This design comes from an exercise in tuning for small area on the open sky130 flow, not from production work. RTL that was checked went through simulation tests only; none was proved equivalent to the original. The series may have gaps, and a smaller design here may also do less where the tests do not look. Function not checked in runs 4 to 7: the RTL went through the layout flow alone. Power is estimated from default activity; no workload was simulated.

==> flow/design.v, too long to show whole: its modules and the start of the top module <==
// module custom_alu_top: 28 lines
// module custom_alu: 382 lines
// module custom_alu_row0: 10 lines
// module custom_alu_row1: 12 lines
// module custom_alu_row2: 14 lines
// module custom_alu_row3: 16 lines
// module custom_alu_row4: 32 lines
// module custom_alu_row5: 36 lines
// module custom_alu_row6: 44 lines
// module custom_alu_row7: 48 lines
// module custom_alu_row8: 54 lines
// module custom_alu_row9: 58 lines
// module custom_alu_row10: 66 lines
// module custom_alu_row11: 70 lines
// module custom_alu_row12: 76 lines
// module custom_alu_row13: 80 lines
// module custom_alu_row14: 90 lines
// module custom_alu_row15: 94 lines
// module custom_alu_row16: 100 lines
// module custom_alu_row17: 104 lines
// module custom_alu_row18: 112 lines
// module custom_alu_row19: 116 lines
// module custom_alu_row20: 122 lines
// module custom_alu_row21: 126 lines
// module custom_alu_row22: 136 lines
// module custom_alu_row23: 140 lines
// module custom_alu_row24: 146 lines
// module custom_alu_row25: 150 lines
// module custom_alu_row26: 158 lines
// module custom_alu_row27: 162 lines
// module custom_alu_row28: 168 lines
// module custom_alu_row29: 172 lines
// module custom_alu_row30: 184 lines
// module custom_alu_pg: 4 lines
// module custom_alu_go_ppp_p: 3 lines
// module custom_alu_gp_pppp_p: 4 lines
module custom_alu_top(
    input             CLK,
    input      [31:0] RA,
    input      [31:0] RB,
    input      [4:0]  ALU_OP,
    output reg [31:0] Y,
    output reg        C
    );
  // ...
==> flow/flow/run.sh <==
#!/bin/bash
# Standard layout, except that the port buffers use the smallest buffer cell
# (sky130_fd_sc_hd__buf_1) instead of the one buffer_ports picks by default,
# and ORFS's power recovery (downsizing cells on paths with slack) runs after
# global routing.
set -e
export BUFFER_PORTS_ARGS="-buffer_cell sky130_fd_sc_hd__buf_1"
export RECOVER_POWER=100
bash standard.sh > standard_sh.log 2>&1
==> flow/standard.sh <==
#!/bin/bash
# synth_recipe.tcl (not shown) runs the flow's synth.tcl, then flattens the netlist and writes it again
# the make line also repeats each setting of config.mk as NAME=value (left out here)
make -C /OpenROAD-flow-scripts/flow DESIGN_CONFIG=/design/flow/config.mk WORK_HOME=/design/flow/orfs CLKGATE_MAP_FILE= SYNTH_SCRIPT=/design/flow/synth_recipe.tcl "${@:-finish}"
==> flow/config.mk <==
export PLATFORM = sky130hd
export DESIGN_NAME = custom_alu_top
export DESIGN_NICKNAME = custom_alu_top
export VERILOG_FILES = /design/flow/design.v
export SDC_FILE = /design/flow/constraint.sdc
export NUM_CORES = 4
export LEC_CHECK = 0
export CAP_MARGIN = 20
export CORE_MARGIN = 2
export CORE_UTILIZATION = 40
export CTS_CLUSTER_DIAMETER = 60
export CTS_CLUSTER_SIZE = 10
export SLEW_MARGIN = 20
export SYNTH_HIERARCHICAL = 1
==> flow/constraint.sdc <==
create_clock -name core_clock -period 75.0 [get_ports {CLK}]
set_input_delay 15.0000 -clock core_clock [delete_from_list [all_inputs] [get_ports {CLK}]]
set_output_delay 15.0000 -clock core_clock [all_outputs]
set_load 0.01 [all_outputs]
Fig. 1: run 1, cells coloured by class
The bar under the picture is 100 um long.
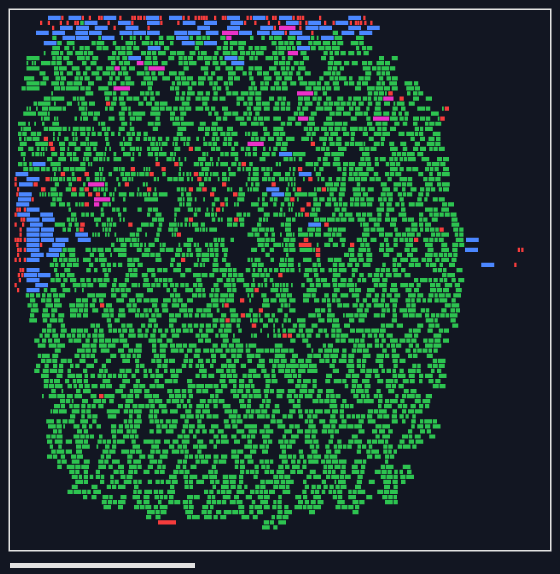
colour	class	cells
blue	flops	102
red	other buffers and delay cells	177
green	combinational and other logic	3524
magenta	clock drivers and dummy loads	16

Fig. 2: run 1, wiring by layer
The bar under the picture is 100 um long. Only two layers are drawn.
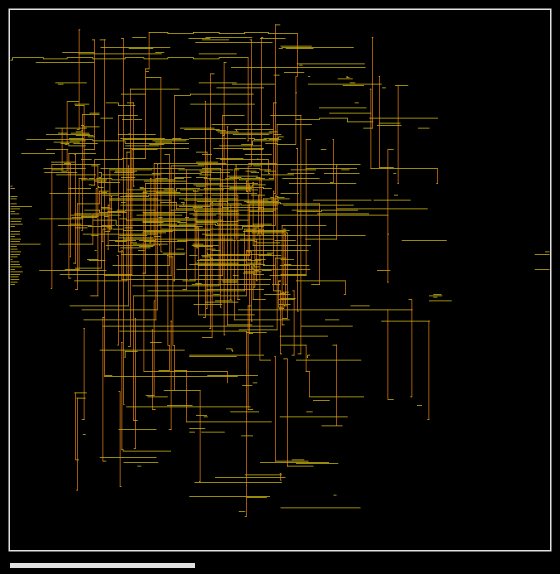
colour	layer	wire length
orange	metal 4	7130 um
yellow	metal 3	9160 um

Fig. 3: run 1, cell placement
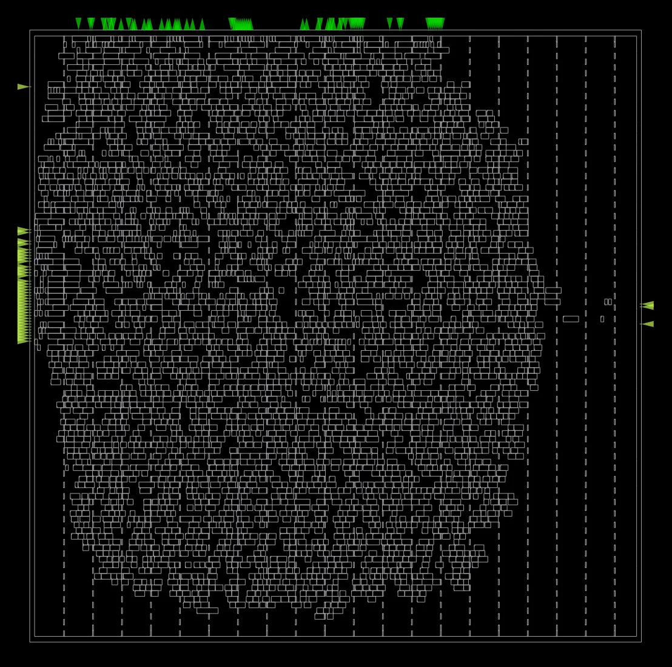
Cell Rows: 105
Core Area: 81800 um^2
Finished Core Util: 0.425

Fig. 4: run 1, metal 3
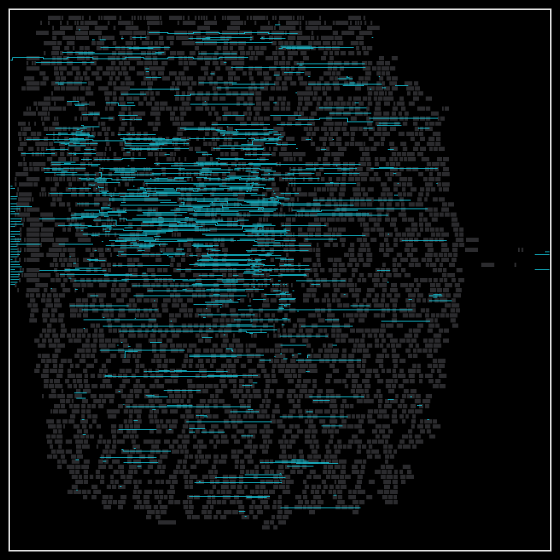
longest straight run	112 um
wire length on this layer	9160 um
share of all routed wire	7.6%
main direction	horizontal
nets with wire on the layer	354

==> out/qor.csv, run 1 <==
stage,metric,value,unit
power_and_ir_drop,peak supply drop,0.0000133,V
route,Metal-1 WL,52.2,mm
clocking,clock sink count,102,
placed_design,HPWL after DPL,93.9,mm
route,"antenna viol nets, final",0,
worst_setup_path,WP data arrival,71190,ps
logic_synthesis,Synth Net Count,4338,
worst_setup_path,R2R Setup Slk,4070,ps
logic_synthesis,"area leader, netlist",a21o_1,
grt,grt ovf,0,
logic_synthesis,sequential share of the synthesized area,0.0619,
route,First-pass DRT Iterations,6,
timing,Worst Tran Pin Value,1170,ps
die,Die X,291,um
grt,vias in the first global route,28104,
logic_synthesis,adder-cell share of the synthesized area,0.203,
worst_setup_path,reg2reg path depth,282,
logic_synthesis,combinational family with the most area after synthesis,compound AO/OA/AOI/OAI gates,
timing,Max Clock Skew,16.4,ps
grt,Tot GR Track Use,0.275,
logic_synthesis,"Avg Cell Area, Syn",8.83,um^2
worst_setup_path,Worst Setup Start Kind,register,
status,status,finished clean,
finish,post-route cell area,34800,um^2
logic_synthesis,Yosys reg bits,102,
clocking,CTS H-tree lvls,3,
timing,final worst slack,4070,ps
placed_design,placed cell area,34300,um^2
worst_setup_path,nature of the critical path endpoint,register,
timing,Setup TNS,0,ps
route,via-per-instance ratio,6.00,
logic_synthesis,Synth top area share,0.202,
clocking,hold_buf cts,0,
power_and_ir_drop,Leak,22.8,nW
logic_synthesis,multiplexer area fraction after synthesis,0.161,
route,DRC viols,0,
route,WL met2,52.5,mm
placed_design,gpl congestion,1.02,
logic_synthesis,Compound-Gate Fraction of Synth Area,0.261,
logic_synthesis,Mapped Area,33000,um^2
finish,Layout Cells excl Fill,4892,
timing,final hold vios,0,
timing,endpoints failing setup,0,
logic_synthesis,Simple-Gate Fraction of Synth Area,0.140,
finish,number of fill cells,8248,
worst_setup_path,WS Path Type,register to register,
clocking,Clock Root Buffer,clkbuf_16,
logic_synthesis,XOR/XNOR Fraction of Synth Area,0.138,
flow_run,max cap viols,0,
clocking,"CTS clk-pin slew, worst paths",80,ps
power_and_ir_drop,total power,859,uW
die,Die Y,291,um
grt,first-pass GRT wire length,178,mm
grt,pin count of the biggest net entering global routing,55,
hold_path,hold-critical path depth,3,
route,initial drt markers,2304,
finish,layout cell share with drive strength beyond 1,0.0487,
## run 1: critical path, delay by kind of cell (launching register included)
kind | cells | cell delay [ps]
AO/OA/AOI/OAI | 141 | 32430
adder cells (fa/ha/maj) | 34 | 10960
buffers and inverters | 7 | 2060
flip-flops | 1 | 730
multiplexers | 31 | 9810
AND/OR/NAND/NOR | 69 | 14490
## run 1: cells in the final DEF (no fill, tap or decap), drive strengths merged, types with 4 or more instances in the layout
master	count
o22ai	31
nand3	6
clkinv	4
a21o	887
a22oi	13
nand2b	5
xnor2	21
nand4	18
ha	520
nor3	28
and3	5
nand2	126
a22o	11
dfxtp	102
nor2	58
mux2	4
a21oi	24
nand3b	4
a221o	28
fa	10
or3b	4
inv	55
xor2	499
clkbuf	9
nor4	33
mux2i	524
and2	420
o21ai	72
buf	177
a311o	25
or4	5
nor2b	22
o211ai	6
o311ai	25
a211o	4
## run 1: routing by layer
metal / up-vias / global-route usage
li1: 14039 / -
met1: 13903 / 0.353
met2: 1089 / 0.441
met3: 301 / 0.0482
met4: 2 / 0.136
met5: - / 0
## run 1: area by class of cell
| type | instances | area [um^2] | share of cell area |
|---|---|---|---|
| Clock inverter | 7 | 86.3 | 0.00248 |
| Clock buffer | 9 | 225 | 0.00647 |
| Antenna cell | 3 | 7.51 | 0.000216 |
| Multi-Input combinational cell | 3472 | 29900 | 0.860 |
| Timing Repair Buffer | 177 | 978 | 0.0281 |
| Tap cell | 1070 | 1340 | 0.0385 |
| Sequential cell | 102 | 2040 | 0.0587 |
| Inverter | 52 | 195 | 0.00561 |
## run 1: timing repair
action                                  CTS  global route
setup buffers                             0             6
endpoints found under the setup margin    0            31
resized for setup                         0             4
## run 1: cells by family after synthesis
logic type	after synthesis
compound gates	1140
simple gates	749
fa+ha+maj	530
mux	528
xor+xnor	520
buf+inv	169
flops	102
## run 1: report_power, final
part / switching, mW / internal, mW / leakage, nW
logic: 0.409 / 0.326 / 21.8
registers: 0.00834 / 0.0646 / 0.860
clock network: 0.0268 / 0.0240 / 0.151
==> inputs of run 2 (changes only) <==
==> flow/flow/run.sh (replaced) <==
#!/bin/bash
# Standard layout, except that the port buffers use the smallest buffer cell
# (sky130_fd_sc_hd__buf_1) instead of the one buffer_ports picks by default.
set -e
export BUFFER_PORTS_ARGS="-buffer_cell sky130_fd_sc_hd__buf_1"
bash standard.sh > standard_sh.log 2>&1
--- a/flow/config.mk
+++ b/flow/config.mk
@@ -5,10 +5,10 @@
 export SDC_FILE = /design/flow/constraint.sdc
 export NUM_CORES = 4
 export LEC_CHECK = 0
-export CAP_MARGIN = 20
+export CAP_MARGIN = 0
 export CORE_MARGIN = 2
 export CORE_UTILIZATION = 40
 export CTS_CLUSTER_DIAMETER = 60
 export CTS_CLUSTER_SIZE = 10
-export SLEW_MARGIN = 20
+export SLEW_MARGIN = 0
 export SYNTH_HIERARCHICAL = 1
Fig. 5: run 2, cell area per tile
The bar under the picture is 100 um long. 29 x 29 tiles, from white (low) to dark blue (high), 0 to 100% covered.
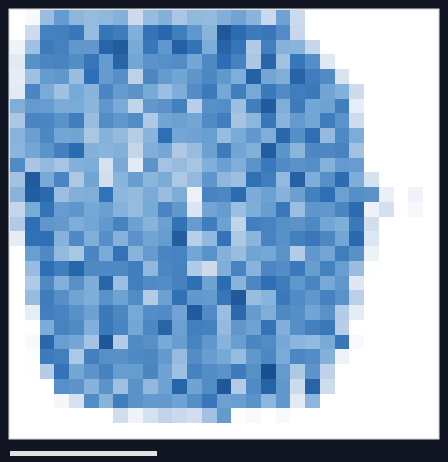
fullest tile	88%
tiles over 75% full	4.9%
nearly empty tiles	26%
emptiest ninth of the die	south-east
mean over tiles	39%

Fig. 6: run 2, clock tree after CTS
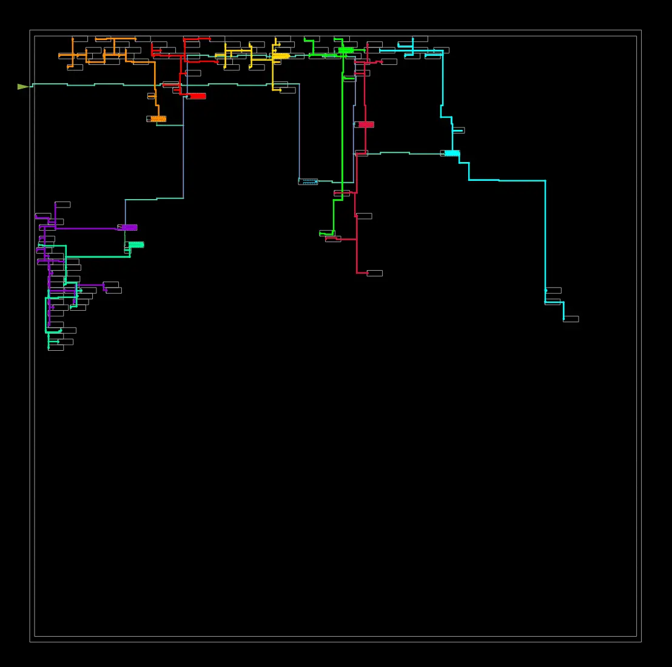
total CTS buffers: 9
CTS H-tree lvls: 3
clock sink count: 102

Fig. 7: run 2, cells coloured by class
The bar under the picture is 100 um long.
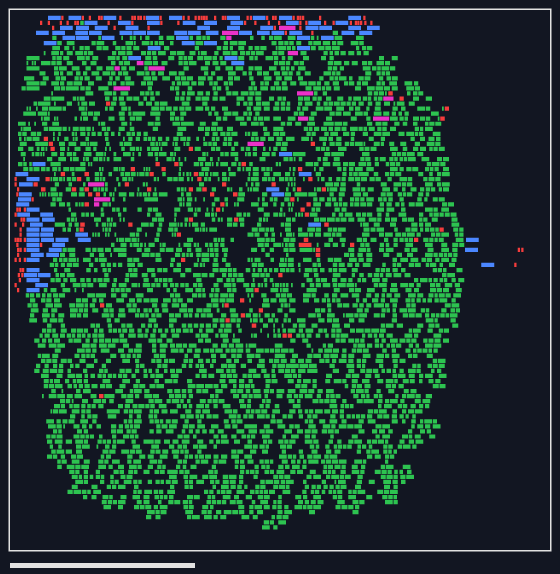
colour	class	cells
green	combinational and other logic	3525
red	other buffers and delay cells	176
magenta	clock drivers and dummy loads	16
blue	flops	102

==> run 2 against run 1 <==
Effect of this change: cell count is the same; still clean on timing, DRC and antenna; final area hardly changed; clock power about the same; highest routed layer unchanged; sequential share of layout area about the same; critical path depth down 1; global-route usage unchanged; utilization is essentially flat; routed wire length grew 0.17%; hold slack lost 4.8 ps; fmax grew 0.10%; non-clock buffer count shrank 1.
==> out/qor.csv, run 2 <==
stage,metric,value,unit,change
power_and_ir_drop,switch share,0.518,,about the same
power_and_ir_drop,Flop pwr share,0.085,,about the same
finish,"commonest cells after routing, fill and taps aside","a21o_1 (887), mux2i_1 (524), ha_1 (520)",,unchanged
worst_setup_path,Worst Setup Start Kind,register,,unchanged
worst_setup_path,CP bufs+invs,6,,was 7
clocking,Clock Root Buffer,clkbuf_16,,unchanged
grt,vias in the first global route,28104,,unchanged
timing,Max Clock Skew,16.6,ps,was 16.4 ps
worst_setup_path,crit-path most repeated cell,a21o_1,,unchanged
status,status,finished clean,,unchanged
timing,Setup TNS,0,ps,unchanged
die,Cell Rows,105,,unchanged
grt,first-pass GRT wire length,178,mm,unchanged
grt,pin count of the biggest net entering global routing,55,,unchanged
die,Die Y,291,um,unchanged
power_and_ir_drop,cell internal pwr,414,uW,about the same
worst_setup_path,WS Path Type,register to register,,unchanged
hold_path,hold-critical path depth,3,,unchanged
logic_synthesis,"area leader, netlist",a21o_1,,unchanged
finish,number of fill cells,8254,,was 8248
route,"antenna viol nets, final",0,,unchanged
worst_setup_path,CP top delay family,compound AO/OA/AOI/OAI gates,,unchanged
worst_setup_path,Stages on worst setup path,281,,was 282
worst_setup_path,nature of the critical path endpoint,register,,unchanged
worst_setup_path,WP data arrival,71120,ps,was 71190 ps
clocking,hold_buf cts,0,,unchanged
finish,register area,2040,um^2,unchanged
clocking,"CTS clk-pin slew, worst paths",80,ps,about the same
logic_synthesis,Yosys reg bits,102,,unchanged
route,DRC viols,0,,unchanged
power_and_ir_drop,combinational group share of total power,0.856,,about the same
die,Die X,291,um,unchanged
logic_synthesis,sequential share of the synthesized area,0.0619,,unchanged
placed_design,gpl congestion,1.02,,unchanged
grt,Tot GR Track Use,0.275,,unchanged
timing,Worst Tran Pin Value,1200,ps,was 1170 ps
route,via-per-instance ratio,6.02,,was 6.00
power_and_ir_drop,peak supply drop,0.0000133,V,about the same
finish,post-route cell area,34800,um^2,about the same
logic_synthesis,Synth Net Count,4338,,unchanged
worst_setup_path,R2R Setup Slk,4140,ps,was 4070 ps
power_and_ir_drop,Leak,22.8,nW,about the same
route,initial drt markers,2431,,was 2304
timing,endpoints failing setup,0,,unchanged
finish,area of the multi-input gates,29900,um^2,about the same
finish,Finished Core Util,0.425,,about the same
power_and_ir_drop,clock power share,0.059,,about the same
logic_synthesis,"Avg Cell Area, Syn",8.83,um^2,unchanged
finish,layout cell share with drive strength beyond 1,0.0490,,was 0.0487
flow_run,max cap viols,0,,unchanged
route,First-pass DRT Iterations,8,,was 6
[run 2: metrics by stage]
step,setup WS [ps],total power [mW]
2_1_floorplan,15650,0.630
3_3_place_gp,3340,0.791
3_5_place_dp,2340,0.793
4_1_cts,2130,0.849
5_1_grt,289,0.931
6_report,4140,0.859
[run 2: timing repair]
action / CTS / global route
setup endpoints to repair: 0 / 31
gates resized for setup: 0 / 5
buffers inserted: 0 / 6
[run 2: cell families after synthesis]
logic type               count (synthesis)  synth area share
AO/OA/AOI/OAI                         1140             0.261
AND/OR/NAND/NOR                        749             0.140
adder cells (fa/ha/maj)                530             0.203
multiplexers                           528             0.161
XOR/XNOR                               520             0.138
buffers and inverters                  169            0.0354
flip-flops                             102            0.0619
[run 2: tightest hold or removal path, cell delays in order, from the launching register on]
cell,delay (ps)
dfxtp_1,470
mux2i_1,120
o21ai_0,160
a221o_1,170
[run 2: layout make-up]
cell class	instances	share of cell area
multi-input cells	3473	0.861
flip-flops and latches	102	0.0587
well taps	1070	0.0385
repair buffers	176	0.0273
clock buffers	9	0.00647
inverters	52	0.00561
clock inverters	7	0.00248
diodes	3	0.000216
[run 2: metal layers]
layer / share of wire / routed length, um / track usage / vias to the layer above
li1: - / - / - / 14058
met5: 0.00011 / 13 / 0 / -
met4: 0.058 / 7020 / 0.136 / 2
met1: 0.43 / 52600 / 0.353 / 13966
met3: 0.072 / 8760 / 0.0482 / 295
met2: 0.44 / 52800 / 0.441 / 1105
[run 2: power groups by stage]
stage | Clock, mW | Combinational, mW | Sequential [mW]
after CTS | 0.0526 | 0.724 | 0.0724
after global placement | 0 | 0.717 | 0.0734
after global routing | 0.0537 | 0.804 | 0.0732
after detailed placement | 0 | 0.719 | 0.0735
after floorplan | 0 | 0.557 | 0.0736
final | 0.0508 | 0.736 | 0.0729
Fig. 8: run 2, wiring by layer
The bar under the picture is 100 um long. Only two layers are drawn.
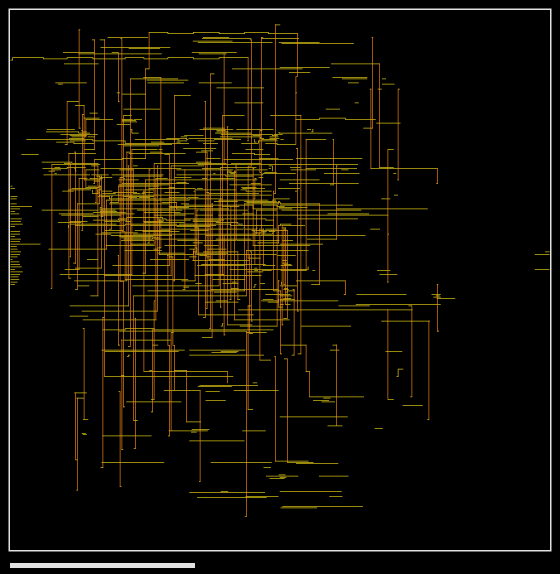

==> inputs of run 3 (changes only) <==
==> flow/run.sh (new file) <==
#!/bin/bash
# synth_recipe.tcl (not shown) runs the flow's synth.tcl, then flattens the netlist and writes it again
# the make line also repeats each setting of config.mk as NAME=value (left out here)
make -C /OpenROAD-flow-scripts/flow DESIGN_CONFIG=/design/flow/config.mk WORK_HOME=/design/flow/orfs CLKGATE_MAP_FILE= SYNTH_SCRIPT=/design/flow/synth_recipe.tcl finish
--- a/flow/config.mk
+++ b/flow/config.mk
@@ -5,10 +5,10 @@
 export SDC_FILE = /design/flow/constraint.sdc
 export NUM_CORES = 4
 export LEC_CHECK = 0
-export CAP_MARGIN = 0
+export CAP_MARGIN = 20
 export CORE_MARGIN = 2
 export CORE_UTILIZATION = 40
 export CTS_CLUSTER_DIAMETER = 60
 export CTS_CLUSTER_SIZE = 10
-export SLEW_MARGIN = 0
+export SLEW_MARGIN = 20
 export SYNTH_HIERARCHICAL = 1
removed: flow/flow/run.sh
removed: flow/standard.sh
Fig. 9: run 3, wiring by layer
The bar under the picture is 100 um long. Only two layers are drawn.
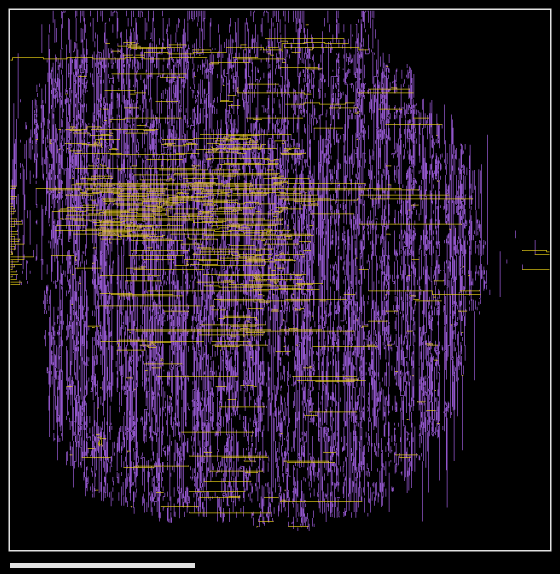
colour	layer	wire length
yellow	metal 3	8140 um
purple	metal 2	52.6 mm

Fig. 10: run 3, cells coloured by class
The bar under the picture is 100 um long.
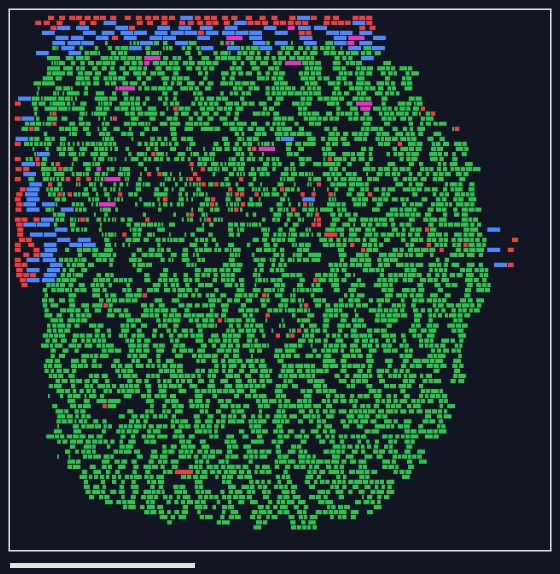
colour	class	cells
green	combinational and other logic	3524
blue	flops	102
magenta	clock drivers and dummy loads	16
red	other buffers and delay cells	180

Fig. 11: run 3, cell area per tile
The bar under the picture is 100 um long. 29 x 29 tiles, from white (low) to dark blue (high), 0 to 100% covered.
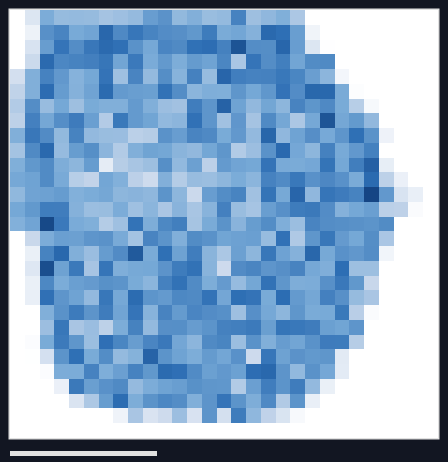
fullest tile	91%
nearly empty tiles	24%
emptiest ninth of the die	south-east

==> run 3 against run 2 <==
Effect of this change: hold slack better by 1.1 ps; count of clock-buffer cells in the layout unchanged; clock power down 4%; final area up 1.9%; die area unchanged; first-iteration DRC count up 2.6%; register-to-register slack worse by 250 ps; global-route usage up 0.058 points; sequential power about the same; synthesized area unchanged; highest routed layer is now met4.
==> out/qor.csv, run 3 <==
stage,metric,value,unit,change
status,status,finished clean,,unchanged
worst_setup_path,Worst Setup Start Kind,register,,unchanged
clocking,total CTS buffers,9,,unchanged
worst_setup_path,WP data arrival,71360,ps,was 71120 ps
die,Cell Rows,105,,unchanged
worst_setup_path,max incr delay on CP,710,ps,was 730 ps
worst_setup_path,reg2reg path depth,283,,was 281
grt,pin count of the biggest net entering global routing,55,,unchanged
logic_synthesis,Synth Net Count,4338,,unchanged
logic_synthesis,"Avg Cell Area, Syn",8.83,um^2,unchanged
worst_setup_path,R2R Setup Slk,3890,ps,was 4140 ps
finish,number of fill cells,8085,,was 8254
die,Core Area,81800,um^2,unchanged
route,DRC viols,0,,unchanged
logic_synthesis,Mapped Area,33000,um^2,unchanged
power_and_ir_drop,peak supply drop,0.0000117,V,was 0.0000133 V
clocking,CTS H-tree lvls,3,,unchanged
die,Die Y,291,um,unchanged
logic_synthesis,Yosys reg bits,102,,unchanged
clocking,clock sink count,102,,unchanged
logic_synthesis,"area leader, netlist",a21o_1,,unchanged
worst_setup_path,slowest cell on the critical path,dfxtp_1,,unchanged
logic_synthesis,sequential share of the synthesized area,0.0619,,unchanged
timing,Worst Tran Pin Value,1240,ps,was 1200 ps
finish,"commonest cells after routing, fill and taps aside","a21o_1 (887), mux2i_1 (524), ha_1 (520)",,unchanged
hold_path,hold-critical path depth,3,,unchanged
timing,final worst slack,3890,ps,was 4140 ps
grt,Tot GR Track Use,0.275,,about the same
route,initial drt markers,2494,,was 2431
power_and_ir_drop,total power,871,uW,was 859 uW
power_and_ir_drop,Leak,23.1,nW,was 22.8 nW
die,Die X,291,um,unchanged
route,"antenna viol nets, final",0,,unchanged
worst_setup_path,crit-path most repeated cell,a21o_1,,unchanged
clocking,Clock Root Buffer,clkbuf_16,,unchanged
placed_design,pre-CTS WS,2340,ps,about the same
finish,post-route cell area,35400,um^2,was 34800 um^2
finish,ant diodes,0,,was 3
worst_setup_path,nature of the critical path endpoint,register,,unchanged
placed_design,HPWL after DPL,94.3,mm,was 93.9 mm
finish,layout cell share with drive strength beyond 1,0.0497,,was 0.0490
grt,vias in the first global route,28287,,was 28104
grt,grt ovf,0,,unchanged
timing,RSZ-0062 raised after global routing,no,,unchanged
die,die area,84800,um^2,unchanged
route,First-pass DRT Iterations,6,,was 8
timing,Max Clock Skew,25.3,ps,was 16.6 ps
clocking,hold_buf cts,0,,unchanged
finish,"commonest non-fill, non-tap cell in the layout",a21o_1,,unchanged
logic_synthesis,Synth top area share,0.202,,unchanged
die,Initial Utilization,0.403,,unchanged
route,via-per-instance ratio,5.99,,was 6.02
flow_run,max cap viols,0,,unchanged
placed_design,gpl congestion,1.04,,was 1.02
logic_synthesis,most numerous cell in the Yosys netlist,a21o_1,,unchanged
placed_design,placed cell area,35000,um^2,was 34300 um^2
grt,first-pass GRT wire length,178,mm,about the same
timing,endpoints failing setup,0,,unchanged
timing,Setup TNS,0,ps,unchanged
-- run 3: cell types whose count changed in the layout (fill, tap and decap cells not counted), sizes merged --
| cell | before | now |
|---|---|---|
| a21oi | 25 | 24 |
| buf | 176 | 78 |
| clkdlybuf4s50 | 0 | 102 |
| clkinv | 4 | 2 |
| clkinvlp | 0 | 2 |
| diode | 3 | 0 |
-- run 3: per-stage QoR --
step	hold slack [ps]	cells	util
after global placement	913	4862	0.427
after global routing	971	4892	0.433
after floorplan	633	3738	-
after CTS	936	4878	0.431
after detailed placement	917	4862	0.427
final	959	4892	0.433
-- run 3: power by group --
group | internal [mW] | switching [mW] | total, mW
sequential | 0.0646 | 0.00844 | 0.0731
combinational | 0.338 | 0.411 | 0.749
clock | 0.0234 | 0.0255 | 0.0489
total | 0.426 | 0.445 | 0.871
-- run 3: repair_timing --
action / in CTS / in global routing
gates resized for setup: 0 / 5
endpoints found under the hold margin: 0 / 0
buffers inserted: 0 / 8
endpoints found under the setup margin: 0 / 31
-- run 3: layout make-up --
cell class | instances | area, um^2 | share of cell area
tap | 1070 | 1340 | 0.0378
multi-input combinational | 3472 | 29900 | 0.845
clock inverter | 7 | 67.6 | 0.00191
inverter | 52 | 195 | 0.00551
timing repair buffer | 180 | 1640 | 0.0462
sequential | 102 | 2040 | 0.0576
clock buffer | 9 | 225 | 0.00635
-- run 3: cell families (layout without fill, tap and decap cells) --
family | Yosys count | count (layout) | synth area share
adder cells (fa/ha/maj) | 530 | 530 | 0.203
XOR/XNOR | 520 | 520 | 0.138
AND/OR/NAND/NOR | 749 | 751 | 0.140
buffers and inverters | 169 | 248 | 0.0354
flip-flops | 102 | 102 | 0.0619
multiplexers | 528 | 528 | 0.161
AO/OA/AOI/OAI | 1140 | 1143 | 0.261
-- run 3: critical path: cells and delay by family, from the launching register on --
family	cells	cell delay [ps]
AOI/OAI and AO/OA	140	32280
and+or+nand+nor	70	14340
adders and majority gates	34	10690
muxes	31	10400
buffers and inverters	8	2190
DFF	1	710
-- run 3: metal layers --
layer,vias up,GRT usage,wire length (um)
li1,14015,-,-
met1,13959,0.358,52800
met2,1038,0.435,52600
met3,288,0.0450,8140
met4,0,0.144,7550
met5,-,0,0
## Run 4: large edit since run 3, in outline
flow/design.v: 3319 -> 3326 lines; modules unchanged: 7
  custom_alu: edited, 382 -> 382 lines
  custom_alu_row4: edited, 32 -> 32 lines
  custom_alu_row5: edited, 36 -> 36 lines
  custom_alu_row6: edited, 44 -> 44 lines
  custom_alu_row7: edited, 48 -> 48 lines
  custom_alu_row8: edited, 54 -> 54 lines
  custom_alu_row9: edited, 58 -> 58 lines
  custom_alu_row10: edited, 66 -> 66 lines
  custom_alu_row11: edited, 70 -> 70 lines
  custom_alu_row12: edited, 76 -> 76 lines
  custom_alu_row13: edited, 80 -> 80 lines
  custom_alu_row14: edited, 90 -> 90 lines
  custom_alu_row15: edited, 94 -> 94 lines
  custom_alu_row16: edited, 100 -> 100 lines
  custom_alu_row17: edited, 104 -> 104 lines
  custom_alu_row18: edited, 112 -> 112 lines
  custom_alu_row19: edited, 116 -> 116 lines
  custom_alu_row20: edited, 122 -> 122 lines
  custom_alu_row21: edited, 126 -> 126 lines
  custom_alu_row22: edited, 136 -> 136 lines
  custom_alu_row23: edited, 140 -> 140 lines
  custom_alu_row24: edited, 146 -> 146 lines
  custom_alu_row25: edited, 150 -> 150 lines
  custom_alu_row26: edited, 158 -> 158 lines
  custom_alu_row27: edited, 162 -> 162 lines
  custom_alu_row28: edited, 168 -> 168 lines
  custom_alu_row29: edited, 172 -> 172 lines
  custom_alu_row30: edited, 184 -> 184 lines
  custom_alu_go_nnp_p: new, 3 lines
  custom_alu_gp_nnnn_p: new, 4 lines
  and 1 more new or edited modules
  removed: custom_alu_gp_pppp_p
==> module custom_alu_go_nnp_p as of run 4 <==
module custom_alu_go_nnp_p(input gh, input ph, input gl, output g);
    assign g = (~gh | (~ph & gl));
endmodule
==> module custom_alu_row28 as of run 4 <==
module custom_alu_row28(input [28:0] x, input [28:0] y, input ci, input ms, input en, output [28:0] r, output qo);
    wire [29:0] a_p, a_g;
    assign a_p[0] = 1'b0;
    assign a_g[0] = ci;
    custom_alu_pg a_pg0 (.a(x[0]), .b(y[0]), .p(a_p[1]), .g(a_g[1]));
    custom_alu_pg a_pg1 (.a(x[1]), .b(y[1]), .p(a_p[2]), .g(a_g[2]));
    custom_alu_pg a_pg2 (.a(x[2]), .b(y[2]), .p(a_p[3]), .g(a_g[3]));
    custom_alu_pg a_pg3 (.a(x[3]), .b(y[3]), .p(a_p[4]), .g(a_g[4]));
    custom_alu_pg a_pg4 (.a(x[4]), .b(y[4]), .p(a_p[5]), .g(a_g[5]));
    custom_alu_pg a_pg5 (.a(x[5]), .b(y[5]), .p(a_p[6]), .g(a_g[6]));
    custom_alu_pg a_pg6 (.a(x[6]), .b(y[6]), .p(a_p[7]), .g(a_g[7]));
    custom_alu_pg a_pg7 (.a(x[7]), .b(y[7]), .p(a_p[8]), .g(a_g[8]));
    custom_alu_pg a_pg8 (.a(x[8]), .b(y[8]), .p(a_p[9]), .g(a_g[9]));
    custom_alu_pg a_pg9 (.a(x[9]), .b(y[9]), .p(a_p[10]), .g(a_g[10]));
    custom_alu_pg a_pg10 (.a(x[10]), .b(y[10]), .p(a_p[11]), .g(a_g[11]));
    custom_alu_pg a_pg11 (.a(x[11]), .b(y[11]), .p(a_p[12]), .g(a_g[12]));
    custom_alu_pg a_pg12 (.a(x[12]), .b(y[12]), .p(a_p[13]), .g(a_g[13]));
    custom_alu_pg a_pg13 (.a(x[13]), .b(y[13]), .p(a_p[14]), .g(a_g[14]));
    custom_alu_pg a_pg14 (.a(x[14]), .b(y[14]), .p(a_p[15]), .g(a_g[15]));
    custom_alu_pg a_pg15 (.a(x[15]), .b(y[15]), .p(a_p[16]), .g(a_g[16]));
    custom_alu_pg a_pg16 (.a(x[16]), .b(y[16]), .p(a_p[17]), .g(a_g[17]));
    custom_alu_pg a_pg17 (.a(x[17]), .b(y[17]), .p(a_p[18]), .g(a_g[18]));
    custom_alu_pg a_pg18 (.a(x[18]), .b(y[18]), .p(a_p[19]), .g(a_g[19]));
    custom_alu_pg a_pg19 (.a(x[19]), .b(y[19]), .p(a_p[20]), .g(a_g[20]));
    custom_alu_pg a_pg20 (.a(x[20]), .b(y[20]), .p(a_p[21]), .g(a_g[21]));
    custom_alu_pg a_pg21 (.a(x[21]), .b(y[21]), .p(a_p[22]), .g(a_g[22]));
    custom_alu_pg a_pg22 (.a(x[22]), .b(y[22]), .p(a_p[23]), .g(a_g[23]));
    custom_alu_pg a_pg23 (.a(x[23]), .b(y[23]), .p(a_p[24]), .g(a_g[24]));
    custom_alu_pg a_pg24 (.a(x[24]), .b(y[24]), .p(a_p[25]), .g(a_g[25]));
    custom_alu_pg a_pg25 (.a(x[25]), .b(y[25]), .p(a_p[26]), .g(a_g[26]));
    custom_alu_pg a_pg26 (.a(x[26]), .b(y[26]), .p(a_p[27]), .g(a_g[27]));
    custom_alu_pg a_pg27 (.a(x[27]), .b(y[27]), .p(a_p[28]), .g(a_g[28]));
    custom_alu_pg a_pg28 (.a(x[28]), .b(y[28]), .p(a_p[29]), .g(a_g[29]));
    wire a_G0_1;
    custom_alu_go_ppp_p a_G0_1_u (.gh(a_g[1]), .ph(a_p[1]), .gl(a_g[0]), .g(a_G0_1));
    wire a_G0_3, a_P0_3;
    custom_alu_gp_pppp_n a_G0_3_u (.gh(a_g[3]), .ph(a_p[3]), .gl(a_g[2]), .pl(a_p[2]), .g(a_G0_3), .p(a_P0_3));
    wire a_G0_5, a_P0_5;
    custom_alu_gp_pppp_n a_G0_5_u (.gh(a_g[5]), .ph(a_p[5]), .gl(a_g[4]), .pl(a_p[4]), .g(a_G0_5), .p(a_P0_5));
    wire a_G0_7, a_P0_7;
    custom_alu_gp_pppp_n a_G0_7_u (.gh(a_g[7]), .ph(a_p[7]), .gl(a_g[6]), .pl(a_p[6]), .g(a_G0_7), .p(a_P0_7));
    wire a_G0_9, a_P0_9;
    custom_alu_gp_pppp_n a_G0_9_u (.gh(a_g[9]), .ph(a_p[9]), .gl(a_g[8]), .pl(a_p[8]), .g(a_G0_9), .p(a_P0_9));
    wire a_G0_11, a_P0_11;
    custom_alu_gp_pppp_n a_G0_11_u (.gh(a_g[11]), .ph(a_p[11]), .gl(a_g[10]), .pl(a_p[10]), .g(a_G0_11), .p(a_P0_11));
    wire a_G0_13, a_P0_13;
    custom_alu_gp_pppp_n a_G0_13_u (.gh(a_g[13]), .ph(a_p[13]), .gl(a_g[12]), .pl(a_p[12]), .g(a_G0_13), .p(a_P0_13));
    wire a_G0_15, a_P0_15;
    custom_alu_gp_pppp_n a_G0_15_u (.gh(a_g[15]), .ph(a_p[15]), .gl(a_g[14]), .pl(a_p[14]), .g(a_G0_15), .p(a_P0_15));
    wire a_G0_17, a_P0_17;
    custom_alu_gp_pppp_n a_G0_17_u (.gh(a_g[17]), .ph(a_p[17]), .gl(a_g[16]), .pl(a_p[16]), .g(a_G0_17), .p(a_P0_17));
    wire a_G0_19, a_P0_19;
    custom_alu_gp_pppp_n a_G0_19_u (.gh(a_g[19]), .ph(a_p[19]), .gl(a_g[18]), .pl(a_p[18]), .g(a_G0_19), .p(a_P0_19));
    wire a_G0_21, a_P0_21;
    custom_alu_gp_pppp_n a_G0_21_u (.gh(a_g[21]), .ph(a_p[21]), .gl(a_g[20]), .pl(a_p[20]), .g(a_G0_21), .p(a_P0_21));
    wire a_G0_23, a_P0_23;
    custom_alu_gp_pppp_n a_G0_23_u (.gh(a_g[23]), .ph(a_p[23]), .gl(a_g[22]), .pl(a_p[22]), .g(a_G0_23), .p(a_P0_23));
    wire a_G0_25, a_P0_25;
    custom_alu_gp_pppp_n a_G0_25_u (.gh(a_g[25]), .ph(a_p[25]), .gl(a_g[24]), .pl(a_p[24]), .g(a_G0_25), .p(a_P0_25));
    wire a_G0_27, a_P0_27;
    custom_alu_gp_pppp_n a_G0_27_u (.gh(a_g[27]), .ph(a_p[27]), .gl(a_g[26]), .pl(a_p[26]), .g(a_G0_27), .p(a_P0_27));
    wire a_G0_29, a_P0_29;
    custom_alu_gp_pppp_n a_G0_29_u (.gh(a_g[29]), .ph(a_p[29]), .gl(a_g[28]), .pl(a_p[28]), .g(a_G0_29), .p(a_P0_29));
    wire a_G1_3;
    custom_alu_go_nnp_p a_G1_3_u (.gh(a_G0_3), .ph(a_P0_3), .gl(a_G0_1), .g(a_G1_3));
    wire a_G1_7, a_P1_7;
    custom_alu_gp_nnnn_p a_G1_7_u (.gh(a_G0_7), .ph(a_P0_7), .gl(a_G0_5), .pl(a_P0_5), .g(a_G1_7), .p(a_P1_7));
    wire a_G1_11, a_P1_11;
    custom_alu_gp_nnnn_p a_G1_11_u (.gh(a_G0_11), .ph(a_P0_11), .gl(a_G0_9), .pl(a_P0_9), .g(a_G1_11), .p(a_P1_11));
    wire a_G1_15, a_P1_15;
    custom_alu_gp_nnnn_p a_G1_15_u (.gh(a_G0_15), .ph(a_P0_15), .gl(a_G0_13), .pl(a_P0_13), .g(a_G1_15), .p(a_P1_15));
    wire a_G1_19, a_P1_19;
    custom_alu_gp_nnnn_p a_G1_19_u (.gh(a_G0_19), .ph(a_P0_19), .gl(a_G0_17), .pl(a_P0_17), .g(a_G1_19), .p(a_P1_19));
    wire a_G1_23, a_P1_23;
    custom_alu_gp_nnnn_p a_G1_23_u (.gh(a_G0_23), .ph(a_P0_23), .gl(a_G0_21), .pl(a_P0_21), .g(a_G1_23), .p(a_P1_23));
    wire a_G1_27, a_P1_27;
    custom_alu_gp_nnnn_p a_G1_27_u (.gh(a_G0_27), .ph(a_P0_27), .gl(a_G0_25), .pl(a_P0_25), .g(a_G1_27), .p(a_P1_27));
    wire a_G2_7;
    custom_alu_go_ppp_p a_G2_7_u (.gh(a_G1_7), .ph(a_P1_7), .gl(a_G1_3), .g(a_G2_7));
    wire a_G2_15, a_P2_15;
    custom_alu_gp_pppp_n a_G2_15_u (.gh(a_G1_15), .ph(a_P1_15), .gl(a_G1_11), .pl(a_P1_11), .g(a_G2_15), .p(a_P2_15));
    wire a_G2_23, a_P2_23;
    custom_alu_gp_pppp_n a_G2_23_u (.gh(a_G1_23), .ph(a_P1_23), .gl(a_G1_19), .pl(a_P1_19), .g(a_G2_23), .p(a_P2_23));
    wire a_G3_15;
    custom_alu_go_nnp_p a_G3_15_u (.gh(a_G2_15), .ph(a_P2_15), .gl(a_G2_7), .g(a_G3_15));
    wire a_G4_23;
    custom_alu_go_nnp_p a_G4_23_u (.gh(a_G2_23), .ph(a_P2_23), .gl(a_G3_15), .g(a_G4_23));
    wire a_G5_11;
    custom_alu_go_ppp_p a_G5_11_u (.gh(a_G1_11), .ph(a_P1_11), .gl(a_G2_7), .g(a_G5_11));
    wire a_G5_19;
    custom_alu_go_ppp_p a_G5_19_u (.gh(a_G1_19), .ph(a_P1_19), .gl(a_G3_15), .g(a_G5_19));
    wire a_G5_27;
    custom_alu_go_ppp_p a_G5_27_u (.gh(a_G1_27), .ph(a_P1_27), .gl(a_G4_23), .g(a_G5_27));
    wire a_G6_5;
    custom_alu_go_nnp_p a_G6_5_u (.gh(a_G0_5), .ph(a_P0_5), .gl(a_G1_3), .g(a_G6_5));
    wire a_G6_9;
    custom_alu_go_nnp_p a_G6_9_u (.gh(a_G0_9), .ph(a_P0_9), .gl(a_G2_7), .g(a_G6_9));
    wire a_G6_13;
    custom_alu_go_nnp_p a_G6_13_u (.gh(a_G0_13), .ph(a_P0_13), .gl(a_G5_11), .g(a_G6_13));
    wire a_G6_17;
    custom_alu_go_nnp_p a_G6_17_u (.gh(a_G0_17), .ph(a_P0_17), .gl(a_G3_15), .g(a_G6_17));
    wire a_G6_21;
    custom_alu_go_nnp_p a_G6_21_u (.gh(a_G0_21), .ph(a_P0_21), .gl(a_G5_19), .g(a_G6_21));
    wire a_G6_25;
    custom_alu_go_nnp_p a_G6_25_u (.gh(a_G0_25), .ph(a_P0_25), .gl(a_G4_23), .g(a_G6_25));
    wire a_G6_29;
    custom_alu_go_nnp_p a_G6_29_u (.gh(a_G0_29), .ph(a_P0_29), .gl(a_G5_27), .g(a_G6_29));
    wire a_G7_2;
    custom_alu_go_ppp_p a_G7_2_u (.gh(a_g[2]), .ph(a_p[2]), .gl(a_G0_1), .g(a_G7_2));
    wire a_G7_4;
    custom_alu_go_ppp_p a_G7_4_u (.gh(a_g[4]), .ph(a_p[4]), .gl(a_G1_3), .g(a_G7_4));
    wire a_G7_6;
    custom_alu_go_ppp_p a_G7_6_u (.gh(a_g[6]), .ph(a_p[6]), .gl(a_G6_5), .g(a_G7_6));
    wire a_G7_8;
    custom_alu_go_ppp_p a_G7_8_u (.gh(a_g[8]), .ph(a_p[8]), .gl(a_G2_7), .g(a_G7_8));
    wire a_G7_10;
    custom_alu_go_ppp_p a_G7_10_u (.gh(a_g[10]), .ph(a_p[10]), .gl(a_G6_9), .g(a_G7_10));
    wire a_G7_12;
    custom_alu_go_ppp_p a_G7_12_u (.gh(a_g[12]), .ph(a_p[12]), .gl(a_G5_11), .g(a_G7_12));
    wire a_G7_14;
    custom_alu_go_ppp_p a_G7_14_u (.gh(a_g[14]), .ph(a_p[14]), .gl(a_G6_13), .g(a_G7_14));
    wire a_G7_16;
    custom_alu_go_ppp_p a_G7_16_u (.gh(a_g[16]), .ph(a_p[16]), .gl(a_G3_15), .g(a_G7_16));
    wire a_G7_18;
    custom_alu_go_ppp_p a_G7_18_u (.gh(a_g[18]), .ph(a_p[18]), .gl(a_G6_17), .g(a_G7_18));
    wire a_G7_20;
    custom_alu_go_ppp_p a_G7_20_u (.gh(a_g[20]), .ph(a_p[20]), .gl(a_G5_19), .g(a_G7_20));
    wire a_G7_22;
    custom_alu_go_ppp_p a_G7_22_u (.gh(a_g[22]), .ph(a_p[22]), .gl(a_G6_21), .g(a_G7_22));
    wire a_G7_24;
    custom_alu_go_ppp_p a_G7_24_u (.gh(a_g[24]), .ph(a_p[24]), .gl(a_G4_23), .g(a_G7_24));
    wire a_G7_26;
    custom_alu_go_ppp_p a_G7_26_u (.gh(a_g[26]), .ph(a_p[26]), .gl(a_G6_25), .g(a_G7_26));
    wire a_G7_28;
    custom_alu_go_ppp_p a_G7_28_u (.gh(a_g[28]), .ph(a_p[28]), .gl(a_G5_27), .g(a_G7_28));
    wire a_s0 = a_p[1] ^ a_g[0];
    wire a_s1 = a_p[2] ^ a_G0_1;
    wire a_s2 = a_p[3] ^ a_G7_2;
    wire a_s3 = a_p[4] ^ a_G1_3;
    wire a_s4 = a_p[5] ^ a_G7_4;
    wire a_s5 = a_p[6] ^ a_G6_5;
    wire a_s6 = a_p[7] ^ a_G7_6;
    wire a_s7 = a_p[8] ^ a_G2_7;
    wire a_s8 = a_p[9] ^ a_G7_8;
    wire a_s9 = a_p[10] ^ a_G6_9;
    wire a_s10 = a_p[11] ^ a_G7_10;
    wire a_s11 = a_p[12] ^ a_G5_11;
    wire a_s12 = a_p[13] ^ a_G7_12;
    wire a_s13 = a_p[14] ^ a_G6_13;
    wire a_s14 = a_p[15] ^ a_G7_14;
    wire a_s15 = a_p[16] ^ a_G3_15;
    wire a_s16 = a_p[17] ^ a_G7_16;
    wire a_s17 = a_p[18] ^ a_G6_17;
    wire a_s18 = a_p[19] ^ a_G7_18;
    wire a_s19 = a_p[20] ^ a_G5_19;
    wire a_s20 = a_p[21] ^ a_G7_20;
    wire a_s21 = a_p[22] ^ a_G6_21;
    wire a_s22 = a_p[23] ^ a_G7_22;
    wire a_s23 = a_p[24] ^ a_G4_23;
    wire a_s24 = a_p[25] ^ a_G7_24;
    wire a_s25 = a_p[26] ^ a_G6_25;
    wire a_s26 = a_p[27] ^ a_G7_26;
    wire a_s27 = a_p[28] ^ a_G5_27;
    wire a_s28 = a_p[29] ^ a_G7_28;
    assign qo = en & ~(a_G6_29);
    wire sel = ms | qo;
    assign r = ~(sel ? {a_s28, a_s27, a_s26, a_s25, a_s24, a_s23, a_s22, a_s21, a_s20, a_s19, a_s18, a_s17, a_s16, a_s15, a_s14, a_s13, a_s12, a_s11, a_s10, a_s9, a_s8, a_s7, a_s6, a_s5, a_s4, a_s3, a_s2, a_s1, a_s0} : x);    
endmodule
==> module custom_alu_row4 as of run 4 <==
module custom_alu_row4(input [4:0] x, input [4:0] y, input ci, input ms, input en, output [4:0] r, output qo);
    wire [5:0] a_p, a_g;
    assign a_p[0] = 1'b0;
    assign a_g[0] = ci;
    custom_alu_pg a_pg0 (.a(x[0]), .b(y[0]), .p(a_p[1]), .g(a_g[1]));
    custom_alu_pg a_pg1 (.a(x[1]), .b(y[1]), .p(a_p[2]), .g(a_g[2]));
    custom_alu_pg a_pg2 (.a(x[2]), .b(y[2]), .p(a_p[3]), .g(a_g[3]));
    custom_alu_pg a_pg3 (.a(x[3]), .b(y[3]), .p(a_p[4]), .g(a_g[4]));
    custom_alu_pg a_pg4 (.a(x[4]), .b(y[4]), .p(a_p[5]), .g(a_g[5]));
    wire a_G0_1;
    custom_alu_go_ppp_p a_G0_1_u (.gh(a_g[1]), .ph(a_p[1]), .gl(a_g[0]), .g(a_G0_1));
    wire a_G0_3, a_P0_3;
    custom_alu_gp_pppp_n a_G0_3_u (.gh(a_g[3]), .ph(a_p[3]), .gl(a_g[2]), .pl(a_p[2]), .g(a_G0_3), .p(a_P0_3));
    wire a_G0_5, a_P0_5;
    custom_alu_gp_pppp_n a_G0_5_u (.gh(a_g[5]), .ph(a_p[5]), .gl(a_g[4]), .pl(a_p[4]), .g(a_G0_5), .p(a_P0_5));
    wire a_G1_3;
    custom_alu_go_nnp_p a_G1_3_u (.gh(a_G0_3), .ph(a_P0_3), .gl(a_G0_1), .g(a_G1_3));
    wire a_G2_5;
    custom_alu_go_nnp_p a_G2_5_u (.gh(a_G0_5), .ph(a_P0_5), .gl(a_G1_3), .g(a_G2_5));
    wire a_G3_2;
    custom_alu_go_ppp_p a_G3_2_u (.gh(a_g[2]), .ph(a_p[2]), .gl(a_G0_1), .g(a_G3_2));
    wire a_G3_4;
    custom_alu_go_ppp_p a_G3_4_u (.gh(a_g[4]), .ph(a_p[4]), .gl(a_G1_3), .g(a_G3_4));
    wire a_s0 = a_p[1] ^ a_g[0];
    wire a_s1 = a_p[2] ^ a_G0_1;
    wire a_s2 = a_p[3] ^ a_G3_2;
    wire a_s3 = a_p[4] ^ a_G1_3;
    wire a_s4 = a_p[5] ^ a_G3_4;
    assign qo = en & ~(a_G2_5);
    wire sel = ms | qo;
    assign r = ~(sel ? {a_s4, a_s3, a_s2, a_s1, a_s0} : x);    
endmodule
==> module custom_alu_gp_pppp_n as of run 4 <==
module custom_alu_gp_pppp_n(input gh, input ph, input gl, input pl, output g, output p);
    assign g = ~(gh | (ph & gl));
    assign p = ~(ph & pl);
endmodule
==> module custom_alu_gp_nnnn_p as of run 4 <==
module custom_alu_gp_nnnn_p(input gh, input ph, input gl, input pl, output g, output p);
    assign g = (~gh | (~ph & ~gl));
    assign p = (~ph & ~pl);
endmodule
==> run 4 against run 3 <==
Effect of this change: still clean on timing, DRC and antenna; register-to-register slack better by 1200 ps; flip-flop and latch count unchanged; die area about the same; utilization decreased by 0.13 points; first-iteration DRC count grew 24%.
==> out/qor.csv, run 4 <==
stage,metric,value,unit,change
status,status,finished clean,,unchanged
timing,RSZ-0062 raised after global routing,no,,unchanged
route,DRC viols,0,,unchanged
logic_synthesis,"area leader, netlist",ha_1,,was a21o_1
power_and_ir_drop,total power,897,uW,was 871 uW
finish,number of fill cells,8191,,was 8085
clocking,hold_buf cts,0,,unchanged
timing,Max Clock Skew,24.9,ps,was 25.3 ps
clocking,cts repair resizes,0,,unchanged
power_and_ir_drop,Leak,20.2,nW,was 23.1 nW
logic_synthesis,sequential share of the synthesized area,0.0619,,about the same
die,Cell Rows,105,,unchanged
logic_synthesis,Synth Net Count,4506,,was 4338
placed_design,pre-CTS WS,4820,ps,was 2340 ps
route,via-per-instance ratio,5.91,,was 5.99
worst_setup_path,max incr delay on CP,820,ps,was 710 ps
timing,worst hold slack,908,ps,was 959 ps
timing,final worst slack,5100,ps,was 3890 ps
timing,final hold vios,0,,unchanged
route,First-pass DRT Iterations,8,,was 6
power_and_ir_drop,peak supply drop,0.0000117,V,about the same
die,Initial Utilization,0.403,,about the same
grt,Tot GR Track Use,0.271,,was 0.275
grt,grt ovf,0,,unchanged
clocking,Clock Root Buffer,clkbuf_16,,unchanged
route,initial drt markers,3087,,was 2494
logic_synthesis,most numerous cell in the Yosys netlist,mux2i_1,,was a21o_1
flow_run,max cap viols,0,,unchanged
logic_synthesis,Yosys reg bits,102,,unchanged
grt,vias in the first global route,28209,,was 28287
timing,Worst Tran Pin Value,1220,ps,was 1240 ps
worst_setup_path,Worst Setup Start Kind,register,,unchanged
placed_design,gpl congestion,1.01,,was 1.04
worst_setup_path,reg2reg path depth,325,,was 283
die,Die X,291,um,about the same
worst_setup_path,WP data arrival,70160,ps,was 71360 ps
finish,"commonest cells after routing, fill and taps aside","mux2i_1 (524), ha_1 (520), xor2_1 (499)",,"was a21o_1 (887), mux2i_1 (524), ha_1 (520)"
clocking,total CTS buffers,9,,unchanged
finish,layout cell share with drive strength beyond 1,0.155,,was 0.0497
worst_setup_path,R2R Setup Slk,5100,ps,was 3890 ps
placed_design,HPWL after DPL,94.0,mm,was 94.3 mm
clocking,Post-CTS Setup Bufs,0,,unchanged
grt,first-pass GRT wire length,176,mm,was 178 mm
finish,area of the multi-input gates,29200,um^2,was 29900 um^2
hold_path,hold-critical path depth,4,,was 3
grt,pin count of the biggest net entering global routing,57,,was 55
die,Die Y,291,um,about the same
logic_synthesis,Yosys cell types,75,,was 74
clocking,clock sink count,102,,unchanged
finish,"commonest non-fill, non-tap cell in the layout",mux2i_1,,was a21o_1
worst_setup_path,nature of the critical path endpoint,register,,unchanged
logic_synthesis,Mapped Area,33000,um^2,about the same
clocking,CTS H-tree lvls,3,,unchanged
timing,Slew headroom,0.179,,was 0.164
worst_setup_path,crit-path most repeated cell,o21ai_2,,was a21o_1
die,die area,84800,um^2,about the same
logic_synthesis,"Avg Cell Area, Syn",8.45,um^2,was 8.83 um^2
worst_setup_path,WS Path Type,register to register,,unchanged
worst_setup_path,slowest cell on the critical path,a21oi_4,,was dfxtp_1
==> run 4: report_power, final <==
part / internal, mW / switching (mW)
registers: 0.0646 / 0.00812
logic: 0.317 / 0.454
clock network: 0.0241 / 0.0282
total: 0.406 / 0.491
==> run 4: final cells by class <==
type                            instances  share of cell area
Inverter                              220              0.0234
Timing Repair Buffer                  174              0.0448
Multi-Input combinational cell       3468               0.827
Tap cell                             1070              0.0379
Antenna cell                            1           0.0000708
Clock buffer                            9             0.00637
Clock inverter                          7             0.00244
Sequential cell                       102              0.0578
==> run 4: critical path: cells and delay by family (launching register included) <==
| kind | cells | cell delay, ps |
|---|---|---|
| AO/OA/AOI/OAI | 154 | 31960 |
| adder cells (fa/ha/maj) | 34 | 11820 |
| AND/OR/NAND/NOR | 56 | 10640 |
| multiplexers | 31 | 8920 |
| buffers and inverters | 50 | 5360 |
| flip-flops | 1 | 730 |
==> run 4: layer usage <==
layer,vias up,global-route usage,routed length (um)
li1,14361,-,-
met1,13981,0.371,53500
met2,1206,0.418,49700
met3,286,0.0476,10200
met4,2,0.109,5680
met5,-,0,13
==> run 4: metrics by stage <==
| stage | utilization | std cells | cell area [um^2] |
|---|---|---|---|
| finish | 0.432 | 5051 | 35300 |
| detailed placement | 0.427 | 5032 | 35000 |
| global route | 0.432 | 5050 | 35300 |
| global placement | 0.427 | 5032 | 35000 |
| floorplan | - | 3906 | 33000 |
| CTS | 0.431 | 5048 | 35300 |
==> run 4: cells by family after synthesis <==
family,Yosys count,synth area share
XOR/XNOR,520,0.138
AO/OA/AOI/OAI,1140,0.270
flip-flops,102,0.0619
adder cells (fa/ha/maj),530,0.203
buffers and inverters,337,0.0545
AND/OR/NAND/NOR,749,0.112
multiplexers,528,0.161
Fig. 12: run 4, metal 3
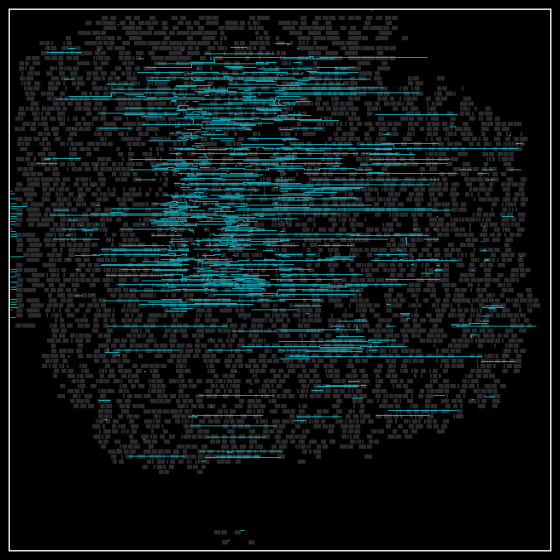
share of all routed wire	8.6%
wire length on this layer	10200 um
main direction	horizontal

Fig. 13: run 4, wiring by layer
The bar under the picture is 100 um long. Only two layers are drawn.
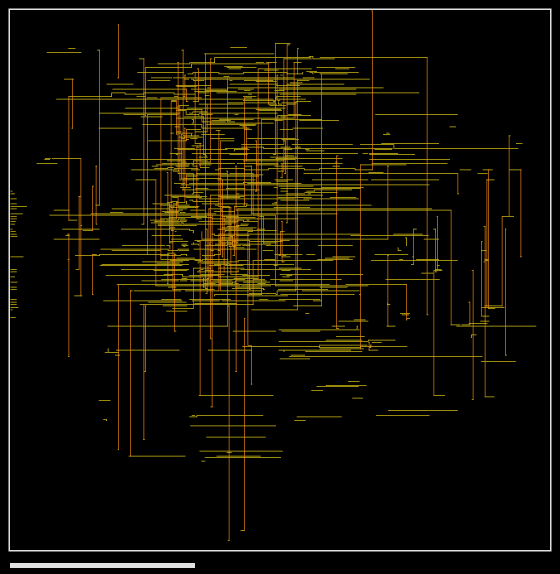
colour	layer	wire length
yellow	metal 3	10200 um
orange	metal 4	5680 um

Fig. 14: run 4, cell area per tile
The bar under the picture is 100 um long. 29 x 29 tiles, from white (low) to dark blue (high), 0 to 100% covered.
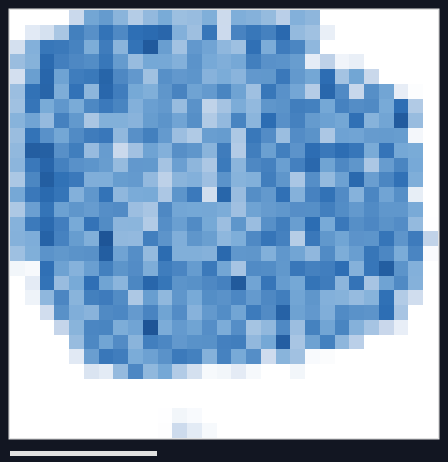
nearly empty tiles	25%
tiles over 75% full	4.4%
mean over tiles	40%

Fig. 15: run 4, cell placement
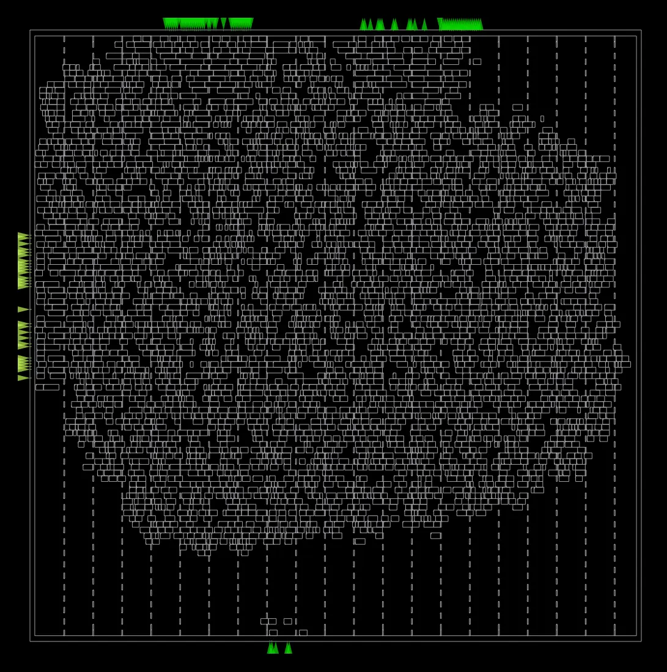

==> inputs of run 5 (changes only) <==
--- a/flow/design.v
+++ b/flow/design.v
@@ -463,72 +463,42 @@
     assign r = ~(sel ? {a_s[3], a_s[2], a_s[1], a_s[0]} : x);    
 endmodule
 module custom_alu_row4(input [4:0] x, input [4:0] y, input ci, input ms, input en, output [4:0] r, output qo);
-    wire [5:0] a_p, a_g;
-    assign a_p[0] = 1'b0;
-    assign a_g[0] = ci;
-    custom_alu_pg a_pg0 (.a(x[0]), .b(y[0]), .p(a_p[1]), .g(a_g[1]));
-    custom_alu_pg a_pg1 (.a(x[1]), .b(y[1]), .p(a_p[2]), .g(a_g[2]));
-    custom_alu_pg a_pg2 (.a(x[2]), .b(y[2]), .p(a_p[3]), .g(a_g[3]));
-    custom_alu_pg a_pg3 (.a(x[3]), .b(y[3]), .p(a_p[4]), .g(a_g[4]));
-    custom_alu_pg a_pg4 (.a(x[4]), .b(y[4]), .p(a_p[5]), .g(a_g[5]));
-    wire a_G0_1;
-    custom_alu_go_ppp_p a_G0_1_u (.gh(a_g[1]), .ph(a_p[1]), .gl(a_g[0]), .g(a_G0_1));
-    wire a_G0_3, a_P0_3;
-    custom_alu_gp_pppp_n a_G0_3_u (.gh(a_g[3]), .ph(a_p[3]), .gl(a_g[2]), .pl(a_p[2]), .g(a_G0_3), .p(a_P0_3));
-    wire a_G0_5, a_P0_5;
-    custom_alu_gp_pppp_n a_G0_5_u (.gh(a_g[5]), .ph(a_p[5]), .gl(a_g[4]), .pl(a_p[4]), .g(a_G0_5), .p(a_P0_5));
-    wire a_G1_3;
-    custom_alu_go_nnp_p a_G1_3_u (.gh(a_G0_3), .ph(a_P0_3), .gl(a_G0_1), .g(a_G1_3));
-    wire a_G2_5;
-    custom_alu_go_nnp_p a_G2_5_u (.gh(a_G0_5), .ph(a_P0_5), .gl(a_G1_3), .g(a_G2_5));
-    wire a_G3_2;
-    custom_alu_go_ppp_p a_G3_2_u (.gh(a_g[2]), .ph(a_p[2]), .gl(a_G0_1), .g(a_G3_2));
-    wire a_G3_4;
-    custom_alu_go_ppp_p a_G3_4_u (.gh(a_g[4]), .ph(a_p[4]), .gl(a_G1_3), .g(a_G3_4));
-    wire a_s0 = a_p[1] ^ a_g[0];
-    wire a_s1 = a_p[2] ^ a_G0_1;
-    wire a_s2 = a_p[3] ^ a_G3_2;
-    wire a_s3 = a_p[4] ^ a_G1_3;
-    wire a_s4 = a_p[5] ^ a_G3_4;
-    assign qo = en & ~(a_G2_5);
+    wire [5:0] a_c;
+    wire [4:0] a_s;
+    assign a_c[0] = ci;
+    assign a_s[0] = x[0] ^ y[0] ^ a_c[0];
+    assign a_c[1] = (x[0] & y[0]) | (a_c[0] & (x[0] ^ y[0]));
+    assign a_s[1] = x[1] ^ y[1] ^ a_c[1];
+    assign a_c[2] = (x[1] & y[1]) | (a_c[1] & (x[1] ^ y[1]));
+    assign a_s[2] = x[2] ^ y[2] ^ a_c[2];
+    assign a_c[3] = (x[2] & y[2]) | (a_c[2] & (x[2] ^ y[2]));
+    assign a_s[3] = x[3] ^ y[3] ^ a_c[3];
+    assign a_c[4] = (x[3] & y[3]) | (a_c[3] & (x[3] ^ y[3]));
+    assign a_s[4] = x[4] ^ y[4] ^ a_c[4];
+    assign a_c[5] = (x[4] & y[4]) | (a_c[4] & (x[4] ^ y[4]));
+    assign qo = en & ~(a_c[5]);
     wire sel = ms | qo;
-    assign r = ~(sel ? {a_s4, a_s3, a_s2, a_s1, a_s0} : x);    
+    assign r = ~(sel ? {a_s[4], a_s[3], a_s[2], a_s[1], a_s[0]} : x);    
 endmodule
 module custom_alu_row5(input [5:0] x, input [5:0] y, input ci, input ms, input en, output [5:0] r, output qo);
-    wire [6:0] a_p, a_g;
-    assign a_p[0] = 1'b0;
-    assign a_g[0] = ci;
-    custom_alu_pg a_pg0 (.a(x[0]), .b(y[0]), .p(a_p[1]), .g(a_g[1]));
-    custom_alu_pg a_pg1 (.a(x[1]), .b(y[1]), .p(a_p[2]), .g(a_g[2]));
-    custom_alu_pg a_pg2 (.a(x[2]), .b(y[2]), .p(a_p[3]), .g(a_g[3]));
-    custom_alu_pg a_pg3 (.a(x[3]), .b(y[3]), .p(a_p[4]), .g(a_g[4]));
-    custom_alu_pg a_pg4 (.a(x[4]), .b(y[4]), .p(a_p[5]), .g(a_g[5]));
-    custom_alu_pg a_pg5 (.a(x[5]), .b(y[5]), .p(a_p[6]), .g(a_g[6]));
-    wire a_G0_1;
-    custom_alu_go_ppp_p a_G0_1_u (.gh(a_g[1]), .ph(a_p[1]), .gl(a_g[0]), .g(a_G0_1));
-    wire a_G0_3, a_P0_3;
-    custom_alu_gp_pppp_n a_G0_3_u (.gh(a_g[3]), .ph(a_p[3]), .gl(a_g[2]), .pl(a_p[2]), .g(a_G0_3), .p(a_P0_3));
-    wire a_G0_5, a_P0_5;
-    custom_alu_gp_pppp_n a_G0_5_u (.gh(a_g[5]), .ph(a_p[5]), .gl(a_g[4]), .pl(a_p[4]), .g(a_G0_5), .p(a_P0_5));
-    wire a_G1_3;
-    custom_alu_go_nnp_p a_G1_3_u (.gh(a_G0_3), .ph(a_P0_3), .gl(a_G0_1), .g(a_G1_3));
-    wire a_G2_5;
-    custom_alu_go_nnp_p a_G2_5_u (.gh(a_G0_5), .ph(a_P0_5), .gl(a_G1_3), .g(a_G2_5));
-    wire a_G3_2;
-    custom_alu_go_ppp_p a_G3_2_u (.gh(a_g[2]), .ph(a_p[2]), .gl(a_G0_1), .g(a_G3_2));
-    wire a_G3_4;
-    custom_alu_go_ppp_p a_G3_4_u (.gh(a_g[4]), .ph(a_p[4]), .gl(a_G1_3), .g(a_G3_4));
-    wire a_G3_6;
-    custom_alu_go_ppp_p a_G3_6_u (.gh(a_g[6]), .ph(a_p[6]), .gl(a_G2_5), .g(a_G3_6));
-    wire a_s0 = a_p[1] ^ a_g[0];
-    wire a_s1 = a_p[2] ^ a_G0_1;
-    wire a_s2 = a_p[3] ^ a_G3_2;
-    wire a_s3 = a_p[4] ^ a_G1_3;
-    wire a_s4 = a_p[5] ^ a_G3_4;
-    wire a_s5 = a_p[6] ^ a_G2_5;
-    assign qo = en & (a_G3_6);
+    wire [6:0] a_c;
+    wire [5:0] a_s;
+    assign a_c[0] = ci;
+    assign a_s[0] = x[0] ^ y[0] ^ a_c[0];
+    assign a_c[1] = (x[0] & y[0]) | (a_c[0] & (x[0] ^ y[0]));
+    assign a_s[1] = x[1] ^ y[1] ^ a_c[1];
+    assign a_c[2] = (x[1] & y[1]) | (a_c[1] & (x[1] ^ y[1]));
+    assign a_s[2] = x[2] ^ y[2] ^ a_c[2];
+    assign a_c[3] = (x[2] & y[2]) | (a_c[2] & (x[2] ^ y[2]));
+    assign a_s[3] = x[3] ^ y[3] ^ a_c[3];
+    assign a_c[4] = (x[3] & y[3]) | (a_c[3] & (x[3] ^ y[3]));
+    assign a_s[4] = x[4] ^ y[4] ^ a_c[4];
+    assign a_c[5] = (x[4] & y[4]) | (a_c[4] & (x[4] ^ y[4]));
+    assign a_s[5] = x[5] ^ y[5] ^ a_c[5];
+    assign a_c[6] = (x[5] & y[5]) | (a_c[5] & (x[5] ^ y[5]));
+    assign qo = en & (a_c[6]);
     wire sel = ms | qo;
-    assign r = ~(sel ? {a_s5, a_s4, a_s3, a_s2, a_s1, a_s0} : x);    
+    assign r = ~(sel ? {a_s[5], a_s[4], a_s[3], a_s[2], a_s[1], a_s[0]} : x);    
 endmodule
 module custom_alu_row6(input [6:0] x, input [6:0] y, input ci, input ms, input en, output [6:0] r, output qo);
     wire [7:0] a_p, a_g;
Fig. 16: run 5, cell placement
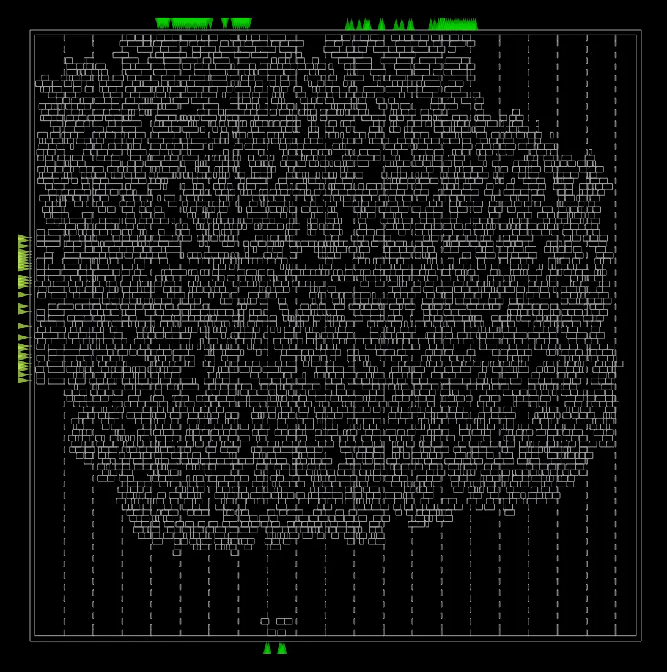
number of fill cells: 8324
Layout Cells excl Fill: 5035

Fig. 17: run 5, cell area per tile
The bar under the picture is 100 um long. 29 x 29 tiles, from white (low) to dark blue (high), 0 to 100% covered.
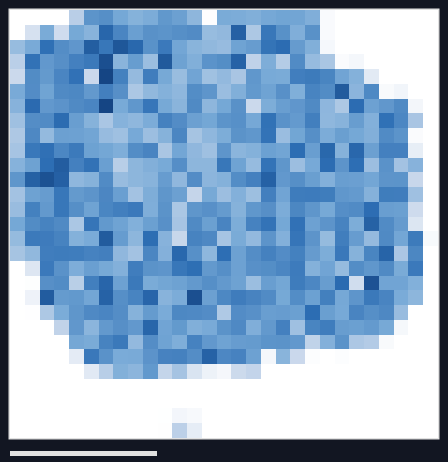
nearly empty tiles	25%
mean over tiles	40%
tiles over 75% full	5.0%
fullest tile	92%

Fig. 18: run 5, clock tree after CTS
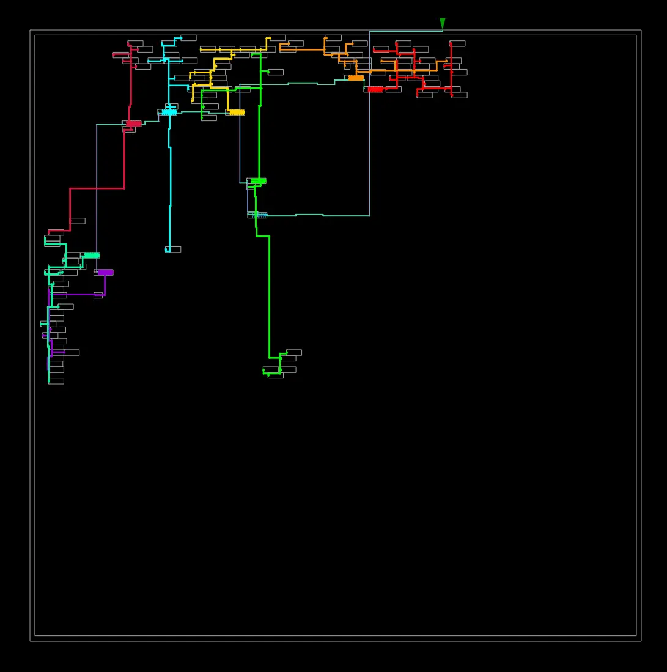
Clock Root Buffer: clkbuf_16
sequential cell count: 102

==> run 5 against run 4 <==
Effect of this change: still clean; non-clock buffer count is 5 lower; utilization hardly changed; final area is 0.27% lower; combinational power hardly changed; synthesized cell count is 0.44% lower; clock power is 6.1% lower; first-iteration DRC count is 12% lower; worst setup slack worse by 77 ps; power is 0.46% lower; synthesized area is 0.32% lower; flip-flop and latch count stayed put; hold slack better by 29 ps; critical path type unchanged; largest cell class unchanged.
==> out/qor.csv, run 5 <==
stage,metric,value,unit,change
finish,"commonest non-fill, non-tap cell in the layout",mux2i_1,,unchanged
timing,Setup TNS,0,ps,unchanged
timing,RSZ-0062 raised after global routing,no,,unchanged
clocking,clock sink count,102,,unchanged
logic_synthesis,Yosys cell types,76,,was 75
die,die area,84500,um^2,was 84800 um^2
worst_setup_path,WP data arrival,70230,ps,was 70160 ps
placed_design,pre-CTS WS,2910,ps,was 4820 ps
die,Initial Utilization,0.402,,was 0.403
logic_synthesis,"Avg Cell Area, Syn",8.46,um^2,was 8.45 um^2
logic_synthesis,Yosys reg bits,102,,unchanged
logic_synthesis,"area leader, netlist",ha_1,,unchanged
placed_design,HPWL after DPL,94.2,mm,was 94.0 mm
grt,Tot GR Track Use,0.273,,was 0.271
clocking,hold_buf cts,0,,unchanged
finish,layout cell share with drive strength beyond 1,0.155,,about the same
worst_setup_path,R2R Setup Slk,5020,ps,was 5100 ps
worst_setup_path,reg2reg path depth,322,,was 325
finish,"commonest cells after routing, fill and taps aside","mux2i_1 (518), ha_1 (509), xor2_1 (488)",,"was mux2i_1 (524), ha_1 (520), xor2_1 (499)"
grt,vias in the first global route,28089,,was 28209
route,First-pass DRT Iterations,6,,was 8
worst_setup_path,slowest cell on the critical path,dfxtp_1,,was a21oi_4
status,status,finished clean,,unchanged
logic_synthesis,Synth top area share,0.194,,was 0.197
timing,final worst slack,5020,ps,was 5100 ps
die,Core Area,81700,um^2,was 81800 um^2
timing,Worst Tran Pin Value,1120,ps,was 1220 ps
[run 5: cell count changes after synthesis, moves of 6 or more]
| cell | before | now |
|---|---|---|
| a21o_1 | 351 | 344 |
| fa_1 | 10 | 21 |
| ha_1 | 520 | 509 |
| inv_1 | 220 | 233 |
| mux2_2 | 0 | 6 |
| mux2i_1 | 524 | 518 |
| xor2_1 | 499 | 488 |
[run 5: area by class of cell]
type / count / area [um^2] / area share
Antenna cell: 2 / 5.00 / 0.000142
Tap cell: 1070 / 1340 / 0.0380
Clock inverter: 7 / 77.6 / 0.00220
Multi-Input combinational cell: 3443 / 29200 / 0.827
Inverter: 233 / 875 / 0.0248
Sequential cell: 102 / 2040 / 0.0580
Timing Repair Buffer: 169 / 1520 / 0.0432
Clock buffer: 9 / 225 / 0.00639
[run 5: cells by family (layout without fill, tap and decap cells)]
logic type,count (synthesis),after routing,synth area share
fa+ha+maj,530,530,0.206
compound gates,1126,1130,0.268
flops,102,102,0.0621
other cells,0,2,0
mux,528,528,0.161
xor+xnor,509,509,0.136
buf+inv,350,418,0.0562
simple gates,744,746,0.111
[run 5: power breakdown]
part	internal, mW	leakage [nW]	switching [mW]
clock network	0.0236	0.137	0.0255
registers	0.0646	0.860	0.00817
logic	0.316	19.0	0.455
[run 5: worst max-delay path, delay by kind of cell, from the launching register on]
| kind | cells | cell delay, ps |
|---|---|---|
| AOI/OAI and AO/OA | 148 | 30890 |
| DFF | 1 | 760 |
| adders and majority gates | 41 | 13990 |
| muxes | 31 | 9000 |
| and+or+nand+nor | 54 | 10470 |
| buffers and inverters | 48 | 4420 |
[run 5: through the flow]
step           instance area (um^2)  hold slack, ps  std cells
5_1_grt                       35200             939       5033
4_1_cts                       35200             910       5026
2_1_floorplan                 32900             633       3889
6_report                      35200             937       5035
3_5_place_dp                  34800             897       5010
3_3_place_gp                  34800             904       5010
[run 5: per-layer routing]
metal	GRT usage	share of wire	up-vias
li1	-	-	14276
met1	0.369	0.44	14143
met2	0.425	0.43	1171
met3	0.0548	0.086	281
met4	0.106	0.043	6
met5	0	0.00036	-
[run 5: timing repair]
item                                    in CTS  in global routing
endpoints found under the setup margin       0                 30
gates resized for setup                      0                  3
buffers inserted                             0                  1
==> inputs of run 6 (changes only) <==
--- a/flow/design.v
+++ b/flow/design.v
@@ -501,96 +501,50 @@
     assign r = ~(sel ? {a_s[5], a_s[4], a_s[3], a_s[2], a_s[1], a_s[0]} : x);    
 endmodule
 module custom_alu_row6(input [6:0] x, input [6:0] y, input ci, input ms, input en, output [6:0] r, output qo);
-    wire [7:0] a_p, a_g;
-    assign a_p[0] = 1'b0;
-    assign a_g[0] = ci;
-    custom_alu_pg a_pg0 (.a(x[0]), .b(y[0]), .p(a_p[1]), .g(a_g[1]));
-    custom_alu_pg a_pg1 (.a(x[1]), .b(y[1]), .p(a_p[2]), .g(a_g[2]));
-    custom_alu_pg a_pg2 (.a(x[2]), .b(y[2]), .p(a_p[3]), .g(a_g[3]));
-    custom_alu_pg a_pg3 (.a(x[3]), .b(y[3]), .p(a_p[4]), .g(a_g[4]));
-    custom_alu_pg a_pg4 (.a(x[4]), .b(y[4]), .p(a_p[5]), .g(a_g[5]));
-    custom_alu_pg a_pg5 (.a(x[5]), .b(y[5]), .p(a_p[6]), .g(a_g[6]));
-    custom_alu_pg a_pg6 (.a(x[6]), .b(y[6]), .p(a_p[7]), .g(a_g[7]));
-    wire a_G0_1;
-    custom_alu_go_ppp_p a_G0_1_u (.gh(a_g[1]), .ph(a_p[1]), .gl(a_g[0]), .g(a_G0_1));
-    wire a_G0_3, a_P0_3;
-    custom_alu_gp_pppp_n a_G0_3_u (.gh(a_g[3]), .ph(a_p[3]), .gl(a_g[2]), .pl(a_p[2]), .g(a_G0_3), .p(a_P0_3));
-    wire a_G0_5, a_P0_5;
-    custom_alu_gp_pppp_n a_G0_5_u (.gh(a_g[5]), .ph(a_p[5]), .gl(a_g[4]), .pl(a_p[4]), .g(a_G0_5), .p(a_P0_5));
-    wire a_G0_7, a_P0_7;
-    custom_alu_gp_pppp_n a_G0_7_u (.gh(a_g[7]), .ph(a_p[7]), .gl(a_g[6]), .pl(a_p[6]), .g(a_G0_7), .p(a_P0_7));
-    wire a_G1_3;
-    custom_alu_go_nnp_p a_G1_3_u (.gh(a_G0_3), .ph(a_P0_3), .gl(a_G0_1), .g(a_G1_3));
-    wire a_G1_7, a_P1_7;
-    custom_alu_gp_nnnn_p a_G1_7_u (.gh(a_G0_7), .ph(a_P0_7), .gl(a_G0_5), .pl(a_P0_5), .g(a_G1_7), .p(a_P1_7));
-    wire a_G2_7;
-    custom_alu_go_ppp_p a_G2_7_u (.gh(a_G1_7), .ph(a_P1_7), .gl(a_G1_3), .g(a_G2_7));
-    wire a_G3_5;
-    custom_alu_go_nnp_p a_G3_5_u (.gh(a_G0_5), .ph(a_P0_5), .gl(a_G1_3), .g(a_G3_5));
-    wire a_G4_2;
-    custom_alu_go_ppp_p a_G4_2_u (.gh(a_g[2]), .ph(a_p[2]), .gl(a_G0_1), .g(a_G4_2));
-    wire a_G4_4;
-    custom_alu_go_ppp_p a_G4_4_u (.gh(a_g[4]), .ph(a_p[4]), .gl(a_G1_3), .g(a_G4_4));
-    wire a_G4_6;
-    custom_alu_go_ppp_p a_G4_6_u (.gh(a_g[6]), .ph(a_p[6]), .gl(a_G3_5), .g(a_G4_6));
-    wire a_s0 = a_p[1] ^ a_g[0];
-    wire a_s1 = a_p[2] ^ a_G0_1;
-    wire a_s2 = a_p[3] ^ a_G4_2;
-    wire a_s3 = a_p[4] ^ a_G1_3;
-    wire a_s4 = a_p[5] ^ a_G4_4;
-    wire a_s5 = a_p[6] ^ a_G3_5;
-    wire a_s6 = a_p[7] ^ a_G4_6;
-    assign qo = en & ~(a_G2_7);
+    wire [7:0] a_c;
+    wire [6:0] a_s;
+    assign a_c[0] = ci;
+    assign a_s[0] = x[0] ^ y[0] ^ a_c[0];
+    assign a_c[1] = (x[0] & y[0]) | (a_c[0] & (x[0] ^ y[0]));
+    assign a_s[1] = x[1] ^ y[1] ^ a_c[1];
+    assign a_c[2] = (x[1] & y[1]) | (a_c[1] & (x[1] ^ y[1]));
+    assign a_s[2] = x[2] ^ y[2] ^ a_c[2];
+    assign a_c[3] = (x[2] & y[2]) | (a_c[2] & (x[2] ^ y[2]));
+    assign a_s[3] = x[3] ^ y[3] ^ a_c[3];
+    assign a_c[4] = (x[3] & y[3]) | (a_c[3] & (x[3] ^ y[3]));
+    assign a_s[4] = x[4] ^ y[4] ^ a_c[4];
+    assign a_c[5] = (x[4] & y[4]) | (a_c[4] & (x[4] ^ y[4]));
+    assign a_s[5] = x[5] ^ y[5] ^ a_c[5];
+    assign a_c[6] = (x[5] & y[5]) | (a_c[5] & (x[5] ^ y[5]));
+    assign a_s[6] = x[6] ^ y[6] ^ a_c[6];
+    assign a_c[7] = (x[6] & y[6]) | (a_c[6] & (x[6] ^ y[6]));
+    assign qo = en & ~(a_c[7]);
     wire sel = ms | qo;
-    assign r = ~(sel ? {a_s6, a_s5, a_s4, a_s3, a_s2, a_s1, a_s0} : x);    
+    assign r = ~(sel ? {a_s[6], a_s[5], a_s[4], a_s[3], a_s[2], a_s[1], a_s[0]} : x);    
 endmodule
 module custom_alu_row7(input [7:0] x, input [7:0] y, input ci, input ms, input en, output [7:0] r, output qo);
-    wire [8:0] a_p, a_g;
-    assign a_p[0] = 1'b0;
-    assign a_g[0] = ci;
-    custom_alu_pg a_pg0 (.a(x[0]), .b(y[0]), .p(a_p[1]), .g(a_g[1]));
-    custom_alu_pg a_pg1 (.a(x[1]), .b(y[1]), .p(a_p[2]), .g(a_g[2]));
-    custom_alu_pg a_pg2 (.a(x[2]), .b(y[2]), .p(a_p[3]), .g(a_g[3]));
-    custom_alu_pg a_pg3 (.a(x[3]), .b(y[3]), .p(a_p[4]), .g(a_g[4]));
-    custom_alu_pg a_pg4 (.a(x[4]), .b(y[4]), .p(a_p[5]), .g(a_g[5]));
-    custom_alu_pg a_pg5 (.a(x[5]), .b(y[5]), .p(a_p[6]), .g(a_g[6]));
-    custom_alu_pg a_pg6 (.a(x[6]), .b(y[6]), .p(a_p[7]), .g(a_g[7]));
-    custom_alu_pg a_pg7 (.a(x[7]), .b(y[7]), .p(a_p[8]), .g(a_g[8]));
-    wire a_G0_1;
-    custom_alu_go_ppp_p a_G0_1_u (.gh(a_g[1]), .ph(a_p[1]), .gl(a_g[0]), .g(a_G0_1));
-    wire a_G0_3, a_P0_3;
-    custom_alu_gp_pppp_n a_G0_3_u (.gh(a_g[3]), .ph(a_p[3]), .gl(a_g[2]), .pl(a_p[2]), .g(a_G0_3), .p(a_P0_3));
-    wire a_G0_5, a_P0_5;
-    custom_alu_gp_pppp_n a_G0_5_u (.gh(a_g[5]), .ph(a_p[5]), .gl(a_g[4]), .pl(a_p[4]), .g(a_G0_5), .p(a_P0_5));
-    wire a_G0_7, a_P0_7;
-    custom_alu_gp_pppp_n a_G0_7_u (.gh(a_g[7]), .ph(a_p[7]), .gl(a_g[6]), .pl(a_p[6]), .g(a_G0_7), .p(a_P0_7));
-    wire a_G1_3;
-    custom_alu_go_nnp_p a_G1_3_u (.gh(a_G0_3), .ph(a_P0_3), .gl(a_G0_1), .g(a_G1_3));
-    wire a_G1_7, a_P1_7;
-    custom_alu_gp_nnnn_p a_G1_7_u (.gh(a_G0_7), .ph(a_P0_7), .gl(a_G0_5), .pl(a_P0_5), .g(a_G1_7), .p(a_P1_7));
-    wire a_G2_7;
-    custom_alu_go_ppp_p a_G2_7_u (.gh(a_G1_7), .ph(a_P1_7), .gl(a_G1_3), .g(a_G2_7));
-    wire a_G3_5;
-    custom_alu_go_nnp_p a_G3_5_u (.gh(a_G0_5), .ph(a_P0_5), .gl(a_G1_3), .g(a_G3_5));
-    wire a_G4_2;
-    custom_alu_go_ppp_p a_G4_2_u (.gh(a_g[2]), .ph(a_p[2]), .gl(a_G0_1), .g(a_G4_2));
-    wire a_G4_4;
-    custom_alu_go_ppp_p a_G4_4_u (.gh(a_g[4]), .ph(a_p[4]), .gl(a_G1_3), .g(a_G4_4));
-    wire a_G4_6;
-    custom_alu_go_ppp_p a_G4_6_u (.gh(a_g[6]), .ph(a_p[6]), .gl(a_G3_5), .g(a_G4_6));
-    wire a_G4_8;
-    custom_alu_go_ppp_p a_G4_8_u (.gh(a_g[8]), .ph(a_p[8]), .gl(a_G2_7), .g(a_G4_8));
-    wire a_s0 = a_p[1] ^ a_g[0];
-    wire a_s1 = a_p[2] ^ a_G0_1;
-    wire a_s2 = a_p[3] ^ a_G4_2;
-    wire a_s3 = a_p[4] ^ a_G1_3;
-    wire a_s4 = a_p[5] ^ a_G4_4;
-    wire a_s5 = a_p[6] ^ a_G3_5;
-    wire a_s6 = a_p[7] ^ a_G4_6;
-    wire a_s7 = a_p[8] ^ a_G2_7;
-    assign qo = en & (a_G4_8);
+    wire [8:0] a_c;
+    wire [7:0] a_s;
+    assign a_c[0] = ci;
+    assign a_s[0] = x[0] ^ y[0] ^ a_c[0];
+    assign a_c[1] = (x[0] & y[0]) | (a_c[0] & (x[0] ^ y[0]));
+    assign a_s[1] = x[1] ^ y[1] ^ a_c[1];
+    assign a_c[2] = (x[1] & y[1]) | (a_c[1] & (x[1] ^ y[1]));
+    assign a_s[2] = x[2] ^ y[2] ^ a_c[2];
+    assign a_c[3] = (x[2] & y[2]) | (a_c[2] & (x[2] ^ y[2]));
+    assign a_s[3] = x[3] ^ y[3] ^ a_c[3];
+    assign a_c[4] = (x[3] & y[3]) | (a_c[3] & (x[3] ^ y[3]));
+    assign a_s[4] = x[4] ^ y[4] ^ a_c[4];
+    assign a_c[5] = (x[4] & y[4]) | (a_c[4] & (x[4] ^ y[4]));
+    assign a_s[5] = x[5] ^ y[5] ^ a_c[5];
+    assign a_c[6] = (x[5] & y[5]) | (a_c[5] & (x[5] ^ y[5]));
+    assign a_s[6] = x[6] ^ y[6] ^ a_c[6];
+    assign a_c[7] = (x[6] & y[6]) | (a_c[6] & (x[6] ^ y[6]));
+    assign a_s[7] = x[7] ^ y[7] ^ a_c[7];
+    assign a_c[8] = (x[7] & y[7]) | (a_c[7] & (x[7] ^ y[7]));
+    assign qo = en & (a_c[8]);
     wire sel = ms | qo;
-    assign r = ~(sel ? {a_s7, a_s6, a_s5, a_s4, a_s3, a_s2, a_s1, a_s0} : x);    
+    assign r = ~(sel ? {a_s[7], a_s[6], a_s[5], a_s[4], a_s[3], a_s[2], a_s[1], a_s[0]} : x);    
 endmodule
 module custom_alu_row8(input [8:0] x, input [8:0] y, input ci, input ms, input en, output [8:0] r, output qo);
     wire [9:0] a_p, a_g;
Fig. 19: run 6, wiring by layer
The bar under the picture is 100 um long. Only two layers are drawn.
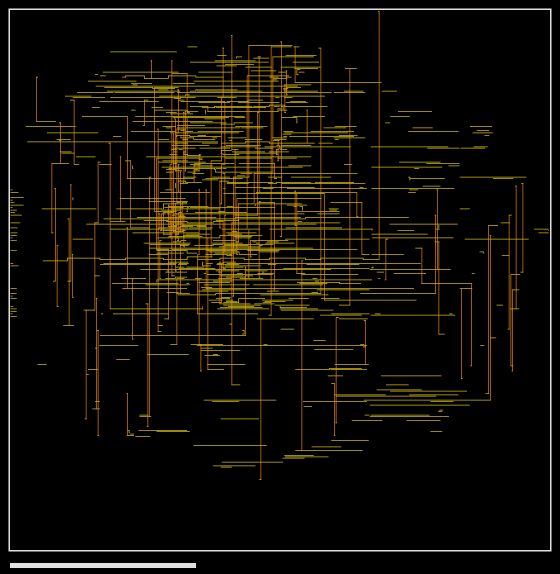
colour	layer	wire length
yellow	metal 3	10300 um
orange	metal 4	5290 um

Fig. 20: run 6, cell placement
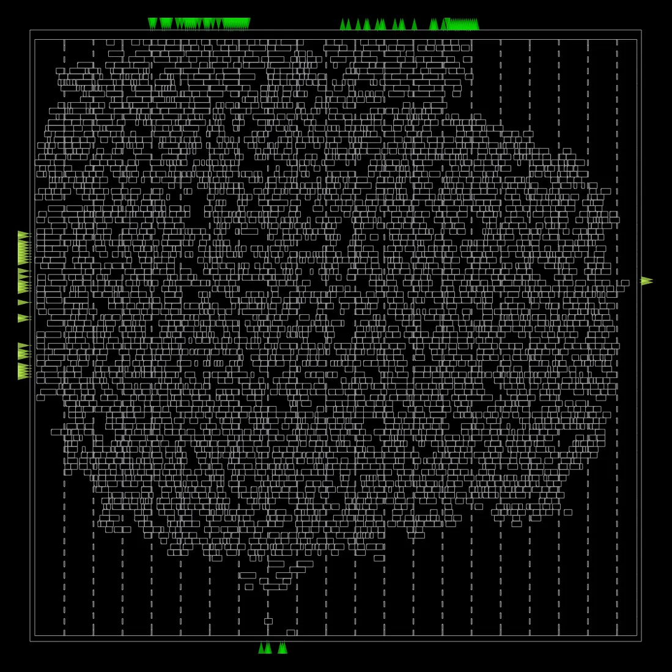
Seq/total area: 0.0575
Core Area: 80800 um^2
Layout Cells excl Fill: 5043
Cell Rows: 104
Finished Core Util: 0.440

==> run 6 against run 5 <==
Effect of this change: power is essentially flat; worst setup slack got worse by 630 ps; register-to-register slack got worse by 630 ps; final area increased by 0.85%; global-route usage up 0.35 points; count of clock-buffer cells in the layout is the same.
==> out/qor.csv, run 6 <==
stage,metric,value,unit,change
grt,vias in the first global route,27902,,was 28089
timing,final hold vios,0,,unchanged
worst_setup_path,R2R Setup Slk,4380,ps,was 5020 ps
route,initial drt markers,2995,,was 2713
die,die area,84200,um^2,was 84500 um^2
worst_setup_path,slowest cell on the critical path,dfxtp_1,,unchanged
grt,first-pass GRT wire length,177,mm,was 176 mm
status,status,finished clean,,unchanged
placed_design,HPWL after DPL,94.6,mm,was 94.2 mm
power_and_ir_drop,peak supply drop,0.0000176,V,was 0.0000121 V
placed_design,placed cell area,34700,um^2,was 34800 um^2
timing,final worst slack,4380,ps,was 5020 ps
worst_setup_path,reg2reg path depth,339,,was 322
hold_path,hold-critical path depth,3,,unchanged
logic_synthesis,Yosys cell types,76,,unchanged
route,via-per-instance ratio,5.95,,was 5.93
logic_synthesis,most numerous cell in the Yosys netlist,mux2i_1,,unchanged
placed_design,gpl congestion,1.00,,was 1.01
worst_setup_path,WS Path Type,register to register,,unchanged
logic_synthesis,sequential share of the synthesized area,0.0624,,was 0.0621
worst_setup_path,max incr delay on CP,580,ps,was 760 ps
clocking,total CTS buffers,9,,unchanged
clocking,"CTS clk-pin slew, worst paths",100,ps,about the same
grt,pin count of the biggest net entering global routing,49,,was 55
finish,"commonest cells after routing, fill and taps aside","mux2i_1 (508), ha_1 (494), xor2_1 (473)",,"was mux2i_1 (518), ha_1 (509), xor2_1 (488)"
logic_synthesis,"Avg Cell Area, Syn",8.47,um^2,was 8.46 um^2
worst_setup_path,crit-path most repeated cell,o21ai_2,,unchanged
timing,Worst Tran Pin Value,1230,ps,was 1120 ps
logic_synthesis,Mapped Area,32700,um^2,was 32900 um^2
flow_run,max cap viols,0,,unchanged
clocking,Clock Root Buffer,clkbuf_16,,unchanged
finish,post-route cell area,35500,um^2,was 35200 um^2
placed_design,placed cells,4980,,was 5010
grt,grt ovf,0,,unchanged
logic_synthesis,Synth Net Count,4464,,was 4489
clocking,CTS H-tree lvls,3,,unchanged
placed_design,pre-CTS WS,394,ps,was 2910 ps
power_and_ir_drop,total power,892,uW,was 893 uW
route,DRC viols,0,,unchanged
grt,Tot GR Track Use,0.277,,was 0.273
Fig. 21: run 6, metal 3
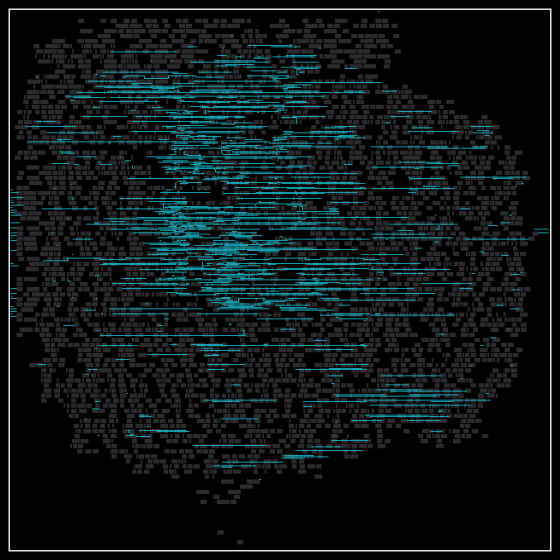
nets with wire on the layer	379
longest straight run	116 um
main direction	horizontal
wire length on this layer	10300 um

-- run 6: changes by cell type after synthesis, moves of 11 or more --
cell	before	now
ha_1	509	494
xor2_1	488	473
a21o_1	344	333
inv_1	233	254
fa_1	21	36
-- run 6: cells by family after synthesis --
logic type | after synthesis | share of synthesized area
buf+inv | 371 | 0.0589
fa+ha+maj | 530 | 0.211
flops | 102 | 0.0624
mux | 528 | 0.162
xor+xnor | 494 | 0.132
compound gates | 1104 | 0.264
simple gates | 735 | 0.110
-- run 6: where the power goes --
part / total (mW) / internal (mW) / switching, mW
clock: 0.0530 / 0.0264 / 0.0266
sequential: 0.0737 / 0.0647 / 0.00909
combinational: 0.766 / 0.314 / 0.452
total: 0.892 / 0.405 / 0.488
-- run 6: cell type report --
type | instances | area [um^2] | area share
Clock inverter | 7 | 81.3 | 0.00229
Antenna cell | 2 | 5.00 | 0.000141
Clock buffer | 9 | 225 | 0.00634
Inverter | 254 | 953 | 0.0268
Multi-Input combinational cell | 3400 | 29000 | 0.816
Timing Repair Buffer | 209 | 1920 | 0.0540
Sequential cell | 102 | 2040 | 0.0575
Tap cell | 1060 | 1330 | 0.0373
-- run 6: worst max-delay path, delay by kind of cell, from the launching register on --
| family | cells | cell delay (ps) |
|---|---|---|
| AND/OR/NAND/NOR | 52 | 9430 |
| adder cells (fa/ha/maj) | 52 | 16260 |
| flip-flops | 1 | 580 |
| AO/OA/AOI/OAI | 142 | 28140 |
| multiplexers | 31 | 9130 |
| buffers and inverters | 62 | 6720 |
-- run 6: stage by stage --
| stage | hold WS [ps] | setup TNS [ps] |
|---|---|---|
| 2_1_floorplan | 633 | 0 |
| 3_3_place_gp | 875 | 0 |
| 3_5_place_dp | 874 | 0 |
| 4_1_cts | 857 | 0 |
| 5_1_grt | 960 | -64.4 |
| 6_report | 915 | 0 |
-- run 6: routing by layer --
| metal | track usage | vias up | routed length (um) |
|---|---|---|---|
| met2 | 0.430 | 1270 | 52300 |
| met1 | 0.376 | 14208 | 54000 |
| met3 | 0.0512 | 280 | 10300 |
| met4 | 0.112 | 4 | 5290 |
| met5 | 0 | - | 27 |
| li1 | - | 14254 | - |
-- run 6: what timing repair did --
item	4_1_cts	5_1_grt
gates resized for setup	0	7
endpoints found under the setup margin	0	33
setup buffers	0	35
hold buffers	0	0
Fig. 22: run 6, cells coloured by class
The bar under the picture is 100 um long.
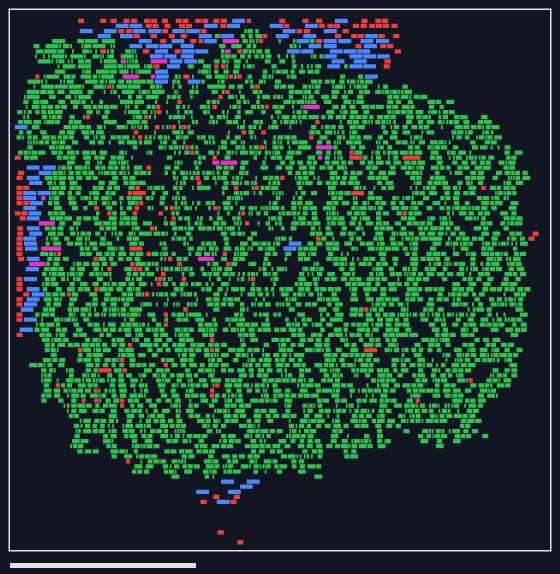

==> inputs of run 7 (changes only) <==
--- a/flow/design.v
+++ b/flow/design.v
@@ -547,116 +547,58 @@
     assign r = ~(sel ? {a_s[7], a_s[6], a_s[5], a_s[4], a_s[3], a_s[2], a_s[1], a_s[0]} : x);    
 endmodule
 module custom_alu_row8(input [8:0] x, input [8:0] y, input ci, input ms, input en, output [8:0] r, output qo);
-    wire [9:0] a_p, a_g;
-    assign a_p[0] = 1'b0;
-    assign a_g[0] = ci;
-    custom_alu_pg a_pg0 (.a(x[0]), .b(y[0]), .p(a_p[1]), .g(a_g[1]));
-    custom_alu_pg a_pg1 (.a(x[1]), .b(y[1]), .p(a_p[2]), .g(a_g[2]));
-    custom_alu_pg a_pg2 (.a(x[2]), .b(y[2]), .p(a_p[3]), .g(a_g[3]));
-    custom_alu_pg a_pg3 (.a(x[3]), .b(y[3]), .p(a_p[4]), .g(a_g[4]));
-    custom_alu_pg a_pg4 (.a(x[4]), .b(y[4]), .p(a_p[5]), .g(a_g[5]));
-    custom_alu_pg a_pg5 (.a(x[5]), .b(y[5]), .p(a_p[6]), .g(a_g[6]));
-    custom_alu_pg a_pg6 (.a(x[6]), .b(y[6]), .p(a_p[7]), .g(a_g[7]));
-    custom_alu_pg a_pg7 (.a(x[7]), .b(y[7]), .p(a_p[8]), .g(a_g[8]));
-    custom_alu_pg a_pg8 (.a(x[8]), .b(y[8]), .p(a_p[9]), .g(a_g[9]));
-    wire a_G0_1;
-    custom_alu_go_ppp_p a_G0_1_u (.gh(a_g[1]), .ph(a_p[1]), .gl(a_g[0]), .g(a_G0_1));
-    wire a_G0_3, a_P0_3;
-    custom_alu_gp_pppp_n a_G0_3_u (.gh(a_g[3]), .ph(a_p[3]), .gl(a_g[2]), .pl(a_p[2]), .g(a_G0_3), .p(a_P0_3));
-    wire a_G0_5, a_P0_5;
-    custom_alu_gp_pppp_n a_G0_5_u (.gh(a_g[5]), .ph(a_p[5]), .gl(a_g[4]), .pl(a_p[4]), .g(a_G0_5), .p(a_P0_5));
-    wire a_G0_7, a_P0_7;
-    custom_alu_gp_pppp_n a_G0_7_u (.gh(a_g[7]), .ph(a_p[7]), .gl(a_g[6]), .pl(a_p[6]), .g(a_G0_7), .p(a_P0_7));
-    wire a_G0_9, a_P0_9;
-    custom_alu_gp_pppp_n a_G0_9_u (.gh(a_g[9]), .ph(a_p[9]), .gl(a_g[8]), .pl(a_p[8]), .g(a_G0_9), .p(a_P0_9));
-    wire a_G1_3;
-    custom_alu_go_nnp_p a_G1_3_u (.gh(a_G0_3), .ph(a_P0_3), .gl(a_G0_1), .g(a_G1_3));
-    wire a_G1_7, a_P1_7;
-    custom_alu_gp_nnnn_p a_G1_7_u (.gh(a_G0_7), .ph(a_P0_7), .gl(a_G0_5), .pl(a_P0_5), .g(a_G1_7), .p(a_P1_7));
-    wire a_G2_7;
-    custom_alu_go_ppp_p a_G2_7_u (.gh(a_G1_7), .ph(a_P1_7), .gl(a_G1_3), .g(a_G2_7));
-    wire a_G3_5;
-    custom_alu_go_nnp_p a_G3_5_u (.gh(a_G0_5), .ph(a_P0_5), .gl(a_G1_3), .g(a_G3_5));
-    wire a_G3_9;
-    custom_alu_go_nnp_p a_G3_9_u (.gh(a_G0_9), .ph(a_P0_9), .gl(a_G2_7), .g(a_G3_9));
-    wire a_G4_2;
-    custom_alu_go_ppp_p a_G4_2_u (.gh(a_g[2]), .ph(a_p[2]), .gl(a_G0_1), .g(a_G4_2));
-    wire a_G4_4;
-    custom_alu_go_ppp_p a_G4_4_u (.gh(a_g[4]), .ph(a_p[4]), .gl(a_G1_3), .g(a_G4_4));
-    wire a_G4_6;
-    custom_alu_go_ppp_p a_G4_6_u (.gh(a_g[6]), .ph(a_p[6]), .gl(a_G3_5), .g(a_G4_6));
-    wire a_G4_8;
-    custom_alu_go_ppp_p a_G4_8_u (.gh(a_g[8]), .ph(a_p[8]), .gl(a_G2_7), .g(a_G4_8));
-    wire a_s0 = a_p[1] ^ a_g[0];
-    wire a_s1 = a_p[2] ^ a_G0_1;
-    wire a_s2 = a_p[3] ^ a_G4_2;
-    wire a_s3 = a_p[4] ^ a_G1_3;
-    wire a_s4 = a_p[5] ^ a_G4_4;
-    wire a_s5 = a_p[6] ^ a_G3_5;
-    wire a_s6 = a_p[7] ^ a_G4_6;
-    wire a_s7 = a_p[8] ^ a_G2_7;
-    wire a_s8 = a_p[9] ^ a_G4_8;
-    assign qo = en & ~(a_G3_9);
+    wire [9:0] a_c;
+    wire [8:0] a_s;
+    assign a_c[0] = ci;
+    assign a_s[0] = x[0] ^ y[0] ^ a_c[0];
+    assign a_c[1] = (x[0] & y[0]) | (a_c[0] & (x[0] ^ y[0]));
+    assign a_s[1] = x[1] ^ y[1] ^ a_c[1];
+    assign a_c[2] = (x[1] & y[1]) | (a_c[1] & (x[1] ^ y[1]));
+    assign a_s[2] = x[2] ^ y[2] ^ a_c[2];
+    assign a_c[3] = (x[2] & y[2]) | (a_c[2] & (x[2] ^ y[2]));
+    assign a_s[3] = x[3] ^ y[3] ^ a_c[3];
+    assign a_c[4] = (x[3] & y[3]) | (a_c[3] & (x[3] ^ y[3]));
+    assign a_s[4] = x[4] ^ y[4] ^ a_c[4];
+    assign a_c[5] = (x[4] & y[4]) | (a_c[4] & (x[4] ^ y[4]));
+    assign a_s[5] = x[5] ^ y[5] ^ a_c[5];
+    assign a_c[6] = (x[5] & y[5]) | (a_c[5] & (x[5] ^ y[5]));
+    assign a_s[6] = x[6] ^ y[6] ^ a_c[6];
+    assign a_c[7] = (x[6] & y[6]) | (a_c[6] & (x[6] ^ y[6]));
+    assign a_s[7] = x[7] ^ y[7] ^ a_c[7];
+    assign a_c[8] = (x[7] & y[7]) | (a_c[7] & (x[7] ^ y[7]));
+    assign a_s[8] = x[8] ^ y[8] ^ a_c[8];
+    assign a_c[9] = (x[8] & y[8]) | (a_c[8] & (x[8] ^ y[8]));
+    assign qo = en & ~(a_c[9]);
     wire sel = ms | qo;
-    assign r = ~(sel ? {a_s8, a_s7, a_s6, a_s5, a_s4, a_s3, a_s2, a_s1, a_s0} : x);    
+    assign r = ~(sel ? {a_s[8], a_s[7], a_s[6], a_s[5], a_s[4], a_s[3], a_s[2], a_s[1], a_s[0]} : x);    
 endmodule
 module custom_alu_row9(input [9:0] x, input [9:0] y, input ci, input ms, input en, output [9:0] r, output qo);
-    wire [10:0] a_p, a_g;
-    assign a_p[0] = 1'b0;
-    assign a_g[0] = ci;
-    custom_alu_pg a_pg0 (.a(x[0]), .b(y[0]), .p(a_p[1]), .g(a_g[1]));
-    custom_alu_pg a_pg1 (.a(x[1]), .b(y[1]), .p(a_p[2]), .g(a_g[2]));
-    custom_alu_pg a_pg2 (.a(x[2]), .b(y[2]), .p(a_p[3]), .g(a_g[3]));
-    custom_alu_pg a_pg3 (.a(x[3]), .b(y[3]), .p(a_p[4]), .g(a_g[4]));
-    custom_alu_pg a_pg4 (.a(x[4]), .b(y[4]), .p(a_p[5]), .g(a_g[5]));
-    custom_alu_pg a_pg5 (.a(x[5]), .b(y[5]), .p(a_p[6]), .g(a_g[6]));
-    custom_alu_pg a_pg6 (.a(x[6]), .b(y[6]), .p(a_p[7]), .g(a_g[7]));
-    custom_alu_pg a_pg7 (.a(x[7]), .b(y[7]), .p(a_p[8]), .g(a_g[8]));
-    custom_alu_pg a_pg8 (.a(x[8]), .b(y[8]), .p(a_p[9]), .g(a_g[9]));
-    custom_alu_pg a_pg9 (.a(x[9]), .b(y[9]), .p(a_p[10]), .g(a_g[10]));
-    wire a_G0_1;
-    custom_alu_go_ppp_p a_G0_1_u (.gh(a_g[1]), .ph(a_p[1]), .gl(a_g[0]), .g(a_G0_1));
-    wire a_G0_3, a_P0_3;
-    custom_alu_gp_pppp_n a_G0_3_u (.gh(a_g[3]), .ph(a_p[3]), .gl(a_g[2]), .pl(a_p[2]), .g(a_G0_3), .p(a_P0_3));
-    wire a_G0_5, a_P0_5;
-    custom_alu_gp_pppp_n a_G0_5_u (.gh(a_g[5]), .ph(a_p[5]), .gl(a_g[4]), .pl(a_p[4]), .g(a_G0_5), .p(a_P0_5));
-    wire a_G0_7, a_P0_7;
-    custom_alu_gp_pppp_n a_G0_7_u (.gh(a_g[7]), .ph(a_p[7]), .gl(a_g[6]), .pl(a_p[6]), .g(a_G0_7), .p(a_P0_7));
-    wire a_G0_9, a_P0_9;
-    custom_alu_gp_pppp_n a_G0_9_u (.gh(a_g[9]), .ph(a_p[9]), .gl(a_g[8]), .pl(a_p[8]), .g(a_G0_9), .p(a_P0_9));
-    wire a_G1_3;
-    custom_alu_go_nnp_p a_G1_3_u (.gh(a_G0_3), .ph(a_P0_3), .gl(a_G0_1), .g(a_G1_3));
-    wire a_G1_7, a_P1_7;
-    custom_alu_gp_nnnn_p a_G1_7_u (.gh(a_G0_7), .ph(a_P0_7), .gl(a_G0_5), .pl(a_P0_5), .g(a_G1_7), .p(a_P1_7));
-    wire a_G2_7;
-    custom_alu_go_ppp_p a_G2_7_u (.gh(a_G1_7), .ph(a_P1_7), .gl(a_G1_3), .g(a_G2_7));
-    wire a_G3_5;
-    custom_alu_go_nnp_p a_G3_5_u (.gh(a_G0_5), .ph(a_P0_5), .gl(a_G1_3), .g(a_G3_5));
-    wire a_G3_9;
-    custom_alu_go_nnp_p a_G3_9_u (.gh(a_G0_9), .ph(a_P0_9), .gl(a_G2_7), .g(a_G3_9));
-    wire a_G4_2;
-    custom_alu_go_ppp_p a_G4_2_u (.gh(a_g[2]), .ph(a_p[2]), .gl(a_G0_1), .g(a_G4_2));
-    wire a_G4_4;
-    custom_alu_go_ppp_p a_G4_4_u (.gh(a_g[4]), .ph(a_p[4]), .gl(a_G1_3), .g(a_G4_4));
-    wire a_G4_6;
-    custom_alu_go_ppp_p a_G4_6_u (.gh(a_g[6]), .ph(a_p[6]), .gl(a_G3_5), .g(a_G4_6));
-    wire a_G4_8;
-    custom_alu_go_ppp_p a_G4_8_u (.gh(a_g[8]), .ph(a_p[8]), .gl(a_G2_7), .g(a_G4_8));
-    wire a_G4_10;
-    custom_alu_go_ppp_p a_G4_10_u (.gh(a_g[10]), .ph(a_p[10]), .gl(a_G3_9), .g(a_G4_10));
-    wire a_s0 = a_p[1] ^ a_g[0];
-    wire a_s1 = a_p[2] ^ a_G0_1;
-    wire a_s2 = a_p[3] ^ a_G4_2;
-    wire a_s3 = a_p[4] ^ a_G1_3;
-    wire a_s4 = a_p[5] ^ a_G4_4;
-    wire a_s5 = a_p[6] ^ a_G3_5;
-    wire a_s6 = a_p[7] ^ a_G4_6;
-    wire a_s7 = a_p[8] ^ a_G2_7;
-    wire a_s8 = a_p[9] ^ a_G4_8;
-    wire a_s9 = a_p[10] ^ a_G3_9;
-    assign qo = en & (a_G4_10);
+    wire [10:0] a_c;
+    wire [9:0] a_s;
+    assign a_c[0] = ci;
+    assign a_s[0] = x[0] ^ y[0] ^ a_c[0];
+    assign a_c[1] = (x[0] & y[0]) | (a_c[0] & (x[0] ^ y[0]));
+    assign a_s[1] = x[1] ^ y[1] ^ a_c[1];
+    assign a_c[2] = (x[1] & y[1]) | (a_c[1] & (x[1] ^ y[1]));
+    assign a_s[2] = x[2] ^ y[2] ^ a_c[2];
+    assign a_c[3] = (x[2] & y[2]) | (a_c[2] & (x[2] ^ y[2]));
+    assign a_s[3] = x[3] ^ y[3] ^ a_c[3];
+    assign a_c[4] = (x[3] & y[3]) | (a_c[3] & (x[3] ^ y[3]));
+    assign a_s[4] = x[4] ^ y[4] ^ a_c[4];
+    assign a_c[5] = (x[4] & y[4]) | (a_c[4] & (x[4] ^ y[4]));
+    assign a_s[5] = x[5] ^ y[5] ^ a_c[5];
+    assign a_c[6] = (x[5] & y[5]) | (a_c[5] & (x[5] ^ y[5]));
+    assign a_s[6] = x[6] ^ y[6] ^ a_c[6];
+    assign a_c[7] = (x[6] & y[6]) | (a_c[6] & (x[6] ^ y[6]));
+    assign a_s[7] = x[7] ^ y[7] ^ a_c[7];
+    assign a_c[8] = (x[7] & y[7]) | (a_c[7] & (x[7] ^ y[7]));
+    assign a_s[8] = x[8] ^ y[8] ^ a_c[8];
+    assign a_c[9] = (x[8] & y[8]) | (a_c[8] & (x[8] ^ y[8]));
+    assign a_s[9] = x[9] ^ y[9] ^ a_c[9];
+    assign a_c[10] = (x[9] & y[9]) | (a_c[9] & (x[9] ^ y[9]));
+    assign qo = en & (a_c[10]);
     wire sel = ms | qo;
-    assign r = ~(sel ? {a_s9, a_s8, a_s7, a_s6, a_s5, a_s4, a_s3, a_s2, a_s1, a_s0} : x);    
+    assign r = ~(sel ? {a_s[9], a_s[8], a_s[7], a_s[6], a_s[5], a_s[4], a_s[3], a_s[2], a_s[1], a_s[0]} : x);    
 endmodule
 module custom_alu_row10(input [10:0] x, input [10:0] y, input ci, input ms, input en, output [10:0] r, output qo);
     wire [11:0] a_p, a_g;
Fig. 23: run 7, cells coloured by class
The bar under the picture is 100 um long.
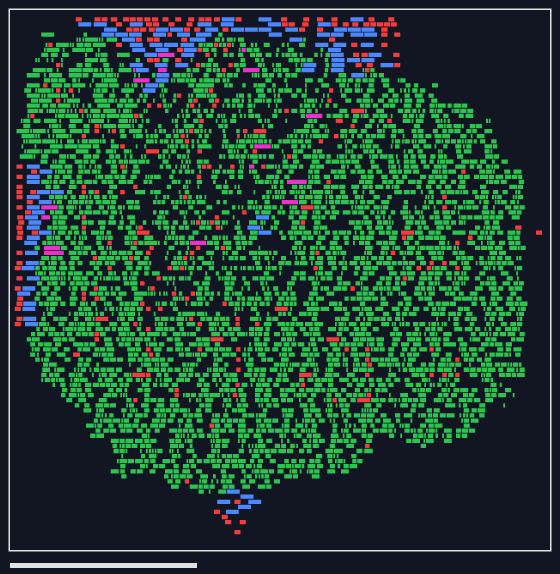
colour	class	cells
blue	flops	102
red	other buffers and delay cells	267
green	combinational and other logic	3626
magenta	clock drivers and dummy loads	16

Fig. 24: run 7, metal 3
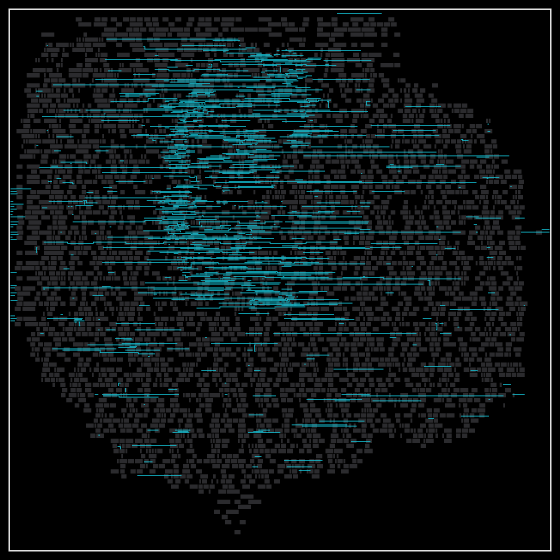
nets with wire on the layer	365
longest straight run	147 um
share of all routed wire	8.3%
main direction	horizontal
wire length on this layer	10100 um

==> run 7 against run 6 <==
Effect of this change: non-clock buffer count is 58 higher; register-to-register slack worse by 660 ps; flip-flop and latch count stayed put; cell count grew 0.61%; largest power group unchanged; still clean on timing, DRC and antenna.
==> out/qor.csv, run 7 <==
stage,metric,value,unit,change
status,status,finished clean,,unchanged
placed_design,gpl congestion,0.983,,was 1.00
placed_design,HPWL after DPL,94.3,mm,was 94.6 mm
logic_synthesis,Mapped Area,32600,um^2,was 32700 um^2
logic_synthesis,Synth Net Count,4432,,was 4464
die,Die X,289,um,was 290 um
timing,endpoints failing setup,0,,unchanged
timing,worst hold slack,897,ps,was 915 ps
logic_synthesis,combinational family with the most area after synthesis,compound AO/OA/AOI/OAI gates,,unchanged
route,First-pass DRT Iterations,7,,was 8
logic_synthesis,adder-cell share of the synthesized area,0.216,,was 0.211
clocking,hold_buf cts,0,,unchanged
logic_synthesis,Synth top area share,0.183,,was 0.189
flow_run,max cap viols,0,,unchanged
route,via-per-instance ratio,5.88,,was 5.95
finish,layout cell share with drive strength beyond 1,0.185,,was 0.166
worst_setup_path,max incr delay on CP,780,ps,was 580 ps
die,Die Y,289,um,was 290 um
power_and_ir_drop,total power,891,uW,was 892 uW
logic_synthesis,sequential share of the synthesized area,0.0627,,was 0.0624
finish,"commonest cells after routing, fill and taps aside","mux2i_1 (479), ha_1 (473), xor2_1 (454)",,"was mux2i_1 (508), ha_1 (494), xor2_1 (473)"
worst_setup_path,nature of the critical path endpoint,register,,unchanged
route,initial drt markers,2641,,was 2995
grt,pin count of the biggest net entering global routing,105,,was 49
die,Core Area,80500,um^2,was 80800 um^2
finish,"commonest non-fill, non-tap cell in the layout",mux2i_1,,unchanged
grt,first-pass GRT wire length,176,mm,was 177 mm
grt,grt ovf,0,,unchanged
worst_setup_path,Stages on worst setup path,346,,was 339
clocking,Clock Root Buffer,clkbuf_16,,unchanged
power_and_ir_drop,Leak,20.2,nW,was 20.1 nW
grt,Tot GR Track Use,0.280,,was 0.277
route,DRC viols,0,,unchanged
timing,Max Clock Skew,38.3,ps,was 42.1 ps
logic_synthesis,Yosys reg bits,102,,unchanged
clocking,total CTS buffers,9,,unchanged
timing,Setup TNS,0,ps,unchanged
logic_synthesis,Compound-Gate Fraction of Synth Area,0.259,,was 0.264
logic_synthesis,"area leader, netlist",ha_1,,unchanged
logic_synthesis,Yosys cell types,76,,unchanged
worst_setup_path,R2R Setup Slk,3730,ps,was 4380 ps
clocking,clock sink count,102,,unchanged
logic_synthesis,"Avg Cell Area, Syn",8.50,um^2,was 8.47 um^2
worst_setup_path,slowest cell on the critical path,a21oi_2,,was dfxtp_1
placed_design,pre-CTS WS,-1480,ps,was 394 ps
clocking,CTS H-tree lvls,3,,unchanged
die,Initial Utilization,0.404,,was 0.405
worst_setup_path,WP data arrival,71540,ps,was 70910 ps
timing,final worst slack,3730,ps,was 4380 ps
worst_setup_path,CP bufs+invs,63,,was 62
Fig. 25: run 7, wiring by layer
The bar under the picture is 100 um long. Only two layers are drawn.
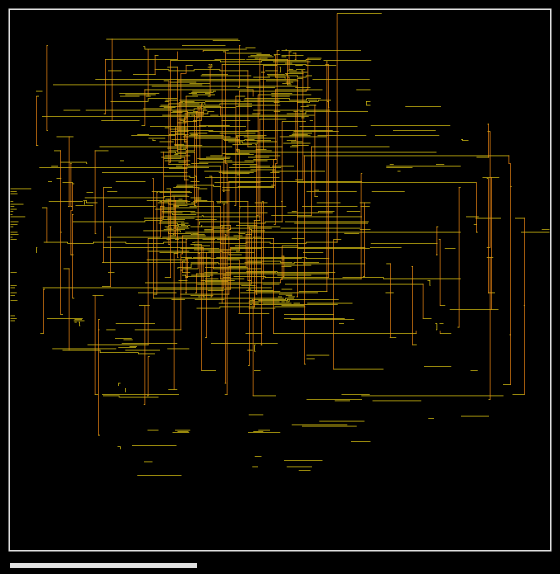
colour	layer	wire length
yellow	metal 3	10100 um
orange	metal 4	5610 um

==> run 7: cell count changes after synthesis, moves of 6 or more <==
cell,delta
xor2_1,-19
a21oi_2,-9
mux2i_1,-14
a21o_1,-13
o21ai_2,-6
mux2_2,+14
ha_1,-19
inv_1,+27
nand2_1,-8
fa_1,+19
==> run 7: cells by family after synthesis <==
logic type	after synthesis
compound gates	1076
xor+xnor	475
fa+ha+maj	530
buf+inv	397
flops	102
mux	528
simple gates	724
==> run 7: per-layer routing <==
layer  track usage  vias to the layer above  share of wire
li1              -                    14160              -
met1         0.374                    14144           0.44
met2         0.436                     1199           0.43
met3        0.0581                      307          0.083
met4         0.114                        6          0.046
met5             0                        -        0.00030
==> run 7: cell type report <==
| type | count | area [um^2] |
|---|---|---|
| timing repair buffer | 267 | 2430 |
| multi-input combinational | 3345 | 28800 |
| tap | 1060 | 1330 |
| antenna | 3 | 7.51 |
| fill | 8024 | 44500 |
| clock inverter | 4 | 76.3 |
| clock buffer | 12 | 256 |
| sequential | 102 | 2050 |
| inverter | 281 | 1050 |
==> run 7: stage by stage <==
stage,util,instances,cell area [um^2]
final,0.447,5074,36000
after global routing,0.447,5071,36000
after CTS,0.435,4978,35000
after detailed placement,0.430,4957,34600
after global placement,0.430,4956,34600
after floorplan,-,3832,32600
==> run 7: worst reg2reg max path: cells and delay by family, from the launching register on <==
kind            cells  cell delay [ps]
flops               1              410
compound gates    129            24360
mux                31             8970
simple gates       56             9270
fa+ha+maj          67            21510
buf+inv            63             6760
==> run 7: power by group <==
part           leakage [nW]  internal, mW  switching [mW]
Sequential            0.860        0.0646         0.00982
Combinational          19.1         0.313           0.447
Clock                 0.159        0.0313          0.0252
==> run 7: timing repair <==
item | CTS | global route
pin swaps | 5 | 25
resized for setup | 3 | 33
setup endpoints to repair | 27 | 33
gates cloned | 4 | 8
setup buffers | 1 | 85

[port drivers added, routing unchanged]
No port has a modelled driver above. Below, the same layouts with a new extraction and two added sets of constraints. Step 1: set_driving_cell puts a clkbuf_16 on CLK and a buf_2 on each other input, an assumption about the parent block. Step 2, shift: input delay + t, output delay - t, t = (earliest + latest rising clock arrival at the registers) / 2. This alone moves slack from input paths to output paths. Slacks: ideal ports / drivers / drivers and shift; pairs: ideal ports / drivers.
run | t, ns | setup slack, ns | hold WS [ns] | worst data-port slew with drivers (ns)
run 1 | 0.437 | 4.071 / 4.071 / 4.071 | 0.962 / 0.962 / 0.962 | 0.05
run 2 | 0.436 | 4.143 / 4.143 / 4.143 | 0.958 / 0.958 / 0.958 | 0.05
run 3 | 0.438 | 3.893 / 3.893 / 3.893 | 0.959 / 0.959 / 0.959 | 0.06
run 4 | 0.443 | 5.096 / 5.096 / 5.096 | 0.908 / 0.908 / 0.908 | 0.05
run 5 | 0.434 | 5.019 / 5.019 / 5.019 | 0.937 / 0.937 / 0.937 | 0.05
run 6 | 0.466 | 4.385 / 4.385 / 4.385 | 0.915 / 0.915 / 0.915 | 0.05
run 7 | 0.455 | 3.726 / 3.726 / 3.726 | 0.897 / 0.897 / 0.897 | 0.05
After both steps every run listed still meets setup and hold.
